This is an optimization exercise on Yosys and OpenROAD, whose aim is small area, not a production implementation. At most, simulation tests tie the RTL to the original design; equivalence was not proved. Some runs may be left out. An edit can pass the tests and still lose a function that they never use. No functional check of the RTL was part of runs 2 to 5. Power is estimated from default activity; no workload was simulated.

### Met3 routing, run 1

Scale: 1 px per micron.
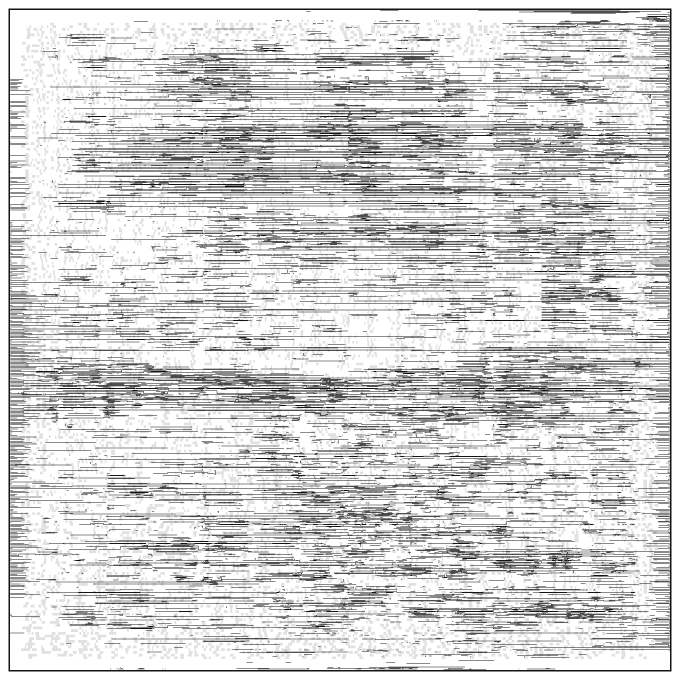
### Routing view, run 1

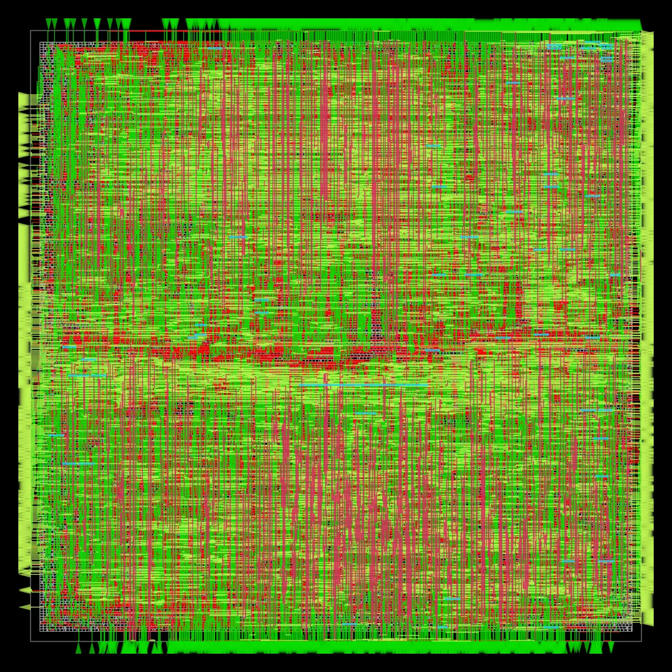
### Routed metal, one color a layer, run 1

Scale: 1 px per micron.
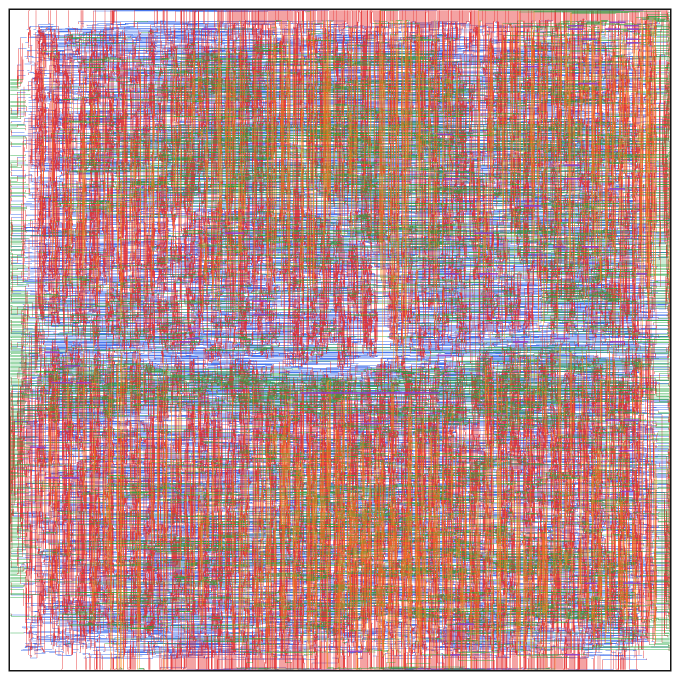
### M2 wires, run 1

Scale: 1 px per micron.
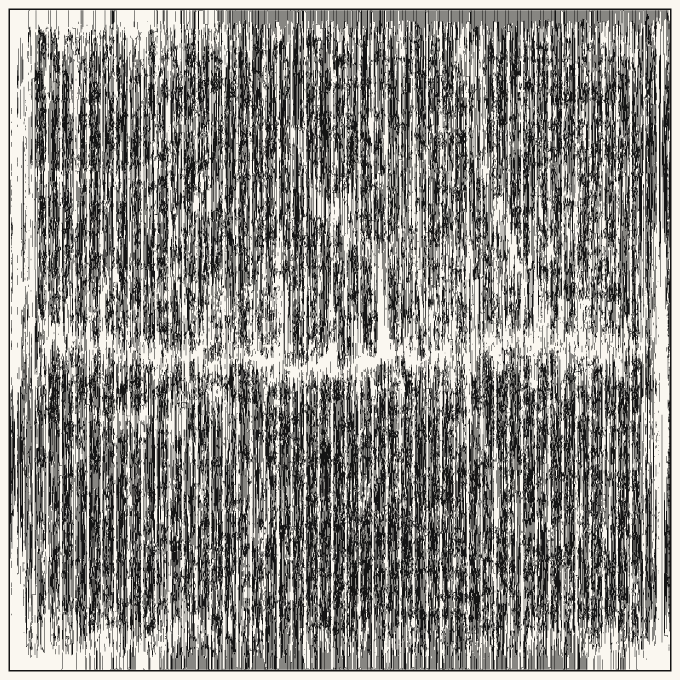
## design.v

```verilog
module Req_Arb_Node_icache_intc
#(
   parameter ADDRESS_WIDTH = 32, 
   parameter UID_WIDTH     = 16
)
(
   input  logic                     request_ch0_i,
   input  logic [ADDRESS_WIDTH-1:0] address_ch0_i,
   input  logic [UID_WIDTH-1:0]     UID_ch0_i,
   output logic                     grant_ch0_o,
   input  logic                     request_ch1_i,
   input  logic [ADDRESS_WIDTH-1:0] address_ch1_i,
   input  logic [UID_WIDTH-1:0]     UID_ch1_i,
   output logic                     grant_ch1_o,
   output logic [ADDRESS_WIDTH-1:0] address_o,
   output logic                     request_o,
   output logic [UID_WIDTH-1:0]     UID_o,
   input  logic                     grant_i,
   input logic                      Flag_i
);
   logic      ch_selector;   
   always_comb
   begin
      request_o   =  request_ch0_i |   request_ch1_i;
      ch_selector = ~request_ch0_i | ( Flag_i & request_ch1_i );
      grant_ch0_o = (( request_ch0_i & ~request_ch1_i) | ( request_ch0_i & ~Flag_i)) & grant_i;
      grant_ch1_o = ((~request_ch0_i &  request_ch1_i) | ( request_ch1_i &  Flag_i)) & grant_i;    
      case(ch_selector)
         1'b1: begin address_o   = address_ch1_i; UID_o    = UID_ch1_i; end
         1'b0: begin address_o   = address_ch0_i; UID_o    = UID_ch0_i; end
      endcase
   end
endmodule
module Resp_Arb_Node_icache_intc #( parameter DATA_WIDTH = 32 )
(
    input  logic                  response_ch0_i,
    input  logic [DATA_WIDTH-1:0] read_data_ch0_i,
    input  logic                  response_ch1_i,
    input  logic [DATA_WIDTH-1:0] read_data_ch1_i,
    output logic [DATA_WIDTH-1:0] read_data_o,
    output logic                  response_o
);
    assign response_o  = response_ch0_i | response_ch1_i;
    assign read_data_o = (response_ch1_i) ? read_data_ch1_i : read_data_ch0_i;
endmodule
module DistributedArbitrationNetwork_Req_icache_intc
#(
    parameter N_CORES       = 16,
    parameter ADDRESS_WIDTH = 32,
    parameter UID_WIDTH     = 20
) 
(
   input  logic                                   clk_i,
   input  logic                                   rst_ni,
   input  logic [N_CORES-1:0]                     request_i,
   input  logic [N_CORES-1:0][ADDRESS_WIDTH-1:0]  address_i,
   input  logic [N_CORES-1:0][UID_WIDTH-1:0]      UID_i,
   output logic [N_CORES-1:0]                     grant_o,
   output logic                                   request_o,
   output logic [ADDRESS_WIDTH-1:0]               address_o,
   output logic [UID_WIDTH-1:0]                   UID_o,
   input  logic                                   grant_i
);
   logic [$clog2(N_CORES)-1:0]                    arb_FLAG_o;
   genvar j,k;
   generate
      if(N_CORES == 2)
      begin : DUAL_MASTER
          Req_Arb_Node_icache_intc 
          #( 
                  .ADDRESS_WIDTH ( ADDRESS_WIDTH ), 
                  .UID_WIDTH     ( UID_WIDTH     )
          )
          Req_Arb_Node_icache_intc_i
          (
            .request_ch0_i   ( request_i [0] ),
            .address_ch0_i   ( address_i [0] ),
            .UID_ch0_i       ( UID_i     [0] ),
            .grant_ch0_o     ( grant_o   [0] ),
            .request_ch1_i   ( request_i [1] ),
            .address_ch1_i   ( address_i [1] ),    
            .UID_ch1_i       ( UID_i     [1] ),
            .grant_ch1_o     ( grant_o   [1] ),
            .request_o       ( request_o     ),
            .address_o       ( address_o     ),
            .UID_o           ( UID_o         ),
            .grant_i         ( grant_i       ),
            .Flag_i          ( arb_FLAG_o    )
         );
      end 
      else
      begin : MULTI_MASTER
          logic [ADDRESS_WIDTH-1:0]   address_int  [N_CORES-3:0];
          logic                       request_int  [N_CORES-3:0];
          logic [UID_WIDTH-1:0]       UID_int      [N_CORES-3:0];
          logic                       grant_int    [N_CORES-3:0];
            for(j=0; j < $clog2(N_CORES); j++)
            begin : HORIZONTAL_INDEX
              for(k=0; k<2**j; k=k+1)
                begin : VERTICAL_INDEX
                  if (j == 0 )
                  begin : OUT_NODE
                    Req_Arb_Node_icache_intc 
                    #( 
                        .ADDRESS_WIDTH ( ADDRESS_WIDTH ), 
                        .UID_WIDTH     ( UID_WIDTH     )
                    )
                    Req_Arb_Node_icache_intc_i
                    (
                        .request_ch0_i   ( request_int [2*k]                ),
                        .address_ch0_i   ( address_int [2*k]                ),
                        .UID_ch0_i       ( UID_int     [2*k]                ),
                        .grant_ch0_o     ( grant_int   [2*k]                ),
                        .request_ch1_i   ( request_int [2*k+1]              ),
                        .address_ch1_i   ( address_int [2*k+1]              ),    
                        .UID_ch1_i       ( UID_int     [2*k+1]              ),
                        .grant_ch1_o     ( grant_int   [2*k+1]              ),
                        .request_o       ( request_o                        ),
                        .address_o       ( address_o                        ),
                        .UID_o           ( UID_o                            ),
                        .grant_i         ( grant_i                          ),
                        .Flag_i          ( arb_FLAG_o[$clog2(N_CORES)-j-1]  )
                    );
                  end 
                  else if ( j < $clog2(N_CORES) - 1 )
                        begin : INTERNAL_NODES
                          Req_Arb_Node_icache_intc 
                          #( 
                              .ADDRESS_WIDTH ( ADDRESS_WIDTH ), 
                              .UID_WIDTH     ( UID_WIDTH     )
                          )
                          Req_Arb_Node_icache_intc_i 
                          (
                              .request_ch0_i   ( request_int [((2**j)*2-2) + 2*k]    ),
                              .address_ch0_i   ( address_int [((2**j)*2-2) + 2*k]    ),
                              .UID_ch0_i       ( UID_int     [((2**j)*2-2) + 2*k]    ),
                              .grant_ch0_o     ( grant_int   [((2**j)*2-2) + 2*k]    ),
                              .request_ch1_i   ( request_int [((2**j)*2-2) + 2*k+1]  ),
                              .address_ch1_i   ( address_int [((2**j)*2-2) + 2*k+1]  ),    
                              .UID_ch1_i       ( UID_int     [((2**j)*2-2) + 2*k+1]  ),
                              .grant_ch1_o     ( grant_int   [((2**j)*2-2) + 2*k+1]  ),
                              .request_o       ( request_int [((2**(j-1))*2-2) + k]  ),
                              .address_o       ( address_int [((2**(j-1))*2-2) + k]  ),
                              .UID_o           ( UID_int     [((2**(j-1))*2-2) + k]  ),
                              .grant_i         ( grant_int   [((2**(j-1))*2-2) + k]  ),
                              .Flag_i          ( arb_FLAG_o  [$clog2(N_CORES)-j-1]   )   
                          );
                        end 
                     else
                        begin : INPUT_NODES
                             Req_Arb_Node_icache_intc 
                             #( 
                                 .ADDRESS_WIDTH ( ADDRESS_WIDTH ), 
                                 .UID_WIDTH     ( UID_WIDTH     )
                             )
                             Req_Arb_Node_icache_intc_i
                             (
                                 .request_ch0_i   ( request_i   [2*k]                   ),
                                 .address_ch0_i   ( address_i   [2*k]                   ),
                                 .UID_ch0_i       ( UID_i       [2*k]                   ),
                                 .grant_ch0_o     ( grant_o     [2*k]                   ),
                                 .request_ch1_i   ( request_i   [2*k+1]                 ),
                                 .address_ch1_i   ( address_i   [2*k+1]                 ),    
                                 .UID_ch1_i       ( UID_i       [2*k+1]                 ),
                                 .grant_ch1_o     ( grant_o     [2*k+1]                 ),
                                 .request_o       ( request_int [((2**(j-1))*2-2) + k]  ),
                                 .address_o       ( address_int [((2**(j-1))*2-2) + k]  ),
                                 .UID_o           ( UID_int     [((2**(j-1))*2-2) + k]  ),
                                 .grant_i         ( grant_int   [((2**(j-1))*2-2) + k]  ),
                                 .Flag_i          ( arb_FLAG_o[$clog2(N_CORES)-j-1]  )
                             );
                        end
                end
            end
    end
    endgenerate
    always_ff @(posedge clk_i or negedge rst_ni)
    begin
        if(rst_ni == 1'b0)
           arb_FLAG_o <= '0;
        else
            if( request_o  & grant_i )
            begin
                    arb_FLAG_o <= arb_FLAG_o + 1'b1;
            end
    end
endmodule
module DistributedArbitrationNetwork_Resp_icache_intc #( parameter N_CACHE_BANKS = 16, parameter DATA_WIDTH    = 32 ) 
(
   input logic [N_CACHE_BANKS-1:0]                 response_i,
   input logic [N_CACHE_BANKS-1:0][DATA_WIDTH-1:0] read_data_i,
   output logic                                    response_o,
   output logic [DATA_WIDTH-1:0]                   read_data_o
);
   genvar j,k;
   generate
      case(N_CACHE_BANKS)
        1: begin
          assign read_data_o = read_data_i;
          assign response_o  = response_i;
        end  
        2:       
        begin : DUAL_CACHE_BANKS
           Resp_Arb_Node_icache_intc 
           #(
              .DATA_WIDTH(DATA_WIDTH)
           )
           Resp_Arb_Node_icache_intc_i
           (
              .response_ch0_i  ( response_i    [0] ),
              .read_data_ch0_i ( read_data_i   [0] ),
              .response_ch1_i  ( response_i    [1] ),
              .read_data_ch1_i ( read_data_i   [1] ),
              .response_o      ( response_o        ),
              .read_data_o     ( read_data_o       )
           );
        end  
        default:
        begin : MULTI_CHACHE_BANKS   
              logic                               response_int   [N_CACHE_BANKS-3:0];
              logic [DATA_WIDTH-1:0]              read_data_int  [N_CACHE_BANKS-3:0];
                for(j=0; j < $clog2(N_CACHE_BANKS); j++)
                  begin : HORIZ_INCR
                    for(k=0; k<2**j; k=k+1)
                      begin : VERT_INCR
                        if (j == 0 )
                        begin : OUT_NODE
                           Resp_Arb_Node_icache_intc 
                           #(
                              .DATA_WIDTH      ( DATA_WIDTH        )
                           )
                           Resp_Arb_Node_icache_intc_i
                           (
                              .response_ch0_i  ( response_int  [2*k]   ),
                              .read_data_ch0_i ( read_data_int [2*k]   ),
                              .response_ch1_i  ( response_int  [2*k+1] ),
                              .read_data_ch1_i ( read_data_int [2*k+1] ),
                              .response_o      ( response_o            ),
                              .read_data_o     ( read_data_o           )
                           );                        
                        end 
                        else    if ( j < $clog2(N_CACHE_BANKS) - 1)
                                begin : INTERNAL_NODES 
                                   Resp_Arb_Node_icache_intc 
                                   #(
                                      .DATA_WIDTH      ( DATA_WIDTH        )
                                   )
                                   Resp_Arb_Node_icache_intc_i
                                   (
                                      .response_ch0_i  ( response_int  [((2**j)*2-2) + 2*k]    ),
                                      .read_data_ch0_i ( read_data_int [((2**j)*2-2) + 2*k]    ),
                                      .response_ch1_i  ( response_int  [((2**j)*2-2) + 2*k +1] ),
                                      .read_data_ch1_i ( read_data_int [((2**j)*2-2) + 2*k +1] ),
                                      .response_o      ( response_int  [((2**(j-1))*2-2) + k]  ),
                                      .read_data_o     ( read_data_int [((2**(j-1))*2-2) + k]  )
                                   );  
                                end
                                else
                                begin : INPUT_NODES
                                   Resp_Arb_Node_icache_intc 
                                   #(
                                      .DATA_WIDTH      ( DATA_WIDTH        )
                                   )
                                   Resp_Arb_Node_icache_intc_i
                                   (
                                      .response_ch0_i  ( response_i    [2*k]                  ),
                                      .read_data_ch0_i ( read_data_i   [2*k]                  ),
                                      .response_ch1_i  ( response_i    [2*k+1]                ),
                                      .read_data_ch1_i ( read_data_i   [2*k+1]                ),
                                      .response_o      ( response_int  [((2**(j-1))*2-2) + k] ),
                                      .read_data_o     ( read_data_int [((2**(j-1))*2-2) + k] )
                                   );
                                end
                      end
                  end
        end  
      endcase  
   endgenerate
endmodule
module RoutingBlock_Req_icache_intc
#(
    parameter int unsigned ADDRESS_WIDTH = 32,
    parameter int unsigned N_CORES       = 16,
    parameter int unsigned UID_WIDTH     = N_CORES,
    parameter int unsigned N_CACHE_BANKS = 8,
    parameter int unsigned DATA_WIDTH    = 32
)
(
    input  logic                                   clk_i,
    input  logic                                   rst_ni,
    output logic                                   request_o,
    output logic [ADDRESS_WIDTH-1:0]               address_o,
    output logic [UID_WIDTH-1:0]                   UID_o,
    input  logic                                   grant_i,
    input  logic [N_CORES-1:0]                     request_i,
    input  logic [N_CORES-1:0][ADDRESS_WIDTH-1:0]  address_i,
    input  logic [N_CORES-1:0][UID_WIDTH-1:0]      UID_i,
    output logic [N_CORES-1:0]                     grant_o,
    input   logic                                  response_i,
    input   logic [UID_WIDTH-1:0]                  response_UID_i,
    output  logic [N_CORES-1:0]                    response_o
);
   assign response_o = {UID_WIDTH{response_i}} & response_UID_i;
   generate
      if(N_CORES > 1)
      begin : MULTI_CORE
         DistributedArbitrationNetwork_Req_icache_intc #( .ADDRESS_WIDTH (ADDRESS_WIDTH), .UID_WIDTH(UID_WIDTH), .N_CORES(N_CORES) )  DistributedArbitrationNetwork_Req_icache_intc_i
         (
            .clk_i        ( clk_i       ),
            .rst_ni       ( rst_ni      ),
            .request_i    ( request_i   ),
            .address_i    ( address_i   ),
            .UID_i        ( UID_i       ),
            .grant_o      ( grant_o     ),
            .request_o    ( request_o   ),
            .address_o    ( address_o   ),
            .UID_o        ( UID_o       ),
            .grant_i      ( grant_i     )
         );
      end
      else
      begin : SINGLE_CORE
         assign request_o   = request_i;
         assign address_o   = address_i;
         assign UID_o       = UID_i;
         assign grant_o     = grant_i;
      end
   endgenerate
endmodule
module RoutingBlock_Resp_icache_intc
#(
   parameter int unsigned UID_WIDTH       = 8,
   parameter int unsigned UID             = 1,
   parameter int unsigned N_CACHE_BANKS   = 16,
   parameter int unsigned DATA_WIDTH      = 32,
   parameter int unsigned DEST_WIDTH      = 1
)
(
   input logic [N_CACHE_BANKS-1:0]                 response_i,
   input logic [N_CACHE_BANKS-1:0][DATA_WIDTH-1:0] read_data_i,
   output logic                                    response_o,
   output logic [DATA_WIDTH-1:0]                   read_data_o,
   input logic                                     request_i,
   input logic [DEST_WIDTH-1:0]                    destination_i,
   output logic                                    grant_o,
   output logic [N_CACHE_BANKS-1:0]                request_o,
   input  logic [N_CACHE_BANKS-1:0]                grant_i,
   output logic [UID_WIDTH-1:0]                    UID_o    
);
   typedef logic [UID_WIDTH-1:0] logic_uid_type;
   DistributedArbitrationNetwork_Resp_icache_intc  #( .N_CACHE_BANKS(N_CACHE_BANKS), .DATA_WIDTH(DATA_WIDTH) )  DistributedArbitrationNetwork_Resp_icache_intc_i
   (
      .response_i  ( response_i  ),
      .read_data_i ( read_data_i ),
      .response_o  ( response_o  ),
      .read_data_o ( read_data_o )
   );
      always @(*)
      begin
         request_o = '0;
         request_o [destination_i] = request_i;
         grant_o                    = grant_i[destination_i];
         UID_o                      = logic_uid_type'(UID);
      end
endmodule
module icache_intc 
#(
    parameter ADDRESS_WIDTH  = 32,
    parameter N_CORES        = 8,
    parameter N_AUX_CHANNEL  = 0,
    parameter UID_WIDTH      = N_CORES+N_AUX_CHANNEL,
    parameter DATA_WIDTH     = 32,
    parameter N_CACHE_BANKS  = 16,
    parameter OFFSET         = $clog2(DATA_WIDTH)-3
)
(
   input  logic                                                      clk_i,
   input  logic                                                      rst_ni,
   input  logic [N_CORES+N_AUX_CHANNEL-1:0]                          request_i,
   input  logic [N_CORES+N_AUX_CHANNEL-1:0][ADDRESS_WIDTH-1:0]       address_i,
   output logic [N_CORES+N_AUX_CHANNEL-1:0]                          grant_o,
   output logic [N_CORES+N_AUX_CHANNEL-1:0]                          response_o,
   output logic [N_CORES+N_AUX_CHANNEL-1:0][DATA_WIDTH-1:0]          read_data_o,
   output logic [N_CACHE_BANKS-1:0]                                  request_o,
   output logic [N_CACHE_BANKS-1:0][ADDRESS_WIDTH-1:0]               address_o,
   output logic [N_CACHE_BANKS-1:0][UID_WIDTH-1:0]                   UID_o,
   input  logic [N_CACHE_BANKS-1:0]                                  grant_i,
   input  logic [N_CACHE_BANKS-1:0][DATA_WIDTH-1:0]                  read_data_i,
   input  logic [N_CACHE_BANKS-1:0]                                  response_i,
   input  logic [N_CACHE_BANKS-1:0][UID_WIDTH-1:0]                   response_UID_i
);
   localparam DEST_WIDTH  = (N_CACHE_BANKS == 1) ? 1'b1 : $clog2(N_CACHE_BANKS);
   logic [N_CORES+N_AUX_CHANNEL-1:0][UID_WIDTH-1:0]   UID_int;
   logic [N_CORES+N_AUX_CHANNEL-1:0]                  grant_from_CB     [N_CACHE_BANKS-1:0];
   logic [N_CACHE_BANKS-1:0]                          request_from_CORE [N_CORES+N_AUX_CHANNEL-1:0];
   logic [N_CORES+N_AUX_CHANNEL-1:0]                  response_from_CB  [N_CACHE_BANKS-1:0];
   logic [N_CACHE_BANKS-1:0]                          response_to_CORE  [N_CORES+N_AUX_CHANNEL-1:0];
   logic [N_CORES+N_AUX_CHANNEL-1:0]                  request_to_CB     [N_CACHE_BANKS-1:0];
   logic [N_CACHE_BANKS-1:0]                          grant_to_CORE     [N_CORES+N_AUX_CHANNEL-1:0];
   logic [N_CORES+N_AUX_CHANNEL-1:0][DEST_WIDTH-1:0]  destination;
   genvar j,k;
   generate
      for (k=0; k<N_CORES+N_AUX_CHANNEL; k++)
      begin : Destination_blk
         if(N_CACHE_BANKS == 1)
            assign destination[k] = 1'b0;
         else
            assign destination[k] = address_i[k][OFFSET+$clog2(N_CACHE_BANKS)-1:OFFSET];
         for (j=0; j<N_CACHE_BANKS; j++)
         begin : Swapping
            assign response_to_CORE[k][j] = response_from_CB[j][k];
            assign request_to_CB[j][k]    = request_from_CORE[k][j];
            assign grant_to_CORE[k][j]    = grant_from_CB[j][k];
         end
      end
      for (j=0; j<N_CACHE_BANKS; j++)
      begin : RoutingRequestNetwork
         if(N_AUX_CHANNEL == 0)
         begin : NO_AUX_CHANNEL
            RoutingBlock_Req_icache_intc #( .ADDRESS_WIDTH(ADDRESS_WIDTH), .N_CORES(N_CORES), .UID_WIDTH(UID_WIDTH), .N_CACHE_BANKS(N_CACHE_BANKS), .DATA_WIDTH(DATA_WIDTH)) RoutingBlock_Req_icache_intc_i
            (
               .clk_i          ( clk_i                ),
               .rst_ni         ( rst_ni               ),
               .request_o      ( request_o        [j] ),
               .address_o      ( address_o        [j] ),
               .UID_o          ( UID_o            [j] ),
               .grant_i        ( grant_i          [j] ),
               .request_i      ( request_to_CB    [j] ),
               .address_i      ( address_i            ),
               .UID_i          ( UID_int              ),
               .grant_o        ( grant_from_CB    [j] ),
               .response_i     ( response_i       [j] ),
               .response_UID_i ( response_UID_i   [j] ),
               .response_o     ( response_from_CB [j] )
            );
         end
         else
         begin : WITH_AUX_CH
               RoutingBlock_2ch_Req_icache_intc #( .ADDRESS_WIDTH(ADDRESS_WIDTH), .N_CORES(N_CORES), .N_AUX_CHANNEL(N_AUX_CHANNEL), .UID_WIDTH(UID_WIDTH), .N_CACHE_BANKS(N_CACHE_BANKS), .DATA_WIDTH(DATA_WIDTH)) RoutingBlock_Req_icache_intc_i
               (
                  .clk_i          ( clk_i                ),
                  .rst_ni         ( rst_ni               ),
                  .request_o      ( request_o        [j] ),
                  .address_o      ( address_o        [j] ),
                  .UID_o          ( UID_o            [j] ),
                  .grant_i        ( grant_i          [j] ),
                  .request_i      ( request_to_CB    [j] ),
                  .address_i      ( address_i            ),
                  .UID_i          ( UID_int              ),
                  .grant_o        ( grant_from_CB    [j] ),
                  .response_i     ( response_i       [j] ),
                  .response_UID_i ( response_UID_i   [j] ),
                  .response_o     ( response_from_CB [j] )
               );
         end
      end
      for (j=0; j<  N_CORES+N_AUX_CHANNEL; j++)
      begin : RoutingResponsetNetwork
         RoutingBlock_Resp_icache_intc #( .UID(2**j), .DEST_WIDTH(DEST_WIDTH), .N_CACHE_BANKS(N_CACHE_BANKS), .DATA_WIDTH(DATA_WIDTH), .UID_WIDTH(UID_WIDTH) ) RoutingBlock_Resp_icache_intc_i
         (
            .response_i    ( response_to_CORE  [j] ),
            .read_data_i   ( read_data_i           ),
            .response_o    ( response_o        [j] ),
            .read_data_o   ( read_data_o       [j] ),
            .request_i     ( request_i         [j] ),
            .destination_i ( destination       [j] ),
            .grant_o       ( grant_o           [j] ),
            .request_o     ( request_from_CORE [j] ),
            .grant_i       ( grant_to_CORE     [j] ),
            .UID_o         ( UID_int           [j] )
         );
      end
    endgenerate
endmodule
module icache_intc_top (
   input  logic          clk_i,
   input  logic          rst_ni,
   input  logic [7:0]    request_i,
   input  logic [255:0]  address_i,
   output logic [7:0]    grant_o,
   output logic [7:0]    response_o,
   output logic [255:0]  read_data_o,
   output logic [15:0]   request_o,
   output logic [511:0]  address_o,
   output logic [127:0]  UID_o,
   input  logic [15:0]   grant_i,
   input  logic [511:0]  read_data_i,
   input  logic [15:0]   response_i,
   input  logic [127:0]  response_UID_i
);
   icache_intc #(
      .ADDRESS_WIDTH ( 32 ),
      .N_CORES       ( 8  ),
      .N_AUX_CHANNEL ( 0  ),
      .DATA_WIDTH    ( 32 ),
      .N_CACHE_BANKS ( 16 )
   ) i_icache_intc (
      .clk_i          ( clk_i          ),
      .rst_ni         ( rst_ni         ),
      .request_i      ( request_i      ),
      .address_i      ( address_i      ),
      .grant_o        ( grant_o        ),
      .response_o     ( response_o     ),
      .read_data_o    ( read_data_o    ),
      .request_o      ( request_o      ),
      .address_o      ( address_o      ),
      .UID_o          ( UID_o          ),
      .grant_i        ( grant_i        ),
      .read_data_i    ( read_data_i    ),
      .response_i     ( response_i     ),
      .response_UID_i ( response_UID_i )
   );
endmodule
```

## run.sh

```bash
#!/bin/bash
# synth_recipe.tcl (not shown) runs the flow's synth.tcl, then flattens the netlist and writes it again
# the make line also repeats each setting of config.mk as NAME=value (left out here)
make -C /OpenROAD-flow-scripts/flow DESIGN_CONFIG=/design/flow/config.mk WORK_HOME=/design/flow/orfs CLKGATE_MAP_FILE= SYNTH_SCRIPT=/design/flow/synth_recipe.tcl finish
```

## config.mk

```make
export PLATFORM = sky130hd
export DESIGN_NAME = icache_intc_top
export DESIGN_NICKNAME = icache_intc_top
export VERILOG_FILES = /design/flow/design.v
export SDC_FILE = /design/flow/constraint.sdc
export NUM_CORES = 8
export LEC_CHECK = 0
export CAP_MARGIN = 20
export CELL_PAD_IN_SITES_DETAIL_PLACEMENT = 2
export CELL_PAD_IN_SITES_GLOBAL_PLACEMENT = 4
export CORE_AREA = 10 10 650 650
export DIE_AREA = 0 0 660 660
export PLACE_DENSITY = 0.3
export SLEW_MARGIN = 20
```

## constraint.sdc

```tcl
create_clock -name core_clock -period 10.0 [get_ports {clk_i}]
set_input_delay 2.0000 -clock core_clock [delete_from_list [all_inputs] [get_ports {clk_i}]]
set_output_delay 2.0000 -clock core_clock [all_outputs]
set_load 0.01 [all_outputs]
```

==> impl.org, run 1 <==
** Die
- Chip height :: about 660 microns
- Row generation in the floorplan step produced approximately 230 rows.
- Initial core utilization :: 18.5%
- The floorplan step defined a core boundary enclosing 407000 sq um.
- The die is between 600 and 700 microns wide.

** Cells and area
- In the final design database the tool counted 14300 nets.
- Leaving out fill and tap cells, the most frequent cell in the layout is sky130_fd_sc_hd__nand2_1.
- The area growth from synthesis to layout is 38.3%.
- Of the cells placed in the final design, the portion with a size suffix greater than 1 is 14.4%.
- Fill cell instance count of the final layout :: about 48000
- Core utilization of the finished layout :: 25.6%
- Area of combinational cells with multiple inputs :: 66600 sq um
- Non-filler cells, final :: between 15000 and 20000
- In the layout the commonest cells are sky130_fd_sc_hd__nand2_1 (1943), sky130_fd_sc_hd__clkdlybuf4s50_1 (1798), sky130_fd_sc_hd__a21oi_1 (1414).

** Route
- 1st-pass router iterations :: 14
- Avg WL per Cell :: 58.8 microns
- Via density :: 7.08
- Amount of wire on met2 after detailed routing :: 447000 microns
- In this run the remaining antenna-violating nets after routing total 0.
- In the final routing, the length of wire on met1 measures 433000 microns.
- First-iteration detailed-routing DRC count :: 26100
- Drc violations :: 0
- Detailed routing placed a total of 142000 microns of wire on met3.

** Status
- Result of the run :: complete, no violations

** Synthesis
- In the synthesized netlist the async set-or-reset flop fraction comes to 100%.
- In the post-synthesis netlist, the cell with the most instances is sky130_fd_sc_hd__nand2_1.
- The synthesized netlist devotes 25.8% of its cell area to simple gates.
- By count the netlist is led by sky130_fd_sc_hd__nand2_1 (1981), sky130_fd_sc_hd__clkbuf_1 (1493), sky130_fd_sc_hd__a21oi_1 (1456), sky130_fd_sc_hd__nor2_1 (978), sky130_fd_sc_hd__nand3_1 (647).
- The biggest area contributor in the post-synthesis netlist is sky130_fd_sc_hd__nand2_1.
- Cell Area, Synth :: 75300 sq um
- EDFF count, synth :: 0
- After synthesis, the share of cell area in mux cells is 12.1%.
- Counting distinct cell types in the post-synthesis netlist gives 131.
- Summing the areas of all compound-gate instances in the mapped netlist gives 47.3% of the synthesized area.
- After technology mapping, the gate count stands at around 13000.
- In this run the mean area of a mapped cell was 5.98 sq um.
- Main combinational cell family by area after synthesis :: compound AO/OA/AOI/OAI gates
- The most used flip-flop cell after synthesis is sky130_fd_sc_hd__dfrtp_1.
- In this run the biggest area consumer among cell types represents 9.87% of the synthesized area.
- Area share of xor/xnor cells in the synthesized design :: 0.508%
- By area the synthesized netlist is led by sky130_fd_sc_hd__nand2_1 (9.9%), sky130_fd_sc_hd__a21oi_1 (9.7%), sky130_fd_sc_hd__clkbuf_1 (7.4%).
- Count of warnings emitted by yosys :: 27
- For this run, the register share of the synthesized area comes to 1.59%.

** Place
- Routability cong. :: 1.05
- Counting tap cells, the placed design contains a total of 18800 instances.
- Post-detail-place hpwl :: 842000 microns
- Input/output buffers :: 1865

** Setup path
- The largest single stage delay on the critical path is approximately 0.63 ns.
- Crit path buf inv count :: 5
- CP Data Required Time :: around 8 ns
- List of cells traversed by the critical path :: clkdlybuf4s50_1 -> inv_1 -> ha_1 -> or4bb_1 -> a21oi_1 -> nor2b_1 -> nor2_4 -> buf_4 -> a21oi_1 -> a221oi_1 -> buf_4 -> mux2i_1 -> clkdlybuf4s50_1
- Largest delay share family, worst path :: buffers and inverters
- Data arrives at the worst endpoint at 7.71 ns.
- The slowest stage of the critical path belongs to the cell sky130_fd_sc_hd__clkdlybuf4s50_1.
- In this run the worst path has a maximum fanout of 25.
- Setup CP Type :: in2out
- CP startpoint kind :: input pin
- The worst setup path is captured at an output pin.

** Clock tree
- Buffers inserted during post-CTS setup optimization :: 0
- CTS tree :: yes
- Clk pin slew, worst setup/hold paths :: around 0.11 ns
- Total clock buffers created by CTS :: 5
- Count of instances resized after the clock tree is built :: 0
- The H-tree was split into 2 levels.
- In this run the deepest clock path goes through 2 buffers.
- Clock insertion delay at the later pin of the skew report :: 0.36 ns
- Clock sink count :: 48
- Clk Tree Root Cell :: sky130_fd_sc_hd__clkbuf_16
- Total of hold buffers inserted after clock tree synthesis :: 0

** Timing
- The final hold violation count is 0.
- Setup violations remaining at the end of the flow were counted as 0.
- Maximum operating frequency :: 103 MHz
- Slew @ Worst Pin :: 1.36 ns
- Portion of the clock cycle consumed by the worst path in the final layout :: roughly 97%
- Setup repair after global routing left no endpoint under its margin.
- The max-slew violation total from the final report was 0.
- Adding up every negative setup slack in the final design gives 0 ns.
- Subtracting the final worst setup slack from the clock period gives 9.71 ns.
- Relative slew slack :: roughly 9%
- Between clock sinks in the finished design, the worst skew comes to 0.0167 ns.

** Power
- Summed over all cells, the static leakage comes to around 0.037 uW.
- Maximum vdd ir drop :: 162 uV
- Total power per unit cell area :: 99.6 nW/um^2

** Run
- The tool flagged a number of max-cap violations equal to 0.

** Global route
- Global routing used ~68% of the available met2 tracks.
- For this run, the total global-route usage over all layers was measured as 47.8%.
- Overall overflow remaining after global route :: 0
- GRT met1 Usage :: between 50% and 60%
- The first global-routing pass estimated 1410000 microns of wire.
- Maximum number of pins on one net before global-route repair :: 85
- The initial antenna violation count came to 351.
- The via count of the first global-routing pass is roughly 120k.
- GR Layer Usage met3 :: 18.3%

** Worst hold path
- Worst min path class :: reg2reg
Back to the opening pictures, 'Met3 routing':
The wires run mostly horizontal. The layer carries 142 mm of wire. 3378 nets have wire on it. The longest straight run is 398 microns.

Back to the opening pictures, 'Routing view':
highest layer used for signal routing: met5
vias: 134000

Back to the opening pictures, 'Routed metal, one color a layer':
Red stands for M2, wire length 447 mm. Purple stands for M5, wire length 847 microns. Blue stands for M1, wire length 433 mm. Green stands for M3, wire length 142 mm. Orange stands for M4, wire length 91.7 mm.

Back to the opening pictures, 'M2 wires':
13076 nets have wire on it. The wires run mostly vertical. The layer holds 40% of the routed length. The layer carries 447 mm of wire. The longest straight run is 237 microns.

[run 1: report_power, final]
| part | switching (uW) | internal [uW] |
|---|---|---|
| Sequential | 453 | 283 |
| Clock | 132 | 146 |
| Combinational | 6430 | 2940 |
[run 1: through the flow]
step           instance area (sq um)  power (uW)  hold slack [ns]
2_1_floorplan                  75300        3780            0.445
3_3_place_gp                  103000        9430            0.468
3_5_place_dp                  103000        9550            0.482
4_1_cts                       104000        9850            0.502
5_1_grt                       104000       10300            0.517
6_report                      104000       10400            0.506
[run 1: path summary, 6_finish.rpt]
check	startpoint	end	slack, ns	cells after the start
worst min-delay path	flop	flop	0.51	1
max in group asynchronous	rst_ni	asynchronous set/reset pin	7.55	2
worst min register to register	flop	flop	0.51	1
worst max-delay path	address_i[162]	address_o[212]	0.29	13
min in group asynchronous	rst_ni	asynchronous set/reset pin	1.78	2
worst max register to register	flop	flop	8.25	2
[run 1: layout make-up]
type / instances / area share [%]
diodes: 195 / 0.468
flip-flops and latches: 48 / 1.15
repair buffers: 2964 / 27.6
multi-input cells: 10300 / 63.9
well taps: 5428 / 6.52
clock inverters: 3 / 0.0660
clock buffers: 5 / 0.120
inverters: 61 / 0.220
==> run 2: a larger rewrite; changed files in full <==
removed: run.sh
==> design.v <==
module icache_intc_top (
   input  logic          clk_i,
   input  logic          rst_ni,
   input  logic [7:0]    request_i,
   input  logic [255:0]  address_i,
   output logic [7:0]    grant_o,
   output logic [7:0]    response_o,
   output logic [255:0]  read_data_o,
   output logic [15:0]   request_o,
   output logic [511:0]  address_o,
   output logic [127:0]  UID_o,
   input  logic [15:0]   grant_i,
   input  logic [511:0]  read_data_i,
   input  logic [15:0]   response_i,
   input  logic [127:0]  response_UID_i
);
   logic [15:0][7:0] r;       
   logic [15:0][7:0] win;     
   logic [15:0][2:0] flag_q;  
   for (genvar k = 0; k < 8; k++) begin : g_dec
      for (genvar j = 0; j < 16; j++) begin : g_bank
         assign r[j][k] = request_i[k] & (address_i[32*k+2 +: 4] == j);
      end
   end
   for (genvar j = 0; j < 16; j++) begin : g_req
      logic [3:0] l_req, l_sel;
      logic [1:0] m_req, m_sel;
      logic       t_sel;
      for (genvar p = 0; p < 4; p++) begin : g_leaf
         assign l_req[p] = r[j][2*p] | r[j][2*p+1];
         assign l_sel[p] = ~r[j][2*p] | (flag_q[j][0] & r[j][2*p+1]);
      end
      for (genvar q = 0; q < 2; q++) begin : g_mid
         assign m_req[q] = l_req[2*q] | l_req[2*q+1];
         assign m_sel[q] = ~l_req[2*q] | (flag_q[j][1] & l_req[2*q+1]);
      end
      assign t_sel = ~m_req[0] | (flag_q[j][2] & m_req[1]);
      for (genvar k = 0; k < 8; k++) begin : g_win
         assign win[j][k] = (t_sel == k[2]) & (m_sel[k/4] == k[1]) & (l_sel[k/2] == k[0]);
      end
      assign request_o[j]   = m_req[0] | m_req[1];
      assign UID_o[8*j +: 8] = win[j];
      for (genvar i = 0; i < 32; i++) begin : g_abit
         if (i >= 2 && i < 6) begin : g_const
            assign address_o[32*j+i] = j[i-2];
         end else begin : g_sel
            logic [7:0] d;
            for (genvar k = 0; k < 8; k++) begin : g_d
               assign d[k] = address_i[32*k+i];
            end
            icache_intc_aosel8 i_sel (.s_i(win[j]), .d_i(d), .y_o(address_o[32*j+i]));
         end
      end
      always_ff @(posedge clk_i or negedge rst_ni) begin
         if (!rst_ni)
            flag_q[j] <= '0;
         else if (request_o[j] & grant_i[j])
            flag_q[j] <= flag_q[j] + 3'd1;
      end
   end
   for (genvar k = 0; k < 8; k++) begin : g_core
      logic [15:0] sel;
      logic [15:0] gnt;
      for (genvar j = 0; j < 16; j++) begin : g_bank
         assign sel[j] = response_i[j] & response_UID_i[8*j+k];
         assign gnt[j] = r[j][k] & win[j][k] & grant_i[j];
      end
      assign grant_o[k]    = |gnt;
      assign response_o[k] = |sel;
      for (genvar i = 0; i < 32; i++) begin : g_dbit
         logic [15:0] d;
         for (genvar j = 0; j < 16; j++) begin : g_d
            assign d[j] = read_data_i[32*j+i];
         end
         icache_intc_aosel16 i_sel (.s_i(sel), .d_i(d), .y_o(read_data_o[32*k+i]));
      end
   end
endmodule
module icache_intc_aosel8 (
   input  logic [7:0] s_i,
   input  logic [7:0] d_i,
   output logic       y_o
);
   logic [2:0] n;
   icache_intc_aoi222 i_a (.a_i(s_i[2:0]), .b_i(d_i[2:0]), .y_o(n[0]));
   icache_intc_aoi222 i_b (.a_i(s_i[5:3]), .b_i(d_i[5:3]), .y_o(n[1]));
   icache_intc_aoi22  i_c (.a_i(s_i[7:6]), .b_i(d_i[7:6]), .y_o(n[2]));
   icache_intc_nand3  i_o (.a_i(n), .y_o(y_o));
endmodule
module icache_intc_aosel16 (
   input  logic [15:0] s_i,
   input  logic [15:0] d_i,
   output logic        y_o
);
   logic [4:0] n;
   logic [1:0] m;
   for (genvar g = 0; g < 5; g++) begin : g_aoi
      icache_intc_aoi222 i_a (.a_i(s_i[3*g +: 3]), .b_i(d_i[3*g +: 3]), .y_o(n[g]));
   end
   icache_intc_nand3 i_m0 (.a_i(n[2:0]), .y_o(m[0]));
   icache_intc_nand2 i_m1 (.a_i(n[4:3]), .y_o(m[1]));
   icache_intc_ao211 i_o (.a_i({s_i[15], d_i[15]}), .b_i(m[0]), .c_i(m[1]), .y_o(y_o));
endmodule
module icache_intc_aoi222 (
   input  logic [2:0] a_i,
   input  logic [2:0] b_i,
   output logic       y_o
);
   assign y_o = ~((a_i[0] & b_i[0]) | (a_i[1] & b_i[1]) | (a_i[2] & b_i[2]));
endmodule
module icache_intc_aoi22 (
   input  logic [1:0] a_i,
   input  logic [1:0] b_i,
   output logic       y_o
);
   assign y_o = ~((a_i[0] & b_i[0]) | (a_i[1] & b_i[1]));
endmodule
module icache_intc_nand3 (
   input  logic [2:0] a_i,
   output logic       y_o
);
   assign y_o = ~&a_i;
endmodule
module icache_intc_nand2 (
   input  logic [1:0] a_i,
   output logic       y_o
);
   assign y_o = ~&a_i;
endmodule
module icache_intc_ao211 (
   input  logic [1:0] a_i,
   input  logic       b_i,
   input  logic       c_i,
   output logic       y_o
);
   assign y_o = (&a_i) | b_i | c_i;
endmodule
==> flow/run.sh <==
#!/bin/bash
# Standard ORFS layout, with two changes to how it is made:
#  - port buffers are buf_1 (buffer_ports otherwise picks a 10 um^2 delay buffer),
#  - IO pins may sit on adjacent routing tracks, so a smaller die still has room for all ports.
set -euo pipefail
bash standard.sh \
  "BUFFER_PORTS_ARGS=-buffer_cell sky130_fd_sc_hd__buf_1" \
  "PLACE_PINS_ARGS=-min_distance 1 -min_distance_in_tracks" \
  finish > make_finish.log 2>&1
==> standard.sh <==
#!/bin/bash
# synth_recipe.tcl (not shown) runs the flow's synth.tcl, then flattens the netlist and writes it again
# the make line also repeats each setting of config.mk as NAME=value (left out here)
make -C /OpenROAD-flow-scripts/flow DESIGN_CONFIG=/design/flow/config.mk WORK_HOME=/design/flow/orfs CLKGATE_MAP_FILE= SYNTH_SCRIPT=/design/flow/synth_recipe.tcl "${@:-finish}"
==> config.mk <==
export PLATFORM = sky130hd
export DESIGN_NAME = icache_intc_top
export DESIGN_NICKNAME = icache_intc_top
export VERILOG_FILES = /design/flow/design.v
export SDC_FILE = /design/flow/constraint.sdc
export NUM_CORES = 8
export LEC_CHECK = 0
export CAP_MARGIN = 20
export CELL_PAD_IN_SITES_DETAIL_PLACEMENT = 0
export CELL_PAD_IN_SITES_GLOBAL_PLACEMENT = 0
export CORE_AREA = 4 4 296 296
export DIE_AREA = 0 0 300 300
export PLACE_DENSITY = 0.7
export SLEW_MARGIN = 20
export SYNTH_HIERARCHICAL = 1
==> run 2 against run 1 <==
Compared with the run above: the flow now stops in global routing; synthesized cell count down 59%; area after synthesis down 43%.
==> impl.org, run 2 <==
** Status
- Result of the run :: did not finish
- Halt point of the flow :: global routing
- First error :: [ERROR GRT-0116] Global routing finished with congestion. Check the congestion regions in the DRC Viewer.

** Synthesis
- Count of warnings emitted by yosys :: 7 (-74%)
- Fraction of post-synthesis cell area in the top cell type by area :: 50.8% (+41 points)
- In this run, synthesis produced a sequential element count of 48.
- The number of enable flip-flop cells after synthesis came to 0 (unchanged).
- Among all flip-flop cells after synthesis, the most frequent one is sky130_fd_sc_hd__dfrtp_1.
- Mean cell area of the mapped netlist :: 8.38 sq um (+40%)
- The post-synth design cell area was 42900 sq um (-43%).
- Sorting the synthesized cells by how often they occur yields sky130_fd_sc_hd__a222oi_1 (2176), sky130_fd_sc_hd__nand3_1 (748), sky130_fd_sc_hd__a22oi_2 (448), sky130_fd_sc_hd__nand2_1 (372), sky130_fd_sc_hd__a211o_1 (259).
- The cell count after synthesis was 5123 (-59%).
- Top-count cell post-synth :: sky130_fd_sc_hd__a222oi_1
- Portion of the post-synthesis area used by sequential elements :: 2.80% (+1.2 points)
- Sorting the synthesized cells by area gives the leading types as sky130_fd_sc_hd__a222oi_1 (51%), sky130_fd_sc_hd__a22oi_2 (13%), sky130_fd_sc_hd__nand3_1 (8.7%).
- The number of library cell types mapped by synthesis was 88 (-33%).
- Share of synthesized flip-flops with an asynchronous set or reset :: 100% (unchanged)
- Cell accounting for the most synthesized area :: sky130_fd_sc_hd__a222oi_1

** Clock tree
- Clk Tree Root Cell :: sky130_fd_sc_hd__clkbuf_16
- The number of H-tree levels was 2 (unchanged).
- The post-cts sizing count was 0 (unchanged).
- The number of buffers added by the clock tree synthesis step was 5 (unchanged).
- The CTS sink count came to 48 (unchanged).
- The buffer count from post-CTS setup fixing came to 0 (unchanged).
- The count of hold buffers inserted by post-cts repair came to 0 (unchanged).
- The maximum clock path buffer count is 2 (unchanged).

** Die
- Chip height :: 300 microns (-55%)
- The x dimension of the die is 300 microns (-55%).
- Pin placement for this block handled 1866 I/O pins.
- Num rows :: 106 (-55%)
- Initial core utilization :: 51.0% (+33 points)

** Global route
- Overall overflow remaining after global route :: 5574
- Entering global routing, the biggest net connects 49 pins.
- Global-route wire length before repair :: 725000 microns
- Number of global-route vias before repair :: a little under 100k
- For this run, the total global-route usage over all layers was measured as 105%.

** Place
- The placed instance count came to 8276 (-56%).
- Post-detail-place hpwl :: 295000 microns (-65%)
- The weighted congestion at the end of routability-driven global placement is 1.32 (+25%).
- The area of placed instances came to 53400 sq um (-48%).
- The count of port buffers added during placement came to 1801 (-3.4%).
==> run 2: layer usage <==
metal | overflow | track usage [%]
met5 | 114 | 93.7
met4 | 1378 | 113
met3 | 759 | 99.9
met2 | 2499 | 113
met1 | 824 | 99.6
==> run 2: worst min-delay path by stage <==
stage                from    endpoint  slack, ns  cells after the start
2_1_floorplan  flag_q[23]  flag_q[23]       0.44                      1
3_3_place_gp   flag_q[23]  flag_q[23]       0.46                      1
3_5_place_dp   flag_q[23]  flag_q[23]       0.46                      1
4_1_cts        flag_q[23]  flag_q[23]       0.48                      1
==> run 2: per-stage QoR <==
step,hold WS [ns],worst slack [ns]
after detailed placement,0.462,2.31
after CTS,0.477,2.31
after floorplan,0.442,0.308
after global placement,0.459,2.35
==> run 2: kinds of logic after synthesis <==
kind of cell,count (synthesis),synth area share [%]
AO/OA/AOI/OAI,3177,74.1
AND/OR/NAND/NOR,1699,19.7
buffers and inverters,133,1.80
flip-flops,48,2.80
XOR/XNOR,32,0.653
adder cells (fa/ha/maj),16,0.466
multiplexers,16,0.420
other,2,0.0175
==> inputs of run 3 (changes only) <==
--- a/config.mk
+++ b/config.mk
@@ -8,8 +8,8 @@
 export CAP_MARGIN = 20
 export CELL_PAD_IN_SITES_DETAIL_PLACEMENT = 0
 export CELL_PAD_IN_SITES_GLOBAL_PLACEMENT = 0
-export CORE_AREA = 4 4 296 296
-export DIE_AREA = 0 0 300 300
-export PLACE_DENSITY = 0.7
+export CORE_AREA = 4 4 336 336
+export DIE_AREA = 0 0 340 340
+export PLACE_DENSITY = 0.6
 export SLEW_MARGIN = 20
 export SYNTH_HIERARCHICAL = 1
==> run 3 against run 2 <==
Compared with the run above: the flow again stops in global routing; synthesized cell count is the same; area after synthesis is the same.
==> impl.org, run 3 <==
** Status
- The run stopped with a tool error.
- Halt point of the flow :: global routing
- The tool reported: "[ERROR GRT-0116] Global routing finished with congestion. Check the congestion regions in the DRC Viewer".

** Clock tree
- Largest buffer count on any clock path :: 2 (unchanged)
- The number of buffers added by the clock tree synthesis step was 5 (unchanged).
- Count of instances resized after the clock tree is built :: 0 (unchanged)
- Total of hold buffers inserted after clock tree synthesis :: 0 (unchanged)
- The buffer count from post-CTS setup fixing was 0 (unchanged).
- The CTS sink count came to 48 (unchanged).
- The number of H-tree levels is 2 (unchanged).
- Clock tree synthesis selected as its root buffer the cell sky130_fd_sc_hd__clkbuf_16.

** Place
- Post-detail-place hpwl :: 340000 microns (+15%)
- Input/output buffers :: 1801 (unchanged)
- The placed instance count was 8609 (+4.0%).
- The weighted congestion at the end of routability-driven global placement is 1.28 (-2.8%).

** Global route
- Total routing usage reported by global routing :: between 90% and 100%
- Overall overflow remaining after global route :: 2809
- Met2 track demand over resource in global routing :: 103%
- Global-route wire length before repair :: 856000 microns
- GRT met1 Usage :: a little over nine tenths
- Entering global routing, the biggest net connects 49 pins.
- Peak-usage layer in the global routing report :: met2
- GR Layer Usage met3 :: 93.2%
- Number of global-route vias before repair :: 99300

** Synthesis
- Mean cell area of the mapped netlist :: 8.38 sq um (unchanged)
- Count of warnings emitted by yosys :: 7 (unchanged)
- Main area contributors after synthesis :: sky130_fd_sc_hd__a222oi_1 (51%), sky130_fd_sc_hd__a22oi_2 (13%), sky130_fd_sc_hd__nand3_1 (8.7%)
- By count the netlist is led by sky130_fd_sc_hd__a222oi_1 (2176), sky130_fd_sc_hd__nand3_1 (748), sky130_fd_sc_hd__a22oi_2 (448), sky130_fd_sc_hd__nand2_1 (372), sky130_fd_sc_hd__a211o_1 (259).
- Cell accounting for the most synthesized area :: sky130_fd_sc_hd__a222oi_1
- Share of synthesized flip-flops with an asynchronous set or reset :: 100% (unchanged)
- Count of cell types in the netlist :: 88 (unchanged)
- Top-count cell post-synth :: sky130_fd_sc_hd__a222oi_1
- Portion of the post-synthesis area used by sequential elements :: 2.80% (unchanged)
- Fraction of post-synthesis cell area in the top cell type by area :: 50.8% (unchanged)
- FF+latch count, synth :: 48 (unchanged)
- Number of cells produced by synthesis :: 5123 (unchanged)
- Cell Area, Synth :: 42900 sq um (unchanged)
- EDFF count, synth :: 0 (unchanged)
- For this run, the leading register cell type out of synthesis is sky130_fd_sc_hd__dfrtp_1.

** Die
- The cell row count came to 121 (+14%).
- Chip height :: 340 microns (+13%)
- The starting utilization of the core area was 39.3% (-12 points).
- IO Pins :: 1866 (unchanged)
- DIE WIDTH :: 340 microns (+13%)
run 3: cell counts after synthesis:
No cell type changed its count.
run 3: worst min path at each step:
| stage | start | to | slack, ns |
|---|---|---|---|
| after floorplan | flag_q[23] | flag_q[23] | 0.44 |
| after global placement | flag_q[14] | flag_q[14] | 0.49 |
| after detailed placement | flag_q[5] | flag_q[5] | 0.48 |
| after CTS | flag_q[5] | flag_q[5] | 0.50 |
run 3: logic make-up after synthesis:
group | count (synthesis) | share of synthesized area (%)
AOI/OAI and AO/OA | 3177 | 74.1
and+or+nand+nor | 1699 | 19.7
buffers and inverters | 133 | 1.80
DFF | 48 | 2.80
xor gates and xnor gates | 32 | 0.653
adders and majority gates | 16 | 0.466
muxes | 16 | 0.420
other | 2 | 0.0175
run 3: per-stage QoR:
stage | hold WS, ns | setup WS [ns] | instance area (sq um)
after CTS | 0.502 | 2.00 | 54100
after detailed placement | 0.481 | 2.01 | 53900
after global placement | 0.491 | 2.09 | 53800
after floorplan | 0.442 | 0.308 | 43100
run 3: power by group through the flow:
stage	logic [uW]	clock network (uW)	registers, uW
after CTS	3830	212	563
after floorplan	1880	0	375
after global placement	3770	0	563
after detailed placement	3820	0	563
==> inputs of run 4 (changes only) <==
--- a/config.mk
+++ b/config.mk
@@ -8,8 +8,8 @@
 export CAP_MARGIN = 20
 export CELL_PAD_IN_SITES_DETAIL_PLACEMENT = 0
 export CELL_PAD_IN_SITES_GLOBAL_PLACEMENT = 0
-export CORE_AREA = 4 4 336 336
-export DIE_AREA = 0 0 340 340
+export CORE_AREA = 4 4 376 376
+export DIE_AREA = 0 0 380 380
 export PLACE_DENSITY = 0.6
 export SLEW_MARGIN = 20
 export SYNTH_HIERARCHICAL = 1
==> run 4 against run 3 <==
Compared with the run above: the flow again stops in global routing; synthesized cell count is the same; area after synthesis unchanged.
==> impl.org, run 4 <==
** Status
- The run stopped with a tool error.
- The stage where the run came to a stop is global routing.
- First error :: [ERROR GRT-0116] Global routing finished with congestion. Check the congestion regions in the DRC Viewer.

** Global route
- Maximum number of pins on one net before global-route repair :: 49
- The via count of the first global-routing pass is roughly 100000.
- Overall overflow remaining after global route :: ~1300
- Total routing usage reported by global routing :: 83.1%
- The first global-routing pass estimated 878000 microns of wire.

** Clock tree
- The number of buffers added by the clock tree synthesis step was 5 (unchanged).
- In this run the clock root is driven by a sky130_fd_sc_hd__clkbuf_16.
- Clock sink count :: 48 (unchanged)
- Buffers inserted during post-CTS setup optimization :: 0 (unchanged)
- The post-cts sizing count came to 0 (unchanged).
- Largest buffer count on any clock path :: 2 (unchanged)
- The count of hold buffers inserted by post-cts repair was 0 (unchanged).
- The number of H-tree levels came to 2 (unchanged).

** Synthesis
- Fraction of post-synthesis cell area in the top cell type by area :: 50.8% (unchanged)
- In the post-synthesis netlist, the biggest area contributors are sky130_fd_sc_hd__a222oi_1 (51%), sky130_fd_sc_hd__a22oi_2 (13%), sky130_fd_sc_hd__nand3_1 (8.7%).
- EDFF count, synth :: 0 (unchanged)
- The cell count after synthesis came to 5123 (unchanged).
- Top post-synthesis cells by count :: sky130_fd_sc_hd__a222oi_1 (2176), sky130_fd_sc_hd__nand3_1 (748), sky130_fd_sc_hd__a22oi_2 (448), sky130_fd_sc_hd__nand2_1 (372), sky130_fd_sc_hd__a211o_1 (259)
- Count of cell types in the netlist :: 88 (unchanged)
- Portion of the post-synthesis area used by sequential elements :: 2.80% (unchanged)
- The mean cell area of the mapped netlist is 8.38 sq um (unchanged).
- Cell accounting for the most synthesized area :: sky130_fd_sc_hd__a222oi_1
- The post-synthesis async set-or-reset flop share came to 100% (unchanged).
- The number of flip-flops and latches in the synthesized netlist came to 48 (unchanged).
- The number of synthesis warnings is 7 (unchanged).
- The post-synth design cell area is 42900 sq um (unchanged).
- sky130_fd_sc_hd__a222oi_1 is the most common cell in the netlist.
- For this run, the leading register cell type out of synthesis is sky130_fd_sc_hd__dfrtp_1.

** Place
- Setup Slack @ Placement :: 2.14 ns (+0.134 ns)
- Routability cong. :: 1.25 (-2.4%)
- The half-perimeter wire length after detailed placement is 352000 microns (+3.5%).
- Number of cells after detailed placement :: 8963 (+4.1%)
- Area post-placement :: 54500 sq um (+1.0%)
- The count of port buffers added during placement is 1801 (unchanged).

** Die
- Initial core utilization :: 31.2% (-8.1 points)
- The y dimension of the die is 380 microns (+12%).
- DIE WIDTH :: 380 microns (+12%)
- Num rows :: 136 (+12%)
- IO Pins :: 1866 (unchanged)
run 4: cell counts after synthesis:
No cell type changed its count.
run 4: metal layers:
metal / GRT overflow / GRT usage [%]
met1: 178 / 83.1
met2: 549 / 90.7
met3: 167 / 80.2
met4: 330 / 75.9
met5: 29 / 62.0
run 4: worst max-delay path by stage:
stage	from	end	slack, ns	cells after the start
3_5_place_dp	address_i[69]	address_o[31]	2.14	9
4_1_cts	address_i[69]	address_o[31]	2.13	9
2_1_floorplan	address_i[3]	grant_o[4]	0.31	8
3_3_place_gp	address_i[69]	address_o[17]	2.19	9
run 4: power groups by stage:
stage / sequential [uW] / combinational [uW] / clock (uW)
3_5_place_dp: 562 / 3920 / 0
2_1_floorplan: 375 / 1880 / 0
3_3_place_gp: 561 / 3880 / 0
4_1_cts: 562 / 3930 / 246
run 4: cells by family after synthesis:
group,count (synthesis),synth area share (%)
compound gates,3177,74.1
simple gates,1699,19.7
buf+inv,133,1.80
flops,48,2.80
xor+xnor,32,0.653
fa+ha+maj,16,0.466
mux,16,0.420
other cells,2,0.0175
==> inputs of run 5 (changes only) <==
--- a/config.mk
+++ b/config.mk
@@ -8,8 +8,8 @@
 export CAP_MARGIN = 20
 export CELL_PAD_IN_SITES_DETAIL_PLACEMENT = 0
 export CELL_PAD_IN_SITES_GLOBAL_PLACEMENT = 0
-export CORE_AREA = 4 4 376 376
-export DIE_AREA = 0 0 380 380
-export PLACE_DENSITY = 0.6
+export CORE_AREA = 4 4 416 416
+export DIE_AREA = 0 0 420 420
+export PLACE_DENSITY = 0.4
 export SLEW_MARGIN = 20
 export SYNTH_HIERARCHICAL = 1
==> run 5 against run 4 <==
Compared with the run above: the flow again stops in global routing; area after synthesis is the same; synthesized cell count stayed put.
==> impl.org, run 5 <==
** Status
- The run stopped with a tool error.
- Halt point of the flow :: global routing
- The first error in the log reads "[ERROR GRT-0116] Global routing finished with congestion. Check the congestion regions in the DRC Viewer".

** Synthesis
- Count of cell types in the netlist :: 88 (unchanged)
- The post-synthesis share of cell area spent on and, or, nand and nor gates was 19.7% (unchanged).
- The area fraction of the dominant cell type after synthesis was 50.8% (unchanged).
- Area share of xor/xnor cells in the synthesized design :: 0.653% (unchanged)
- The number of synthesis warnings is 7 (unchanged).
- The proportion of synthesized chip area in sequential cells was 2.80% (unchanged).
- Main combinational cell family by area after synthesis :: compound AO/OA/AOI/OAI gates
- Main area contributors after synthesis :: sky130_fd_sc_hd__a222oi_1 (51%), sky130_fd_sc_hd__a22oi_2 (13%), sky130_fd_sc_hd__nand3_1 (8.7%)
- Cell Area, Synth :: 42900 sq um (unchanged)
- Share of synthesized flip-flops with an asynchronous set or reset :: 100% (unchanged)
- The most used flip-flop cell after synthesis is sky130_fd_sc_hd__dfrtp_1.
- EDFF count, synth :: 0 (unchanged)
- Top-count cell post-synth :: sky130_fd_sc_hd__a222oi_1
- The mux cell area share after synthesis came to 0.420% (unchanged).
- The cell count after synthesis was 5123 (unchanged).
- Mean cell area of the mapped netlist :: 8.38 sq um (unchanged)
- Cell accounting for the most synthesized area :: sky130_fd_sc_hd__a222oi_1
- Top post-synthesis cells by count :: sky130_fd_sc_hd__a222oi_1 (2176), sky130_fd_sc_hd__nand3_1 (748), sky130_fd_sc_hd__a22oi_2 (448), sky130_fd_sc_hd__nand2_1 (372), sky130_fd_sc_hd__a211o_1 (259)
- The number of flip-flops and latches in the synthesized netlist is 48 (unchanged).
- The adder-cell area share of the yosys netlist was 0.466% (unchanged).
- Area fraction in compound gates after synthesis :: 74.1% (unchanged)

** Clock tree
- In this run the clock root is driven by a sky130_fd_sc_hd__clkbuf_16.
- The CTS sink count is 48 (unchanged).
- Largest buffer count on any clock path :: 2 (unchanged)
- The number of buffers added by the clock tree synthesis step is 5 (unchanged).
- The number of H-tree levels was 2 (unchanged).
- The buffer count from post-CTS setup fixing came to 0 (unchanged).
- Total of hold buffers inserted after clock tree synthesis :: 0 (unchanged)
- Count of instances resized after the clock tree is built :: 0 (unchanged)

** Die
- The top-level port count came to 1866 (unchanged).
- DIE WIDTH :: 420 microns (+11%)
- The cell row count was 150 (+10%).
- The y dimension of the die was 420 microns (+11%).
- The starting utilization of the core area was 25.5% (-5.7 points).

** Place
- The area of placed instances is 55200 sq um (+1.4%).
- Setup Slack @ Placement :: 2.20 ns (+0.0612 ns)
- Input/output buffers :: 1801 (unchanged)
- The half-perimeter wire length after detailed placement came to 379000 microns (+7.7%).
- Number of cells after detailed placement :: 9381 (+4.7%)
- Routability cong. :: 1.16 (-6.7%)

** Global route
- Summed over all layers, the global routing overflow is 10.
- Entering global routing, the biggest net connects 49 pins.
- The via count of the first global-routing pass was just over 90000.
- The first global-routing pass estimated 864000 microns of wire.
- Total routing usage reported by global routing :: 69.8%
==> run 5: metal layers <==
| layer | GRT overflow | global-route usage (%) |
|---|---|---|
| met4 | 3 | 66.4 |
| met5 | 0 | 32.5 |
| met2 | 7 | 83.0 |
| met1 | 0 | 69.9 |
| met3 | 0 | 59.1 |
==> run 5: per-module statistics from Yosys (local to each module, per instance), a selection <==
module,copies in the design,cells,cell area [sq um]
icache_intc_nand3,704,1,5.00
icache_intc_top,1,1283,8800
icache_intc_aoi222,2176,1,10.0
icache_intc_ao211,256,1,8.76
icache_intc_nand2,256,1,3.75
icache_intc_aoi22,448,1,12.5
==> run 5: how the worst max path moves through the flow <==
stage                         startpoint              to  depth (start not counted)
after CTS                 address_i[162]  address_o[467]                         10
after detailed placement  address_i[162]  address_o[467]                         10
after global placement    address_i[133]  address_o[240]                         11
after floorplan             address_i[3]      grant_o[4]                          8
==> run 5: power groups by stage <==
stage	Sequential [uW]	Combinational (uW)	Clock, uW
2_1_floorplan	375	1880	0
3_3_place_gp	569	4030	0
3_5_place_dp	566	4050	0
4_1_cts	566	4060	260
## Run 6: files that changed since run 5, shown whole
==> design.v <==
module icache_intc_top (
   input  logic          clk_i,
   input  logic          rst_ni,
   input  logic [7:0]    request_i,
   input  logic [255:0]  address_i,
   output logic [7:0]    grant_o,
   output logic [7:0]    response_o,
   output logic [255:0]  read_data_o,
   output logic [15:0]   request_o,
   output logic [511:0]  address_o,
   output logic [127:0]  UID_o,
   input  logic [15:0]   grant_i,
   input  logic [511:0]  read_data_i,
   input  logic [15:0]   response_i,
   input  logic [127:0]  response_UID_i
);
   logic [15:0][7:0] r;       
   logic [15:0][7:0] win;     
   logic [15:0][7:0] win2;    
   logic [15:0]      bank_en;  
   logic [15:0][2:0] flag_q;  
   for (genvar k = 0; k < 8; k++) begin : g_dec
      logic [3:0] a, an;
      logic [3:0] lo_n, hi_n;
      assign a = address_i[32*k+2 +: 4];
      for (genvar b = 0; b < 4; b++) begin : g_inv
         icache_intc_inv i_inv (.a_i(a[b]), .y_o(an[b]));
      end
      for (genvar x = 0; x < 4; x++) begin : g_pre
         icache_intc_nand2 i_lo (.a_i(x[0] ? a[0] : an[0]), .b_i(x[1] ? a[1] : an[1]), .y_o(lo_n[x]));
         icache_intc_nand3 i_hi (.a_i(request_i[k]), .b_i(x[0] ? a[2] : an[2]),
                                 .c_i(x[1] ? a[3] : an[3]), .y_o(hi_n[x]));
      end
      for (genvar j = 0; j < 16; j++) begin : g_bank
         icache_intc_nor2 i_r (.a_i(lo_n[j%4]), .b_i(hi_n[j/4]), .y_o(r[j][k]));
      end
   end
   for (genvar j = 0; j < 16; j++) begin : g_req
      icache_intc_arb8 i_arb (
         .r_i     ( r[j]         ),
         .flag_i  ( flag_q[j]    ),
         .win_o   ( win[j]       ),
         .win2_o  ( win2[j]      ),
         .req_o   ( request_o[j] )
      );
      assign UID_o[8*j +: 8] = win[j];
      logic [2:0] flag_d;
      icache_intc_and2 i_en  (.a_i(request_o[j]), .b_i(grant_i[j]), .y_o(bank_en[j]));
      icache_intc_inc3 i_inc (.q_i(flag_q[j]), .en_i(bank_en[j]), .d_o(flag_d));
      for (genvar i = 0; i < 32; i++) begin : g_abit
         if (i >= 2 && i < 6) begin : g_const
            assign address_o[32*j+i] = j[i-2];
         end else begin : g_sel
            logic [7:0] d;
            for (genvar k = 0; k < 8; k++) begin : g_d
               assign d[k] = address_i[32*k+i];
            end
            logic [7:0] s;
            assign s = (i < 18) ? win[j] : win2[j];
            icache_intc_aosel8 i_sel (.s_i(s), .d_i(d), .y_o(address_o[32*j+i]));
         end
      end
      always_ff @(posedge clk_i or negedge rst_ni) begin
         if (!rst_ni)
            flag_q[j] <= '0;
         else
            flag_q[j] <= flag_d;
      end
   end
   for (genvar k = 0; k < 8; k++) begin : g_core
      logic [15:0] sel, sel2;    
      logic [15:0] wk;
      for (genvar j = 0; j < 16; j++) begin : g_bank
         icache_intc_and2 i_sel  (.a_i(response_i[j]), .b_i(response_UID_i[8*j+k]), .y_o(sel[j]));
         icache_intc_and2 i_sel2 (.a_i(response_i[j]), .b_i(response_UID_i[8*j+k]), .y_o(sel2[j]));
         assign wk[j] = win2[j][k];
      end
      icache_intc_aosel16 i_gnt (.s_i(wk), .d_i(bank_en), .y_o(grant_o[k]));
      icache_intc_or16    i_rsp (.a_i(sel), .y_o(response_o[k]));
      for (genvar i = 0; i < 32; i++) begin : g_dbit
         logic [15:0] d;
         for (genvar j = 0; j < 16; j++) begin : g_d
            assign d[j] = read_data_i[32*j+i];
         end
         logic [15:0] s;
         assign s = (i < 16) ? sel : sel2;
         icache_intc_aosel16 i_sel (.s_i(s), .d_i(d), .y_o(read_data_o[32*k+i]));
      end
   end
endmodule
module icache_intc_arb8 (
   input  logic [7:0] r_i,
   input  logic [2:0] flag_i,
   output logic [7:0] win_o,
   output logic [7:0] win2_o,
   output logic       req_o
);
   logic [3:0] l_n, l_s, l_sn;    
   logic [1:0] m_r, m_s, m_sn;    
   logic       t_s, t_sn;         
   logic       f1_n;
   for (genvar p = 0; p < 4; p++) begin : g_leaf
      logic u;
      icache_intc_nor2  i_n  (.a_i(r_i[2*p]), .b_i(r_i[2*p+1]), .y_o(l_n[p]));
      icache_intc_nand2 i_u  (.a_i(flag_i[0]), .b_i(r_i[2*p+1]), .y_o(u));
      icache_intc_nand2 i_s  (.a_i(r_i[2*p]), .b_i(u), .y_o(l_s[p]));
      icache_intc_inv   i_sn (.a_i(l_s[p]), .y_o(l_sn[p]));
   end
   icache_intc_inv i_f1n (.a_i(flag_i[1]), .y_o(f1_n));
   for (genvar q = 0; q < 2; q++) begin : g_mid
      icache_intc_nand2  i_r  (.a_i(l_n[2*q]), .b_i(l_n[2*q+1]), .y_o(m_r[q]));
      icache_intc_o21bai i_s  (.a1_i(f1_n), .a2_i(l_n[2*q+1]), .b1n_i(l_n[2*q]), .y_o(m_s[q]));
      icache_intc_inv    i_sn (.a_i(m_s[q]), .y_o(m_sn[q]));
   end
   logic t_u;
   icache_intc_nand2 i_tu  (.a_i(flag_i[2]), .b_i(m_r[1]), .y_o(t_u));
   icache_intc_nand2 i_ts  (.a_i(m_r[0]), .b_i(t_u), .y_o(t_s));
   icache_intc_inv   i_tsn (.a_i(t_s), .y_o(t_sn));
   icache_intc_or2    i_req (.a_i(m_r[0]), .b_i(m_r[1]), .y_o(req_o));
   for (genvar k = 0; k < 8; k++) begin : g_win
      icache_intc_and3 i_w (
         .a_i ( k[2] ? t_s           : t_sn         ),
         .b_i ( k[1] ? m_s[k/4]      : m_sn[k/4]    ),
         .c_i ( k[0] ? l_s[k/2]      : l_sn[k/2]    ),
         .y_o ( win_o[k] )
      );
      icache_intc_and3 i_w2 (
         .a_i ( k[2] ? t_s           : t_sn         ),
         .b_i ( k[1] ? m_s[k/4]      : m_sn[k/4]    ),
         .c_i ( k[0] ? l_s[k/2]      : l_sn[k/2]    ),
         .y_o ( win2_o[k] )
      );
   end
endmodule
module icache_intc_aosel8 (
   input  logic [7:0] s_i,
   input  logic [7:0] d_i,
   output logic       y_o
);
   logic [1:0] n;
   logic       m;
   icache_intc_aoi222 i_a (.a_i(s_i[2:0]), .b_i(d_i[2:0]), .y_o(n[0]));
   icache_intc_aoi222 i_b (.a_i(s_i[5:3]), .b_i(d_i[5:3]), .y_o(n[1]));
   icache_intc_nand2  i_m (.a_i(n[0]), .b_i(n[1]), .y_o(m));
   icache_intc_ao221  i_o (.a_i(s_i[7:6]), .b_i(d_i[7:6]), .c_i(m), .y_o(y_o));
endmodule
module icache_intc_aosel16 (
   input  logic [15:0] s_i,
   input  logic [15:0] d_i,
   output logic        y_o
);
   logic [4:0] n;
   logic [1:0] m;
   for (genvar g = 0; g < 5; g++) begin : g_aoi
      icache_intc_aoi222 i_a (.a_i(s_i[3*g +: 3]), .b_i(d_i[3*g +: 3]), .y_o(n[g]));
   end
   icache_intc_nand3 i_m0 (.a_i(n[0]), .b_i(n[1]), .c_i(n[2]), .y_o(m[0]));
   icache_intc_nand2 i_m1 (.a_i(n[3]), .b_i(n[4]), .y_o(m[1]));
   icache_intc_ao211 i_o  (.a_i({s_i[15], d_i[15]}), .b_i(m[0]), .c_i(m[1]), .y_o(y_o));
endmodule
module icache_intc_or16 (
   input  logic [15:0] a_i,
   output logic        y_o
);
   logic [3:0] n;
   for (genvar g = 0; g < 4; g++) begin : g_or
      icache_intc_or4 i_n (.a_i(a_i[4*g +: 4]), .y_o(n[g]));
   end
   icache_intc_or4 i_o (.a_i(n), .y_o(y_o));
endmodule
module icache_intc_inc3 (
   input  logic [2:0] q_i,
   input  logic       en_i,
   output logic [2:0] d_o
);
   logic c1_n, c2_n;
   icache_intc_xor2  i_d0 (.a_i(q_i[0]), .b_i(en_i), .y_o(d_o[0]));
   icache_intc_nand2 i_c1 (.a_i(en_i), .b_i(q_i[0]), .y_o(c1_n));
   icache_intc_xnor2 i_d1 (.a_i(q_i[1]), .b_i(c1_n), .y_o(d_o[1]));
   icache_intc_nand3 i_c2 (.a_i(en_i), .b_i(q_i[0]), .c_i(q_i[1]), .y_o(c2_n));
   icache_intc_xnor2 i_d2 (.a_i(q_i[2]), .b_i(c2_n), .y_o(d_o[2]));
endmodule
module icache_intc_aoi222 (
   input  logic [2:0] a_i,
   input  logic [2:0] b_i,
   output logic       y_o
);
   assign y_o = ~((a_i[0] & b_i[0]) | (a_i[1] & b_i[1]) | (a_i[2] & b_i[2]));
endmodule
module icache_intc_ao221 (
   input  logic [1:0] a_i,
   input  logic [1:0] b_i,
   input  logic       c_i,
   output logic       y_o
);
   assign y_o = (a_i[0] & b_i[0]) | (a_i[1] & b_i[1]) | c_i;
endmodule
module icache_intc_ao211 (
   input  logic [1:0] a_i,
   input  logic       b_i,
   input  logic       c_i,
   output logic       y_o
);
   assign y_o = (&a_i) | b_i | c_i;
endmodule
module icache_intc_o21bai (
   input  logic a1_i,
   input  logic a2_i,
   input  logic b1n_i,
   output logic y_o
);
   assign y_o = ~((a1_i | a2_i) & ~b1n_i);
endmodule
module icache_intc_or4 (
   input  logic [3:0] a_i,
   output logic       y_o
);
   assign y_o = |a_i;
endmodule
module icache_intc_xor2 (
   input  logic a_i,
   input  logic b_i,
   output logic y_o
);
   assign y_o = a_i ^ b_i;
endmodule
module icache_intc_xnor2 (
   input  logic a_i,
   input  logic b_i,
   output logic y_o
);
   assign y_o = ~(a_i ^ b_i);
endmodule
module icache_intc_nand3 (
   input  logic a_i,
   input  logic b_i,
   input  logic c_i,
   output logic y_o
);
   assign y_o = ~(a_i & b_i & c_i);
endmodule
module icache_intc_and3 (
   input  logic a_i,
   input  logic b_i,
   input  logic c_i,
   output logic y_o
);
   assign y_o = a_i & b_i & c_i;
endmodule
module icache_intc_nand2 (
   input  logic a_i,
   input  logic b_i,
   output logic y_o
);
   assign y_o = ~(a_i & b_i);
endmodule
module icache_intc_nor2 (
   input  logic a_i,
   input  logic b_i,
   output logic y_o
);
   assign y_o = ~(a_i | b_i);
endmodule
module icache_intc_and2 (
   input  logic a_i,
   input  logic b_i,
   output logic y_o
);
   assign y_o = a_i & b_i;
endmodule
module icache_intc_or2 (
   input  logic a_i,
   input  logic b_i,
   output logic y_o
);
   assign y_o = a_i | b_i;
endmodule
module icache_intc_inv (
   input  logic a_i,
   output logic y_o
);
   assign y_o = ~a_i;
endmodule
==> flow/run.sh <==
#!/bin/bash
# Layout flow: the standard ORFS flow (standard.sh), run in steps, with these changes to
# how the layout is made:
#  - the synthesis is standard.sh's, unchanged;
#  - after the floorplan (flow/fp_post.tcl), the buffers that synthesis put between tie cells
#    and constant outputs are removed (the timing-driven placement that would remove them is
#    off), and the constant outputs share one tie cell per value;
#  - port buffers are buf_1 (buffer_ports otherwise picks a 10 um^2 delay buffer);
#  - IO pins may sit on adjacent routing tracks, except near the clock port, which is placed
#    in the middle of the left edge (flow/clk_pin.tcl).
# Each step's full output goes to a log file of its own in this folder; ORFS's own logs are
# under orfs/logs.
set -euo pipefail
HERE=$(pwd)
RES=orfs/results/$FLOW_PLATFORM/icache_intc_top/base
DIE_H=$(sed -n 's/^export DIE_AREA = [0-9.]* [0-9.]* [0-9.]* \([0-9.]*\).*/\1/p' config.mk)
YMID=$(python3 -c "print(float('$DIE_H')/2)")
EXCL=$(python3 -c "print('left:%g-%g' % ($YMID-5, $YMID+5))")
EXTRA=(
  "BUFFER_PORTS_ARGS=-buffer_cell sky130_fd_sc_hd__buf_1"
  "PLACE_PINS_ARGS=-min_distance 1 -min_distance_in_tracks -exclude $EXCL"
  "PRE_IO_PLACEMENT_TCL=$HERE/flow/clk_pin.tcl"
)

bash standard.sh synth > log_synth.log 2>&1
bash standard.sh "${EXTRA[@]}" floorplan > log_floorplan.log 2>&1

ODB=$RES/2_floorplan.odb LIB=$FLOW_HOME/platforms/sky130hd/lib/sky130_fd_sc_hd__tt_025C_1v80.lib \
  openroad -no_init -exit flow/fp_post.tcl > log_fp_post.log 2>&1

bash standard.sh "${EXTRA[@]}" "${@:-finish}" > log_finish.log 2>&1
==> flow/clk_pin.tcl <==
# Runs before IO placement: put the clock port in the middle of the left edge. run.sh keeps
# the other pins a few um away from it, since they may otherwise sit on the adjacent tracks.
set die [[ord::get_db_block] getDieArea]
set ymid [expr {([$die yMin] + [$die yMax]) / 2000.0}]
place_pin -pin_name clk_i -layer met3 -location [list 0.4 $ymid] -pin_size {0.8 0.3}
==> flow/fp_post.tcl <==
# Runs on the floorplan before placement (run.sh passes the odb in $::env(ODB)):
#  - removes the buffers synthesis put between tie cells and constant outputs;
#  - drives all constant-1 outputs from one tie cell and all constant-0 outputs from one
#    (the floorplan gave each its own tie cell).
read_liberty $::env(LIB)
read_db $::env(ODB)
set block [ord::get_db_block]
set bufs {}
foreach inst [$block getInsts] {
  if {[string match "sky130_fd_sc_hd__buf_*" [[$inst getMaster] getName]]} { lappend bufs $inst }
}
puts "buffers before placement: [llength $bufs]"
remove_buffers
set keep(HI) ""; set keep(LO) ""
foreach inst [$block getInsts] {
  if {[[$inst getMaster] getName] ne "sky130_fd_sc_hd__conb_1"} continue
  foreach p {HI LO} {
    set n [[$inst findITerm $p] getNet]
    if {$n eq "NULL"} continue
    if {$keep($p) eq ""} { set keep($p) $n; continue }
    foreach bt [$n getBTerms] { $bt disconnect; $bt connect $keep($p) }
    foreach it [$n getITerms] { if {[$it getInst] ne $inst} { $it disconnect; $it connect $keep($p) } }
  }
}
set removed 0
foreach inst [$block getInsts] {
  if {[[$inst getMaster] getName] ne "sky130_fd_sc_hd__conb_1"} continue
  set used 0
  foreach p {HI LO} {
    set n [[$inst findITerm $p] getNet]
    if {$n ne "NULL" && ($n eq $keep(HI) || $n eq $keep(LO))} { set used 1 }
  }
  if {!$used} {
    foreach p {HI LO} { set n [[$inst findITerm $p] getNet]; if {$n ne "NULL"} { odb::dbNet_destroy $n } }
    odb::dbInst_destroy $inst
    incr removed
  }
}
puts "removed $removed tie cells"
write_db $::env(ODB)
==> config.mk <==
export PLATFORM = sky130hd
export DESIGN_NAME = icache_intc_top
export DESIGN_NICKNAME = icache_intc_top
export VERILOG_FILES = /design/flow/design.v
export SDC_FILE = /design/flow/constraint.sdc
export NUM_CORES = 8
export LEC_CHECK = 0
export CAP_MARGIN = 20
export CELL_PAD_IN_SITES_DETAIL_PLACEMENT = 1
export CELL_PAD_IN_SITES_GLOBAL_PLACEMENT = 2
export CORE_AREA = 4 4 516 516
export DIE_AREA = 0 0 520 520
export GPL_TIMING_DRIVEN = 0
export PLACE_DENSITY = 0.3
export SLEW_MARGIN = 20
export SYNTH_HIERARCHICAL = 1
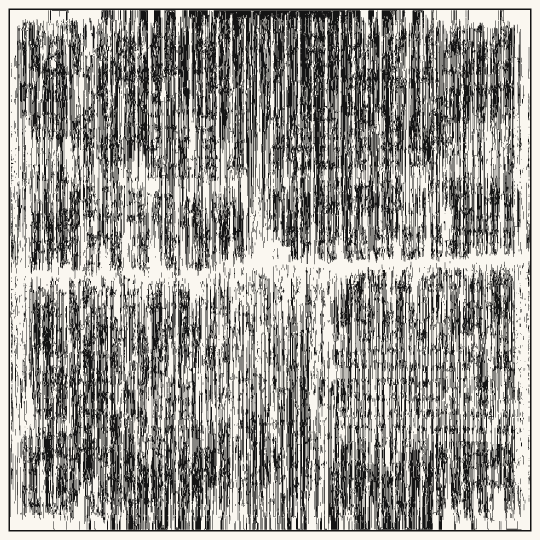
*M2 wires, run 6*
Scale: 1 px per micron.
The wires run mostly vertical. The layer carries 246 mm of wire. 7241 nets have wire on it. The longest straight run is 188 microns. The layer holds 41% of the routed length.

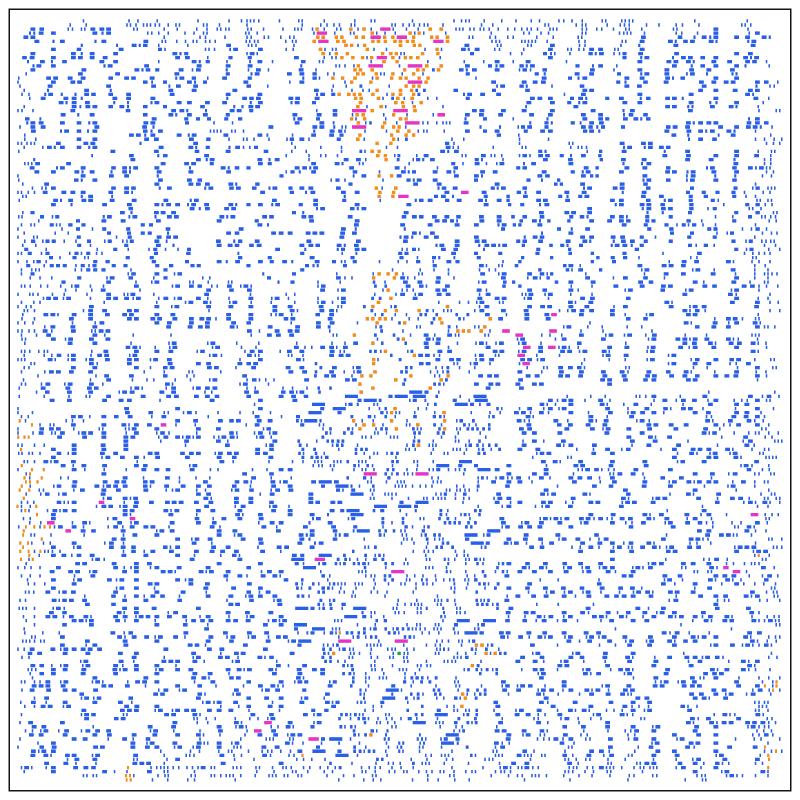
*Sizing map, run 6*
Scale: 1.5 px per micron.
Blue stands for x1 and smaller, cells 6787, most used a222oi_1. Green stands for x3 and x4, cells 1, most used clkinvlp_4. Magenta stands for x6 and larger, cells 42, most used buf_8. Orange stands for x2, cells 273, most used and2_2.

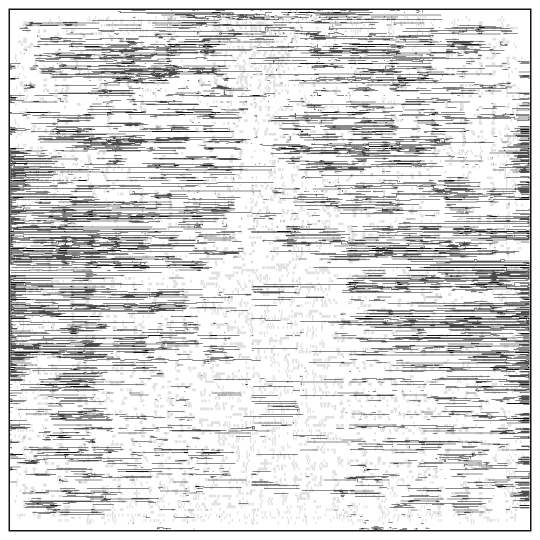
*Met3 routing, run 6*
Scale: 1 px per micron.
wire length reported by the detailed router: 605000 microns
vias: 83200

==> run 6 against run 5 <==
Compared with the run above: now clean on timing, DRC and antenna; synthesized cell count increased by 3.9%; area after synthesis decreased by 3.3%.
==> impl.org, run 6 <==
** Setup path
- The worst register-to-register path ends at flag_q[44].
- The critical path runs through a total of 12 cells.
- Crit path buf inv count :: 3
- Tracing the worst setup path back leads to its startpoint at request_i[0].
- Cell depth of the worst flop-to-flop path :: 2
- STA classifies the critical path startpoint as an input pin.
- Setup slack on the worst reg-to-reg path comes out at 9.01 ns.
- The most numerous cell type found on the critical path is sky130_fd_sc_hd__nand2_1.
- In this run the worst path has a maximum fanout of 15.
- Largest delay share family, worst path :: simple AND/OR/NAND/NOR gates
- Setup CP Type :: in2out
- The startpoint identified for the worst register-to-register timing path is flag_q[42].
- For this run, the slowest stage of the critical path takes 1.03 ns.
- For the worst setup path, the data arrival time is 5.70 ns.
- List of cells traversed by the critical path :: buf_1 -> nand3_1 -> nor2_1 -> nor2_1 -> nand2_1 -> nand2_1 -> inv_1 -> and3_1 -> a222oi_1 -> nand2_1 -> a221o_1 -> buf_1

** Global route
- For met2 alone, demand over resource in global routing was 59.5%.
- GRT met1 Usage :: between 50% and 60%
- The initial antenna violation count is between 150 and 200.
- The via count of the first global-routing pass was 77100.
- Entering global routing, the biggest net connects 33 pins.
- Global routing finished with a remaining overflow of 0.
- Total routing usage reported by global routing :: 41.5%
- For met3 alone, demand over resource in global routing was 13.8%.
- After global routing, the most crowded layer is met2.
- Global-route wire length before repair :: 785000 microns

** Cells and area
- After filler insertion, the fill cell instance count of the layout stands at between 30000 and 40000.
- Max FFs per register :: 48
- # nets final :: 8041
- Non-filler cells, final :: 10800
- Most common library cell in the layout ignoring fill and taps :: sky130_fd_sc_hd__a222oi_1
- For this run, the share of the core covered by cells in the final layout is 20.6%.
- The area growth from synthesis to layout is 29.4%.
- Largest regs :: flag_q: 48 flops
- After routing the design area is ~54000 sq um.
- Reg with most FFs :: flag_q

** Synthesis
- Share of synthesized flip-flops with an asynchronous set or reset :: 100% (unchanged)
- Cell Area, Synth :: 41500 sq um (-3.3%)
- Fraction of post-synthesis cell area in the top cell type by area :: 53.5% (+2.7 points)
- Portion of the post-synthesis area used by sequential elements :: 2.90% (+0.096 points)
- Among all cell types in the netlist, the one instantiated most often is sky130_fd_sc_hd__a222oi_1.
- The number of enable flip-flop cells after synthesis is 0 (unchanged).
- Top post-synthesis cells by count :: sky130_fd_sc_hd__a222oi_1 (2216), sky130_fd_sc_hd__nand2_1 (952), sky130_fd_sc_hd__a221o_1 (448), sky130_fd_sc_hd__nand3_1 (312), sky130_fd_sc_hd__and2_1 (272)
- Dominant synthesized flop cell :: sky130_fd_sc_hd__dfrtp_1
- The cell count after synthesis came to 5322 (+3.9%).
- Count of warnings emitted by yosys :: 7 (unchanged)
- The mean cell area of the mapped netlist was 7.80 sq um (-6.9%).
- Ranked by total cell area, the synthesized netlist is headed by sky130_fd_sc_hd__a222oi_1 (53%), sky130_fd_sc_hd__a221o_1 (11%), sky130_fd_sc_hd__nand2_1 (8.6%).
- The number of library cell types mapped by synthesis came to 17 (-81%).
- The number of flip-flops and latches in the synthesized netlist came to 48 (unchanged).
- The largest total area in the synthesized netlist belongs to sky130_fd_sc_hd__a222oi_1.

** Die
- The x dimension of the die is 520 microns (+24%).
- The top-level port count is 1865 (-0.054%).
- Num rows :: 187 (+25%)
- The total area inside the core boundary comes to about 260000 sq um.
- The y dimension of the die is 520 microns (+24%).
- The starting utilization of the core area was 15.9% (-9.6 points).

** Place
- The worst-case setup slack after placement is 2.54 ns (+0.339 ns).
- Area post-placement :: 53000 sq um (-4.1%)
- Input/output buffers :: 1801 (unchanged)
- Number of cells after detailed placement :: 10600 (+13%)
- The weighted congestion at the end of routability-driven global placement is 0.978 (-16%).
- Post-detail-place hpwl :: 438000 microns (+16%)

** Timing
- The worst path in the final design needs a cycle of 7.70 ns, including I/O delays and setup.
- At the pin with the least slew margin, the transition time is around 1.4 ns.
- Based on the critical path, the design can be clocked at up to 130 MHz.
- The final hold violation count was 0.
- For the final routed database, the setup TNS stands at 0 ns.
- Number of max-slew violations in the final report :: 0

** Power
- Total power per unit cell area :: 87.6 nW/um^2
- Cell leakage power :: 0.0186 uW
- The worst-case IR drop observed on VDD is 64.0 uV.

** Run
- Max-capacitance violation count :: 0

** Clock tree
- Clk Tree Root Cell :: sky130_fd_sc_hd__clkbuf_16
- Count of instances resized after the clock tree is built :: 0 (unchanged)
- Total of hold buffers inserted after clock tree synthesis :: 0 (unchanged)
- The number of H-tree levels is 2 (unchanged).
- TritonCTS built the clock tree.
- Clk pin slew, worst setup/hold paths :: 0.08 ns
- Total clock buffers created by CTS :: 5 (unchanged)
- Buffers inserted during post-CTS setup optimization :: 0 (unchanged)
- Clock insertion delay at the later pin of the skew report :: about 0.32 ns
- The CTS sink count came to 48 (unchanged).
- Largest buffer count on any clock path :: 2 (unchanged)

** Status
- Result of the run :: complete, no violations

** Route
- In this run the top signal layer used is met5.
- The pre-antenna-repair detailed-routing pass consisted of 22 iterations.
- After detailed routing, the met3 layer carries 78700 microns of wire.
- Avg WL per Cell :: 56.3 microns
- First-iteration detailed-routing DRC count :: 27800
- Detailed routing placed a total of 246000 microns of wire on met2.
run 6: cell type report:
type	instances	area (sq um)	share of cell area [%]
diodes	151	378	0.704
clock buffers	5	125	0.233
clock inverters	2	12.5	0.0233
inverters	160	601	1.12
multi-input cells	5050	39500	73.6
flip-flops and latches	48	1200	2.24
well taps	3496	4370	8.15
repair buffers	1838	7500	14.0
run 6: logic make-up after synthesis:
logic type / Yosys count / synth area share [%]
flops: 48 / 2.90
other cells: 2 / 0.0181
buf+inv: 224 / 2.61
compound gates: 2960 / 70.4
xor+xnor: 48 / 1.01
simple gates: 2040 / 23.0
run 6: where the power goes:
| group | total [uW] | internal [uW] | switching [uW] |
|---|---|---|---|
| Combinational | 4080 | 1060 | 3010 |
| Clock | 192 | 91.9 | 99.8 |
| Sequential | 434 | 293 | 141 |
run 6: worst min-delay path by stage:
stage	to	start	cells past startpoint	slack [ns]
2_1_floorplan	flag_q[11]	flag_q[11]	1	0.44
3_3_place_gp	flag_q[8]	flag_q[8]	1	0.46
3_5_place_dp	flag_q[47]	flag_q[47]	1	0.46
4_1_cts	flag_q[47]	flag_q[47]	1	0.47
5_1_grt	flag_q[23]	flag_q[23]	1	0.49
6_report	flag_q[2]	flag_q[2]	1	0.47
### Routing view, run 6

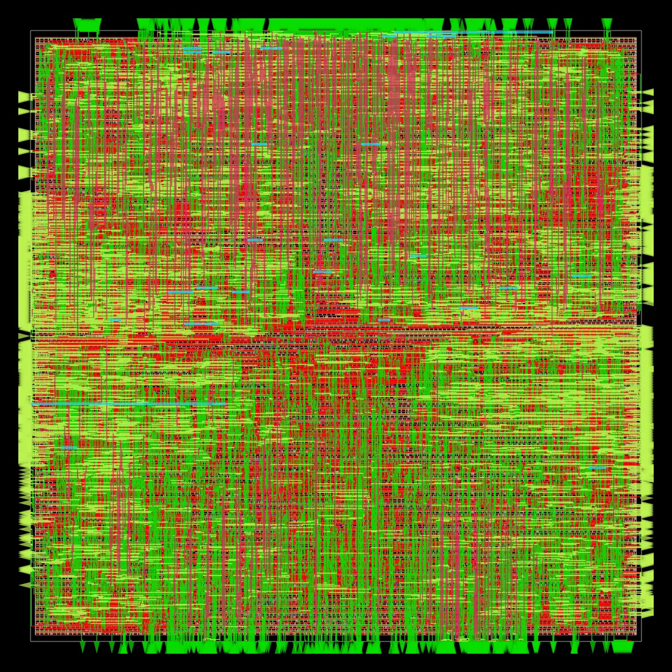

==> inputs of run 7 (changes only) <==
--- a/config.mk
+++ b/config.mk
@@ -8,9 +8,9 @@
 export CAP_MARGIN = 20
 export CELL_PAD_IN_SITES_DETAIL_PLACEMENT = 1
 export CELL_PAD_IN_SITES_GLOBAL_PLACEMENT = 2
-export CORE_AREA = 4 4 516 516
-export DIE_AREA = 0 0 520 520
+export CORE_AREA = 4 4 466 466
+export DIE_AREA = 0 0 470 470
 export GPL_TIMING_DRIVEN = 0
-export PLACE_DENSITY = 0.3
+export PLACE_DENSITY = 0.36
 export SLEW_MARGIN = 20
 export SYNTH_HIERARCHICAL = 1
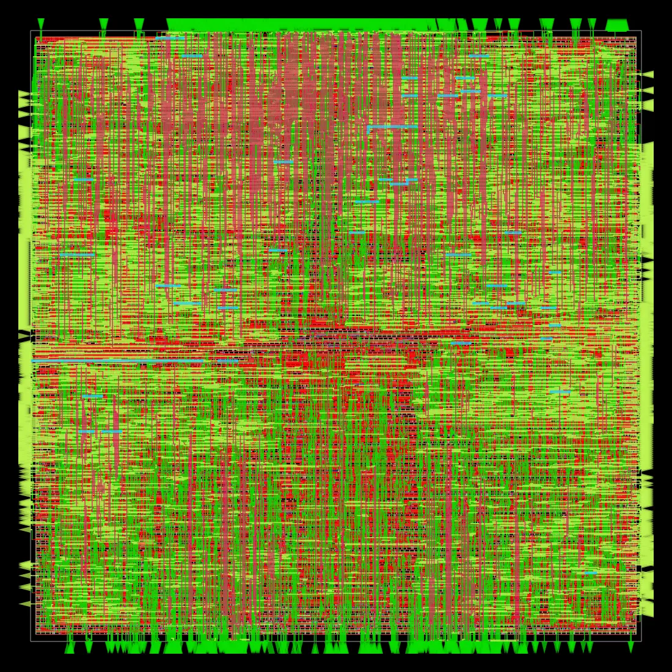
*Routing view, run 7*
amount of wire on met3 after detailed routing: 88500 microns
metal1 wirelength: 210000 microns
amount of wire on met2 after detailed routing: 226000 microns
vias: 85300
wire length reported by the detailed router: 572000 microns

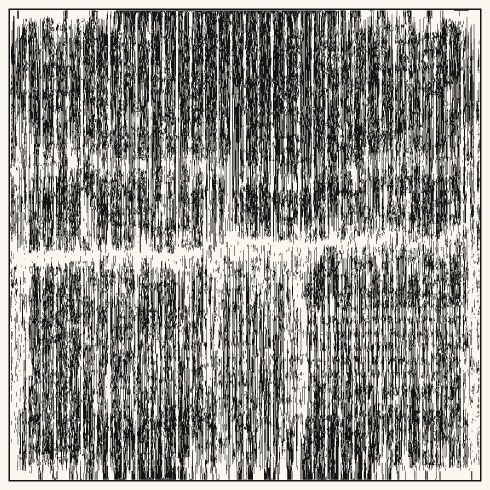
*M2 wires, run 7*
Scale: 1 px per micron.
7313 nets have wire on it. The wires run mostly vertical. The longest straight run is 149 microns.

==> run 7 against run 6 <==
Compared with the run above: still clean on timing, DRC and antenna; clock power is essentially flat; cell count fell by 6.0%; register-to-register slack better by 0.04 ns; power fell by 0.67%; global-route usage grew 7.0 points; sequential share of layout area about the same; sequential cell count unchanged; sequential power barely moved; first-iteration DRC count grew 9.8%; non-clock buffer count increased by 7; via count grew 2.5%; worst setup slack better by 0.15 ns; critical path type unchanged; critical endpoint is now address_o[18]; largest power group unchanged.
==> impl.org, run 7 <==
** Status
- Result of the run :: complete, no violations

** Power
- Maximum vdd ir drop :: 63.3 uV (-0.98%)
- Total power per unit cell area :: 88.4 nW/um^2 (+0.89%)
- Cell leakage power :: 0.0186 uW (-0.41%)

** Synthesis
- Number of cells produced by synthesis :: 5322 (unchanged)
- Among all flip-flop cells after synthesis, the most frequent one is sky130_fd_sc_hd__dfrtp_1.
- In the post-synthesis netlist, the cell with the most instances is sky130_fd_sc_hd__a222oi_1.
- The number of enable flip-flop cells after synthesis was 0 (unchanged).
- The number of flip-flops and latches in the synthesized netlist was 48 (unchanged).
- Count of warnings emitted by yosys :: 7 (unchanged)
- Ranked by total cell area, the synthesized netlist is headed by sky130_fd_sc_hd__a222oi_1 (53%), sky130_fd_sc_hd__a221o_1 (11%), sky130_fd_sc_hd__nand2_1 (8.6%).
- The post-synth design cell area is 41500 sq um (unchanged).
- The post-synthesis async set-or-reset flop share is 100% (unchanged).
- Area fraction in compound gates after synthesis :: 70.4% (unchanged)
- Top post-synthesis cells by count :: sky130_fd_sc_hd__a222oi_1 (2216), sky130_fd_sc_hd__nand2_1 (952), sky130_fd_sc_hd__a221o_1 (448), sky130_fd_sc_hd__nand3_1 (312), sky130_fd_sc_hd__and2_1 (272)
- Fraction of post-synthesis cell area in the top cell type by area :: 53.5% (unchanged)
- Main combinational cell family by area after synthesis :: compound AO/OA/AOI/OAI gates
- Mean cell area of the mapped netlist :: 7.80 sq um (unchanged)
- The number of library cell types mapped by synthesis came to 17 (unchanged).
- The mux cell area share after synthesis came to 0% (unchanged).
- The post-synthesis share of cell area spent on and, or, nand and nor gates came to 23.0% (unchanged).
- The proportion of synthesized chip area in sequential cells was 2.90% (unchanged).
- Area share of xor/xnor cells in the synthesized design :: 1.01% (unchanged)
- Adder-cell share of the synthesized area :: 0% (unchanged)
- Cell accounting for the most synthesized area :: sky130_fd_sc_hd__a222oi_1

** Place
- Input/output buffers :: 1801 (unchanged)
- Post-detail-place hpwl :: 400000 microns (-8.6%)
- The weighted congestion at the end of routability-driven global placement came to 1.00 (+2.4%).
- The placed instance count is 9912 (-6.3%).
- Setup Slack @ Placement :: 2.63 ns (+0.0870 ns)
- The area of placed instances is 52100 sq um (-1.7%).

** Die
- The floorplan step defined a die boundary enclosing 221000 sq um.
- The standard cell core area is 212000 sq um (-18%).
- The top-level port count came to 1865 (unchanged).
- The starting utilization of the core area was 19.5% (+3.6 points).
- DIE WIDTH :: 470 microns (-9.6%)
- The cell row count was 169 (-9.6%).
- Chip height :: 470 microns (-9.6%)

** Cells and area
- The number of flip-flops in the largest register is 48 (unchanged).
- Leaving out fill and tap cells, the most frequent cell in the layout is sky130_fd_sc_hd__a222oi_1.
- Largest regs :: flag_q: 48 flops
- Core utilization of the finished layout :: 24.9% (+4.3 points)
- The layout net count is 8048 (+0.087%).
- Counting flops per register, the top entry is flag_q.
- Non-filler cells, final :: 10100 (-6.0%)
- Compared with the post-synthesis result, the final layout area differs by 27.4%.
- The final non-filler cell area was 52800 sq um (-1.5%).

** Global route
- The via count of the first global-routing pass is 78400 (+1.7%).
- The initial antenna violation count is 223 (+13%).
- Global-route wire length before repair :: 760000 microns (-3.2%)
- The global route total overflow was 0 (unchanged).
- Maximum number of pins on one net before global-route repair :: 33 (unchanged)

** Timing
- The max-slew violation total from the final report was 0 (unchanged).
- Slew @ Worst Pin :: 1.40 ns (+0.0294 ns)
- Number of hold violations in the final report :: 0 (unchanged)
- Setup repair after global routing missed its margin :: no
- Final-layout setup total negative slack :: 0 ns (unchanged)
- The achievable clock frequency came to 133 MHz (+2.0%).
- In this run the tightest slew margin relative to its limit is roughly 6.6%.
- Time the worst path needs with I/O delays and setup :: 7.54 ns (-0.154 ns)

** Clock tree
- The number of H-tree levels is 2 (unchanged).
- TritonCTS built the clock tree.
- Total clock buffers created by CTS :: 5 (unchanged)
- Clock insertion delay at the later pin of the skew report :: 0.33 ns (about the same)
- The tree is rooted in a sky130_fd_sc_hd__clkbuf_16.
- Count of instances resized after the clock tree is built :: 0 (unchanged)
- The count of hold buffers inserted by post-cts repair came to 0 (unchanged).
- The maximum clock path buffer count is 2 (unchanged).
- Clk pin slew, worst setup/hold paths :: 0.08 ns (about the same)
- The CTS sink count is 48 (unchanged).
- Buffers inserted during post-CTS setup optimization :: 0 (unchanged)

** Setup path
- Grouping stages by cell kind, the critical path spends the most delay in simple AND/OR/NAND/NOR gates.
- Peak per-stage delay on the critical path :: 1.06 ns (+0.03 ns)
- Setup CP Type :: in2out
- The worst setup path is launched from an input pin.
- Among the stages of the critical path, the cell type that occurs most often is sky130_fd_sc_hd__nand2_1.
- The largest fanout on the critical path came to 15 (unchanged).
- The critical path buffer and inverter count came to 3 (unchanged).
- List of cells traversed by the critical path :: buf_1 -> nand3_1 -> nor2_1 -> nor2_1 -> nand2_1 -> nand2_1 -> inv_1 -> and3_1 -> a222oi_1 -> nand2_1 -> a221o_1 -> buf_1
- Endpoint arrival time on the critical path :: 5.54 ns (-0.16 ns)

** Route
- The DRC violation total after the first TritonRoute iteration is 30500 (+9.8%).
- In the routed design, unresolved DRC markers number 0.
- 1st-pass router iterations :: 23 (+4.5%)
- In this run the remaining antenna-violating nets after routing total 0.

** Run
- The total of max-cap violations came to 0 (unchanged).
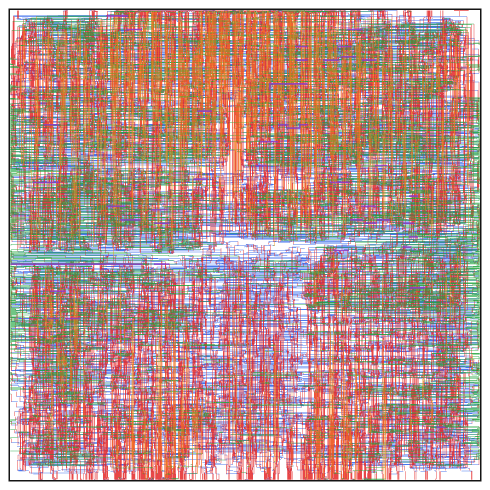
*Routed metal, one color a layer, run 7*
Scale: 1 px per micron.
total routing usage reported by global routing: 48.5%
Avg WL per Cell: 56.7 microns

-- run 7: cell type report --
class,instances,area [sq um]
Clock inverter,3,18.8
Timing Repair Buffer,1845,7530
Sequential cell,48,1200
Antenna cell,170,425
Clock buffer,5,125
Tap cell,2821,3530
Inverter,160,601
Multi-Input combinational cell,5050,39400
Fill cell,26400,159000
-- run 7: worst paths after layout --
check / start / endpoint / slack (ns) / cells after the start
min in group asynchronous: rst_ni / flag_q[41] / 1.61 / 2
setup reg to reg: flag_q[33] / flag_q[35] / 9.05 / 2
hold / removal: flag_q[44] / flag_q[44] / 0.47 / 1
max in group asynchronous: rst_ni / flag_q[0] / 7.96 / 3
hold reg to reg: flag_q[44] / flag_q[44] / 0.47 / 1
setup / recovery: request_i[3] / address_o[18] / 2.46 / 12
-- run 7: layer usage --
layer  vias to the layer above  track usage [%]  wire [microns]
met5                         -             4.35             675
met4                        80             30.0           47100
met3                      1896             22.6           88500
met2                      9102             67.3          226000
met1                     43200             59.8          210000
li1                      31000                -               -
-- run 7: power by group --
group	total, uW	internal (uW)	leakage (uW)	switching [uW]
Combinational	4040	1060	0.0179	2980
Clock	193	93.2	0.0000747	99.5
Sequential	435	293	0.000572	141
### Met3 routing, run 7

Scale: 1 px per micron.
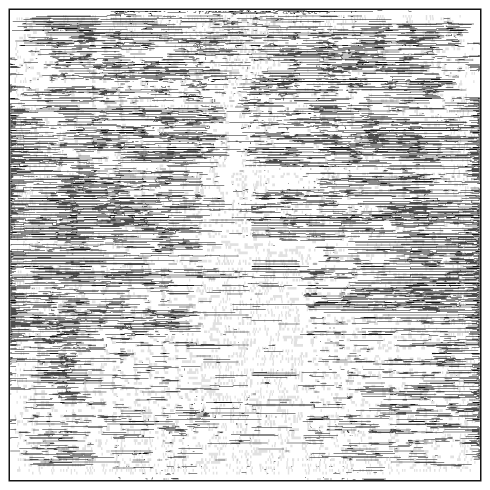

==> inputs of run 8 (changes only) <==
==> flow/run.sh (replaced) <==
#!/bin/bash
# Layout flow: the standard ORFS flow (standard.sh), run in steps, with these changes to
# how the layout is made:
#  - the synthesis is standard.sh's, unchanged;
#  - after the floorplan (flow/fp_post.tcl), the buffers that synthesis put between tie cells
#    and constant outputs are removed (the timing-driven placement that would remove them is
#    off), and the constant outputs share one tie cell per value;
#  - port buffers are buf_1 (buffer_ports otherwise picks a 10 um^2 delay buffer).
# Each step's full output goes to a log file of its own in this folder; ORFS's own logs are
# under orfs/logs.
set -euo pipefail
HERE=$(pwd)
RES=orfs/results/$FLOW_PLATFORM/icache_intc_top/base
EXTRA=(
  "BUFFER_PORTS_ARGS=-buffer_cell sky130_fd_sc_hd__buf_1"
)

bash standard.sh synth > log_synth.log 2>&1
bash standard.sh "${EXTRA[@]}" floorplan > log_floorplan.log 2>&1

ODB=$RES/2_floorplan.odb LIB=$FLOW_HOME/platforms/sky130hd/lib/sky130_fd_sc_hd__tt_025C_1v80.lib \
  openroad -no_init -exit flow/fp_post.tcl > log_fp_post.log 2>&1

bash standard.sh "${EXTRA[@]}" "${@:-finish}" > log_finish.log 2>&1
--- a/config.mk
+++ b/config.mk
@@ -8,9 +8,9 @@
 export CAP_MARGIN = 20
 export CELL_PAD_IN_SITES_DETAIL_PLACEMENT = 1
 export CELL_PAD_IN_SITES_GLOBAL_PLACEMENT = 2
-export CORE_AREA = 4 4 466 466
-export DIE_AREA = 0 0 470 470
+export CORE_AREA = 4 4 556 556
+export DIE_AREA = 0 0 560 560
 export GPL_TIMING_DRIVEN = 0
-export PLACE_DENSITY = 0.36
+export PLACE_DENSITY = 0.3
 export SLEW_MARGIN = 20
 export SYNTH_HIERARCHICAL = 1
removed: flow/clk_pin.tcl
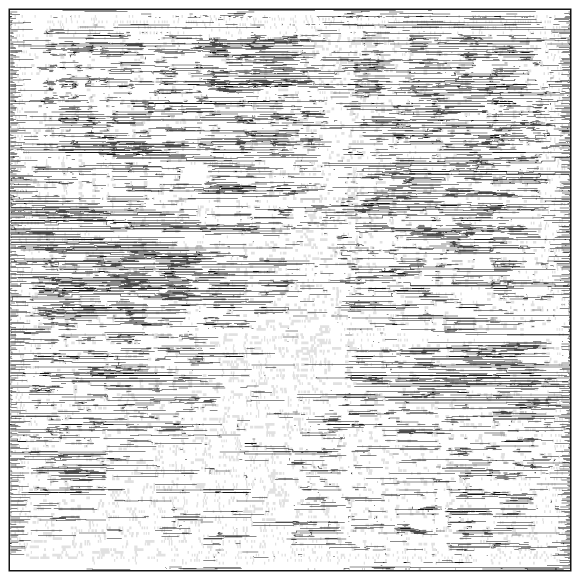
*Met3 routing, run 8*
Scale: 1 px per micron.
The longest straight run is 202 microns. 2756 nets have wire on it. The layer carries 92.9 mm of wire.

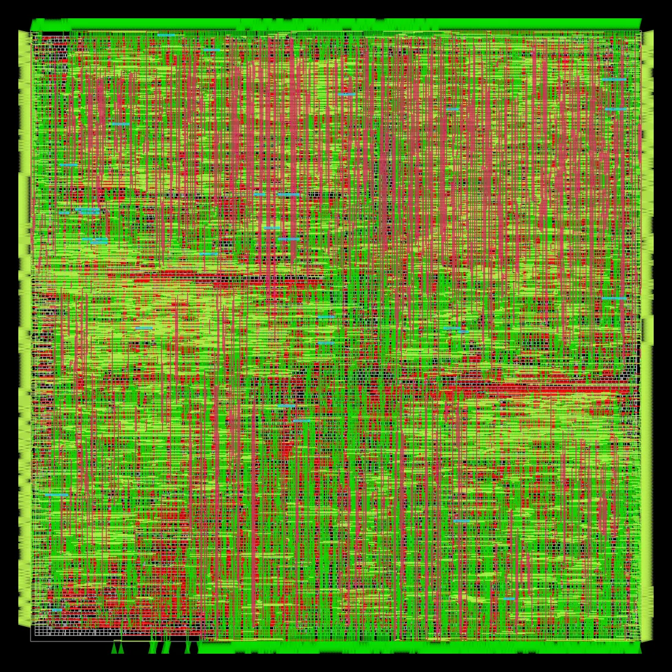
*Routing view, run 8*
amount of wire on met2 after detailed routing: 325000 microns
vias: 88500
amount of wire on met3 after detailed routing: 92900 microns

==> run 8 against run 7 <==
Compared with the run above: still clean on timing, DRC and antenna; global-route usage fell by 2.6 points; power rose by 13%; area after synthesis did not move; core utilization fell by 6.3 points; clock skew rose by 0.0037 ns; sequential cell count did not move; design area rose by 6.5%; sequential share of layout area fell by 0.14 points; clock power rose by 12%; critical path depth did not move; die area rose by 42%; first-iteration DRC count fell by 1.7%; critical path type unchanged; highest routed layer unchanged.
==> impl.org, run 8 <==
** Route
- Drc violations :: 0 (unchanged)
- The per-cell routed wire length came to 68.1 microns (+20%).
- The wire length on met1 was 291000 microns (+39%).
- After detailed routing, no signal wire sits above met5.
- The detailed-route wire length came to 775000 microns (+35%).
- The remaining number of nets flagged by the antenna check after routing was 0 (unchanged).
- The DRC violation total after the first TritonRoute iteration was 30000 (-1.7%).

** Place
- Post-detail-place hpwl :: 576000 microns (+44%)
- Routability cong. :: 0.977 (-2.5%)
- The count of port buffers added during placement was 1801 (unchanged).

** Die
- The starting utilization of the core area was 13.7% (-5.9 points).
- The total number of tap cells is 3978 (+41%).
- Placeable core region :: 303000 sq um (+43%)

** Timing
- The final hold violation count was 0 (unchanged).
- Time the worst path needs with I/O delays and setup :: 7.87 ns (+0.324 ns)
- Setup repair after global routing missed its margin :: no
- The summed negative setup slack over all endpoints came to 0 ns (unchanged).
- Relative slew slack :: 8.22% (+1.6 points)

** Global route
- The routing usage on met2 is 68.9% (+1.6 points).
- The global routing usage on met1 was 55.8% (-3.9 points).
- Number of global-route vias before repair :: 80700 (+2.9%)
- The aggregate global-route resource usage came to 45.9% (-2.6 points).
- Maximum number of pins on one net before global-route repair :: 33 (unchanged)
- The met3 capacity usage during global routing came to 14.2% (-8.4 points).
- The initial antenna violation count is 334 (+50%).

** Cells and area
- The antenna diode count was 231 (+36%).
- #MultiIn Comb :: 5050 (unchanged)
- The fill cell instance count of the final layout came to 36800 (+39%).
- More flip-flops sit in one register than any other, and that register is flag_q.
- The proportion of cell area occupied by registers came to 2.13% (-0.14 points).
- Non-clock inverter count in the final layout :: 160 (unchanged)
- The area of the multi-input gates was 39600 sq um (+0.60%).
- Most common library cell in the layout ignoring fill and taps :: sky130_fd_sc_hd__a222oi_1
- Layout overhead on the synthesized area :: 35.6%
- The core occupancy in the finished layout was 18.6% (-6.3 points).
- Ranked by total area, the top cell class in this layout is multi-input combinational cells.
- Relative area of clock buffers and inverters in the final design :: 0.260% (-0.012 points)
- The combined flip-flop and latch cell area was 1200 sq um (unchanged).
- Clock buffer cells :: 5 (unchanged)
- Non-filler cells, final :: 11400 (+13%)
- Largest regs :: flag_q: 48 flops
- Number of sequential storage elements :: 48 (unchanged)
- The buffer count excluding the clock tree in the final layout came to 1909 (+3.5%).
- The layout net count is 8112 (+0.80%).

** Clock tree
- The number of H-tree levels is 2 (unchanged).
- The number of buffers added by the clock tree synthesis step was 5 (unchanged).
- TritonCTS built the clock tree.
- The root buffer cell chosen for the clock tree is sky130_fd_sc_hd__clkbuf_16.
- The source-to-sink clock delay at the later pin of the worst-skew pair came to 0.34 ns (about the same).
- The maximum clock path buffer count is 2 (unchanged).

** Synthesis
- The area fraction of the dominant cell type after synthesis came to 53.5% (unchanged).
- Ranked by instance count, the synthesized netlist is headed by sky130_fd_sc_hd__a222oi_1 (2216), sky130_fd_sc_hd__nand2_1 (952), sky130_fd_sc_hd__a221o_1 (448), sky130_fd_sc_hd__nand3_1 (312), sky130_fd_sc_hd__and2_1 (272).
- Post-synthesis mux area share :: 0% (unchanged)
- The mean cell area of the mapped netlist came to 7.80 sq um (unchanged).
- Share of synthesized flip-flops with an asynchronous set or reset :: 100% (unchanged)
- Simple-gate portion of the synthesized area :: 23.0% (unchanged)
- The number of library cell types mapped by synthesis came to 17 (unchanged).
- Cell Area, Synth :: 41500 sq um (unchanged)
- The proportion of synthesized chip area in sequential cells is 2.90% (unchanged).
- Area fraction in compound gates after synthesis :: 70.4% (unchanged)
- For this run, the leading register cell type out of synthesis is sky130_fd_sc_hd__dfrtp_1.
- Area share of xor/xnor cells in the synthesized design :: 1.01% (unchanged)
- Number of cells produced by synthesis :: 5322 (unchanged)
- The number of enable flip-flop cells after synthesis came to 0 (unchanged).

** Worst hold path
- Instance count along the most critical hold path :: 1 (unchanged)
- The worst hold path begins at flag_q[41].
- For hold timing, the worst endpoint is flag_q[41].

** Setup path
- List of cells traversed by the critical path :: buf_1 -> nand3_1 -> nor2_1 -> nor2_1 -> nand2_1 -> nand2_1 -> inv_1 -> and3_2 -> a222oi_1 -> nand2_1 -> a221o_1 -> buf_1
- Most used cell, CP :: sky130_fd_sc_hd__nand2_1
- Total number of cells along the worst setup path :: 12 (unchanged)
- The longest individual stage delay on the worst path was 0.83 ns (-0.23 ns).
- The critical path buffer and inverter count was 3 (unchanged).
- The most critical setup path has its startpoint at request_i[3].
- Cell depth of the worst flop-to-flop path :: 2 (unchanged)

** Power
- The total power divided by cell area is 93.7 nW/um^2 (+6.0%).
- Cell leakage power :: 0.0194 uW (+4.8%)

** Run
- The total of max-cap violations came to 0 (unchanged).

** Status
- The run finished with no timing, DRC or antenna violations.
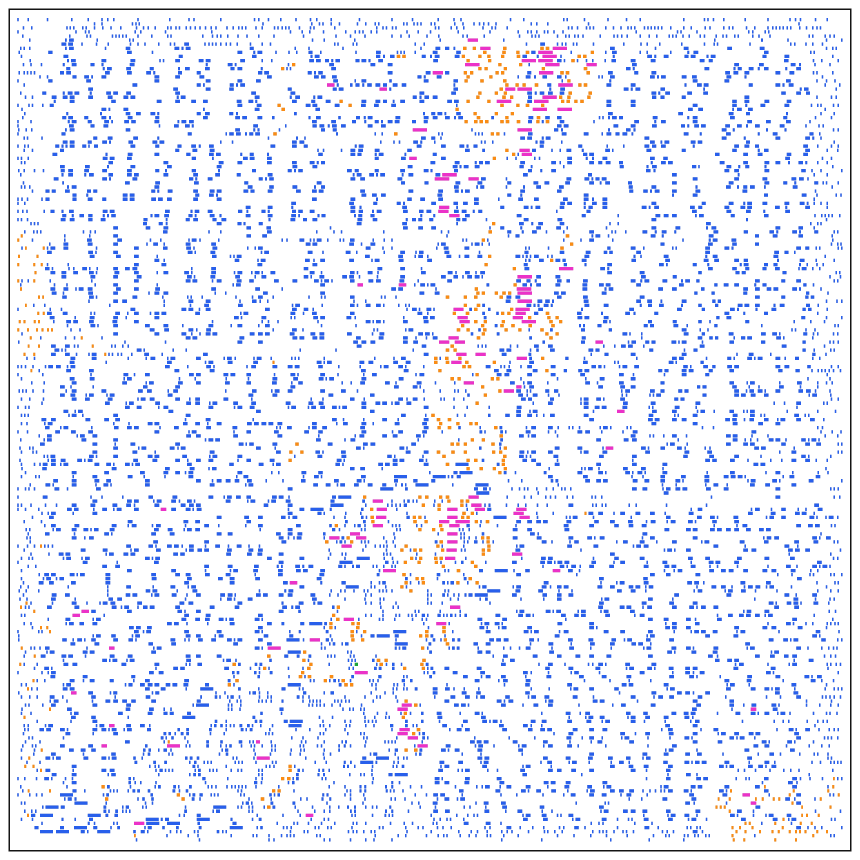
*Sizing map, run 8*
Scale: 1.5 px per micron.
Blue stands for x1 and smaller, cells 6595, most used a222oi_1. Green stands for x3 and x4, cells 1, most used clkinvlp_4. Orange stands for x2, cells 465, most used and2_2. Magenta stands for x6 and larger, cells 114, most used buf_12.

## run 8: cell counts after synthesis
Identical to the previous run, type by type.
## run 8: metrics by stage
stage / setup slack, ns / area [sq um]
2_1_floorplan: 4.23 / 41700
4_1_cts: 2.20 / 55500
6_report: 2.13 / 56300
3_3_place_gp: 2.10 / 52700
5_1_grt: 2.15 / 56100
3_5_place_dp: 2.21 / 55400
## run 8: Yosys stat by module, one instance, submodules excluded, excerpt
module	area [sq um]	cells inside	copies in the design
icache_intc_nand3	5.00	1	312
icache_intc_inv	3.75	1	160
icache_intc_nand2	3.75	1	952
icache_intc_top	1690	114	1
icache_intc_and3	6.26	1	256
icache_intc_nor2	3.75	1	192
icache_intc_and2	6.26	1	272
icache_intc_ao211	8.76	1	264
icache_intc_or2	6.26	1	16
icache_intc_aoi222	10.0	1	2216
icache_intc_or4	7.51	1	40
## run 8: how the worst max path moves through the flow
stage,end
floorplan,address_o[0]
global placement,address_o[59]
detailed placement,address_o[59]
CTS,address_o[59]
global route,address_o[63]
finish,address_o[63]
## run 8: report_power, final
group / switching (uW) / internal [uW]
registers: 159 / 293
clock network: 122 / 94.8
logic: 3480 / 1120
total: 3760 / 1510
### M2 wires, run 8

Scale: 1 px per micron.
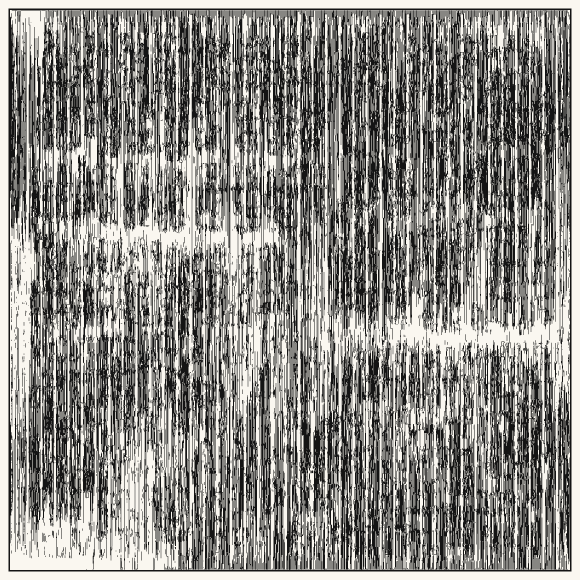

==> inputs of run 9 (changes only) <==
--- a/design.v
+++ b/design.v
@@ -68,15 +68,17 @@
       end
    end
    for (genvar k = 0; k < 8; k++) begin : g_core
+      logic [15:0] sel_n;        
       logic [15:0] sel, sel2;    
       logic [15:0] wk;
       for (genvar j = 0; j < 16; j++) begin : g_bank
-         icache_intc_and2 i_sel  (.a_i(response_i[j]), .b_i(response_UID_i[8*j+k]), .y_o(sel[j]));
-         icache_intc_and2 i_sel2 (.a_i(response_i[j]), .b_i(response_UID_i[8*j+k]), .y_o(sel2[j]));
+         icache_intc_nand2 i_seln (.a_i(response_i[j]), .b_i(response_UID_i[8*j+k]), .y_o(sel_n[j]));
+         icache_intc_inv   i_sel  (.a_i(sel_n[j]), .y_o(sel[j]));
+         icache_intc_inv   i_sel2 (.a_i(sel_n[j]), .y_o(sel2[j]));
          assign wk[j] = win2[j][k];
       end
       icache_intc_aosel16 i_gnt (.s_i(wk), .d_i(bank_en), .y_o(grant_o[k]));
-      icache_intc_or16    i_rsp (.a_i(sel), .y_o(response_o[k]));
+      icache_intc_nand16  i_rsp (.a_i(sel_n), .y_o(response_o[k]));
       for (genvar i = 0; i < 32; i++) begin : g_dbit
          logic [15:0] d;
          for (genvar j = 0; j < 16; j++) begin : g_d
@@ -158,13 +160,13 @@
    icache_intc_nand2 i_m1 (.a_i(n[3]), .b_i(n[4]), .y_o(m[1]));
    icache_intc_ao211 i_o  (.a_i({s_i[15], d_i[15]}), .b_i(m[0]), .c_i(m[1]), .y_o(y_o));
 endmodule
-module icache_intc_or16 (
+module icache_intc_nand16 (
    input  logic [15:0] a_i,
    output logic        y_o
 );
    logic [3:0] n;
-   for (genvar g = 0; g < 4; g++) begin : g_or
-      icache_intc_or4 i_n (.a_i(a_i[4*g +: 4]), .y_o(n[g]));
+   for (genvar g = 0; g < 4; g++) begin : g_nand
+      icache_intc_nand4 i_n (.a_i(a_i[4*g +: 4]), .y_o(n[g]));
    end
    icache_intc_or4 i_o (.a_i(n), .y_o(y_o));
 endmodule
@@ -211,6 +213,12 @@
 );
    assign y_o = ~((a1_i | a2_i) & ~b1n_i);
 endmodule
+module icache_intc_nand4 (
+   input  logic [3:0] a_i,
+   output logic       y_o
+);
+   assign y_o = ~&a_i;
+endmodule
 module icache_intc_or4 (
    input  logic [3:0] a_i,
    output logic       y_o
--- a/flow/run.sh
+++ b/flow/run.sh
@@ -5,14 +5,21 @@
 #  - after the floorplan (flow/fp_post.tcl), the buffers that synthesis put between tie cells
 #    and constant outputs are removed (the timing-driven placement that would remove them is
 #    off), and the constant outputs share one tie cell per value;
-#  - port buffers are buf_1 (buffer_ports otherwise picks a 10 um^2 delay buffer).
+#  - port buffers are buf_1 (buffer_ports otherwise picks a 10 um^2 delay buffer);
+#  - IO pins may sit on adjacent routing tracks, except near the clock port, which is placed
+#    in the middle of the left edge (flow/clk_pin.tcl).
 # Each step's full output goes to a log file of its own in this folder; ORFS's own logs are
 # under orfs/logs.
 set -euo pipefail
 HERE=$(pwd)
 RES=orfs/results/$FLOW_PLATFORM/icache_intc_top/base
+DIE_H=$(sed -n 's/^export DIE_AREA = [0-9.]* [0-9.]* [0-9.]* \([0-9.]*\).*/\1/p' config.mk)
+YMID=$(python3 -c "print(float('$DIE_H')/2)")
+EXCL=$(python3 -c "print('left:%g-%g' % ($YMID-5, $YMID+5))")
 EXTRA=(
   "BUFFER_PORTS_ARGS=-buffer_cell sky130_fd_sc_hd__buf_1"
+  "PLACE_PINS_ARGS=-min_distance 1 -min_distance_in_tracks -exclude $EXCL"
+  "PRE_IO_PLACEMENT_TCL=$HERE/flow/clk_pin.tcl"
 )
 
 bash standard.sh synth > log_synth.log 2>&1
==> flow/clk_pin.tcl (new file) <==
# Runs before IO placement: put the clock port in the middle of the left edge. run.sh keeps
# the other pins a few um away from it, since they may otherwise sit on the adjacent tracks.
set die [[ord::get_db_block] getDieArea]
set ymid [expr {([$die yMin] + [$die yMax]) / 2000.0}]
place_pin -pin_name clk_i -layer met3 -location [list 0.4 $ymid] -pin_size {0.8 0.3}
--- a/config.mk
+++ b/config.mk
@@ -8,9 +8,9 @@
 export CAP_MARGIN = 20
 export CELL_PAD_IN_SITES_DETAIL_PLACEMENT = 1
 export CELL_PAD_IN_SITES_GLOBAL_PLACEMENT = 2
-export CORE_AREA = 4 4 556 556
-export DIE_AREA = 0 0 560 560
+export CORE_AREA = 4 4 436 436
+export DIE_AREA = 0 0 440 440
 export GPL_TIMING_DRIVEN = 0
-export PLACE_DENSITY = 0.3
+export PLACE_DENSITY = 0.4
 export SLEW_MARGIN = 20
 export SYNTH_HIERARCHICAL = 1
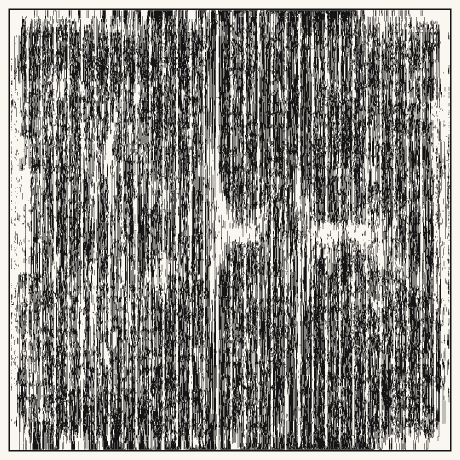
*M2 wires, run 9*
Scale: 1 px per micron.
wire length reported by the detailed router: 539000 microns
vias: 85000
met2 track demand over resource in global routing: 74.9%

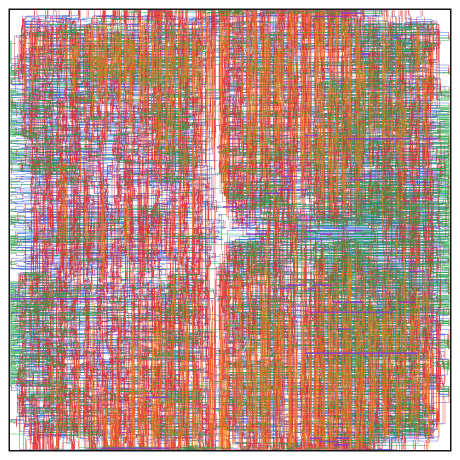
*Routed metal, one color a layer, run 9*
Scale: 1 px per micron.
total routing usage reported by global routing: 51.1%
Avg WL per Cell: 54.7 microns

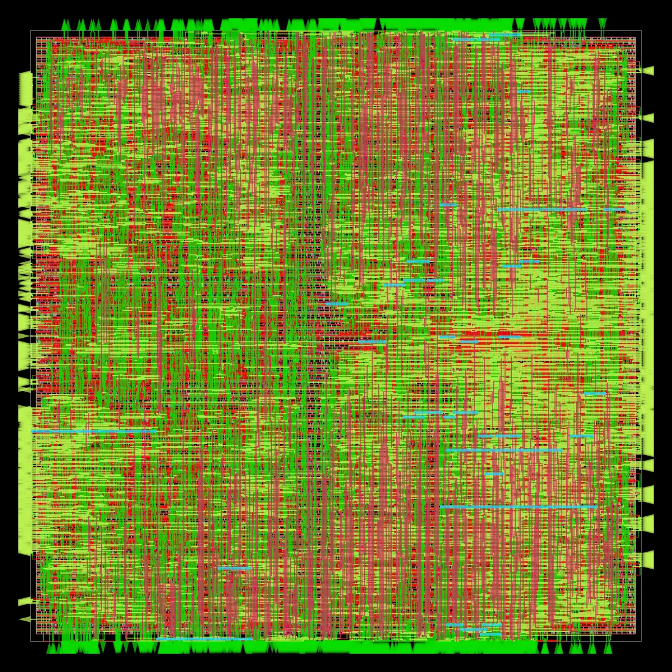
*Routing view, run 9*
amount of wire on met3 after detailed routing: 83500 microns
amount of wire on met2 after detailed routing: 217000 microns
metal1 wirelength: 186000 microns

==> run 9 against run 8 <==
Compared with the run above: largest cell class unchanged; die area fell by 38%; wire length is 31% lower; sequential power fell by 4%; global-route usage up 5.1 points; area after synthesis decreased by 0.48%; design area down 8.7%; clock power shrank 11%; non-clock buffer count decreased by 97; combinational power fell by 13%.
==> impl.org, run 9 <==
** Status
- The flow ran to the end and the layout has no timing, DRC or antenna violations.

** Cells and area
- The layout net count is 8143 (+0.38%).
- The largest registers in the layout are flag_q: 48 flops.
- The final non-filler cell area is 51400 sq um (-8.7%).
- Core utilization of the finished layout :: 27.7% (+9.1 points)
- Flip-flop and latch area :: 1200 sq um (unchanged)
- Fill cell instance count of the final layout :: 23500 (-36%)
- The register with the most flip-flops in the layout has between 40 and 50 of them.
- Counting flops per register, the top entry is flag_q.
- Area of combinational cells with multiple inputs :: 38000 sq um (-4.0%)
- Non-filler cells, final :: 9845 (-14%)
- Most common library cell in the layout ignoring fill and taps :: sky130_fd_sc_hd__a222oi_1
- Compared with the post-synthesis result, the final layout area differs by 24.5%.

** Worst hold path
- Min-Delay Startpoint :: flag_q[20]
- The worst hold path terminates at flag_q[20].
- The cell count of the worst hold path is 1 (unchanged).

** Place
- Routability cong. :: 1.10 (+12%)
- The count of port buffers added during placement was 1801 (unchanged).
- The worst-case setup slack after placement was 2.86 ns (+0.654 ns).
- Post-detail-place hpwl :: 388000 microns (-33%)
- Area post-placement :: 50700 sq um (-8.4%)

** Timing
- Setup repair after global routing missed its margin :: no
- Post-layout worst setup margin :: 2.47 ns (+0.342 ns)
- The normalized max-slew margin came to 7.77% (-0.44 points).
- The summed negative setup slack over all endpoints came to 0 ns (unchanged).
- Time the worst path needs with I/O delays and setup :: 7.53 ns (-0.342 ns)
- Number of max-slew violations in the final report :: 0
- Number of hold violations in the final report :: 0 (unchanged)
- Maximum operating frequency :: roughly 130 MHz
- Final setup vio count :: 0

** Clock tree
- The cell sitting at the root of the clock tree is a sky130_fd_sc_hd__clkbuf_16.
- The maximum clock path buffer count came to 2 (unchanged).
- Total clock buffers created by CTS :: 5 (unchanged)
- H-tree Lvls :: 2 (unchanged)
- The source-to-sink clock delay at the later pin of the worst-skew pair came to 0.33 ns (about the same).
- Buffers inserted during post-CTS setup optimization :: 0
- CTS tree :: yes

** Setup path
- Cell depth of the worst flop-to-flop path :: 2 (unchanged)
- Tracing the worst setup path back leads to its startpoint at request_i[3].
- Of all nets on the critical path, the largest fanout is 15.
- Worst Setup EP :: address_o[78]
- Crit path buf inv count :: 3 (unchanged)
- The total stage count of the critical path was 12 (unchanged).
- Among the stages of the critical path, the cell type that occurs most often is sky130_fd_sc_hd__nand2_1.
- Walking the worst path, the cells encountered are buf_1 -> nand3_1 -> nor2_1 -> nor2_1 -> nand2_1 -> nand2_1 -> inv_1 -> and3_1 -> a222oi_1 -> nand2_1 -> a221o_1 -> buf_1.
- Peak per-stage delay on the critical path :: 0.82 ns (about the same)

** Die
- Initial core utilization :: 22.3% (+8.6 points)
- Placeable core region :: 185000 sq um (-39%)

** Synthesis
- Mean cell area of the mapped netlist :: 7.58 sq um (-2.8%)
- The commonest cells after synthesis are sky130_fd_sc_hd__a222oi_1 (2216), sky130_fd_sc_hd__nand2_1 (1080), sky130_fd_sc_hd__a221o_1 (448), sky130_fd_sc_hd__inv_1 (416), sky130_fd_sc_hd__nand3_1 (312).
- The cell count after synthesis is 5450 (+2.4%).
- Cell Area, Synth :: 41300 sq um (-0.48%)
- The number of enable flip-flop cells after synthesis came to 0 (unchanged).
- The area fraction of the dominant cell type after synthesis is 53.7% (+0.26 points).
- The number of library cell types mapped by synthesis was 18 (+1).
- Dominant synthesized flop cell :: sky130_fd_sc_hd__dfrtp_1
- Share of synthesized flip-flops with an asynchronous set or reset :: 100% (unchanged)

** Run
- The total of max-cap violations came to 0 (unchanged).

** Route
- The number of DRC violations after detailed routing came to 0 (unchanged).
- The DRC violation total after the first TritonRoute iteration came to 30400 (+1.3%).
- Antenna-violating nets left :: 0 (unchanged)

** Global route
- The via count of the first global-routing pass was 77600 (-3.9%).
- Maximum number of pins on one net before global-route repair :: 33 (unchanged)
- Initial antenna violation count :: 196 (-41%)
- Global-route wire length before repair :: 708000 microns

** Power
- Total power per unit cell area :: 90.0 nW/um^2 (-4.0%)
- The reported leakage power was 0.0198 uW (+1.7%).
[run 9: kinds of logic after synthesis]
logic type / after synthesis / share of synthesized area [%]
buffers and inverters: 480 / 4.95
other: 2 / 0.0182
xor gates and xnor gates: 48 / 1.02
AOI/OAI and AO/OA: 2960 / 70.8
DFF: 48 / 2.91
and+or+nand+nor: 1912 / 20.3
[run 9: power by group]
part           switching [uW]  internal, uW
clock network             101          92.2
registers                 141           293
logic                    2980          1020
[run 9: final cells by class]
cell class	count	share of cell area, %
antenna	160	0.779
clock buffer	6	0.251
clock inverter	1	0.00974
inverter	416	3.04
multi-input combinational	4922	74.0
sequential	48	2.34
tap	2480	6.04
timing repair buffer	1812	13.5
[run 9: layer usage]
layer / track usage (%) / part of all wire [%] / wire length, microns / vias to the layer above
met2: 74.9 / 40 / 217000 / 9463
met1: 59.2 / 35 / 186000 / 42000
met3: 22.7 / 15 / 83500 / 2427
met5: 2.47 / 0.15 / 830 / -
met4: 35.2 / 9.6 / 51900 / 72
li1: - / - / - / 31000

## afterwards: timing with drivers on the ports
How much do the figures lean on ideal ports? The routed layouts below were timed once more, with nothing changed but the port constraints. Step 1 (the two cells are an assumption about what drives the block):
set clk [get_ports {clk_i}]
set_driving_cell -lib_cell sky130_fd_sc_hd__clkbuf_16 $clk
set_driving_cell -lib_cell sky130_fd_sc_hd__buf_2 [delete_from_list [all_inputs] $clk]
Step 2 times the ports against the registers' clock, not the clock port: input delays grow and output delays shrink by t, the midpoint of the rising clock arrivals with the driver on. Three values: no drivers, after step 1, after step 2; two values: the first two.
run | t, ns | slack for setup (ns) | hold WS [ns] | worst setup path at the end
run 1 | 0.413 | 0.286 / 0.226 / 0.226 | 0.506 / 0.506 / 0.506 | input to output
run 6 | 0.406 | 2.302 / 2.274 / 2.274 | 0.469 / 0.469 / 0.469 | input to output
run 7 | 0.401 | 2.456 / 2.424 / 2.424 | 0.470 / 0.470 / 0.470 | input to output
run 8 | 0.404 | 2.131 / 2.079 / 2.079 | 0.473 / 0.473 / 0.473 | input to output
run 9 | 0.372 | 2.474 / 2.446 / 2.446 | 0.470 / 0.470 / 0.470 | input to output
After both steps every run listed still meets setup and hold. For run 1, which loses most, drivers alone change the setup slack by -0.060 ns; drivers and shift together by -0.060 ns.
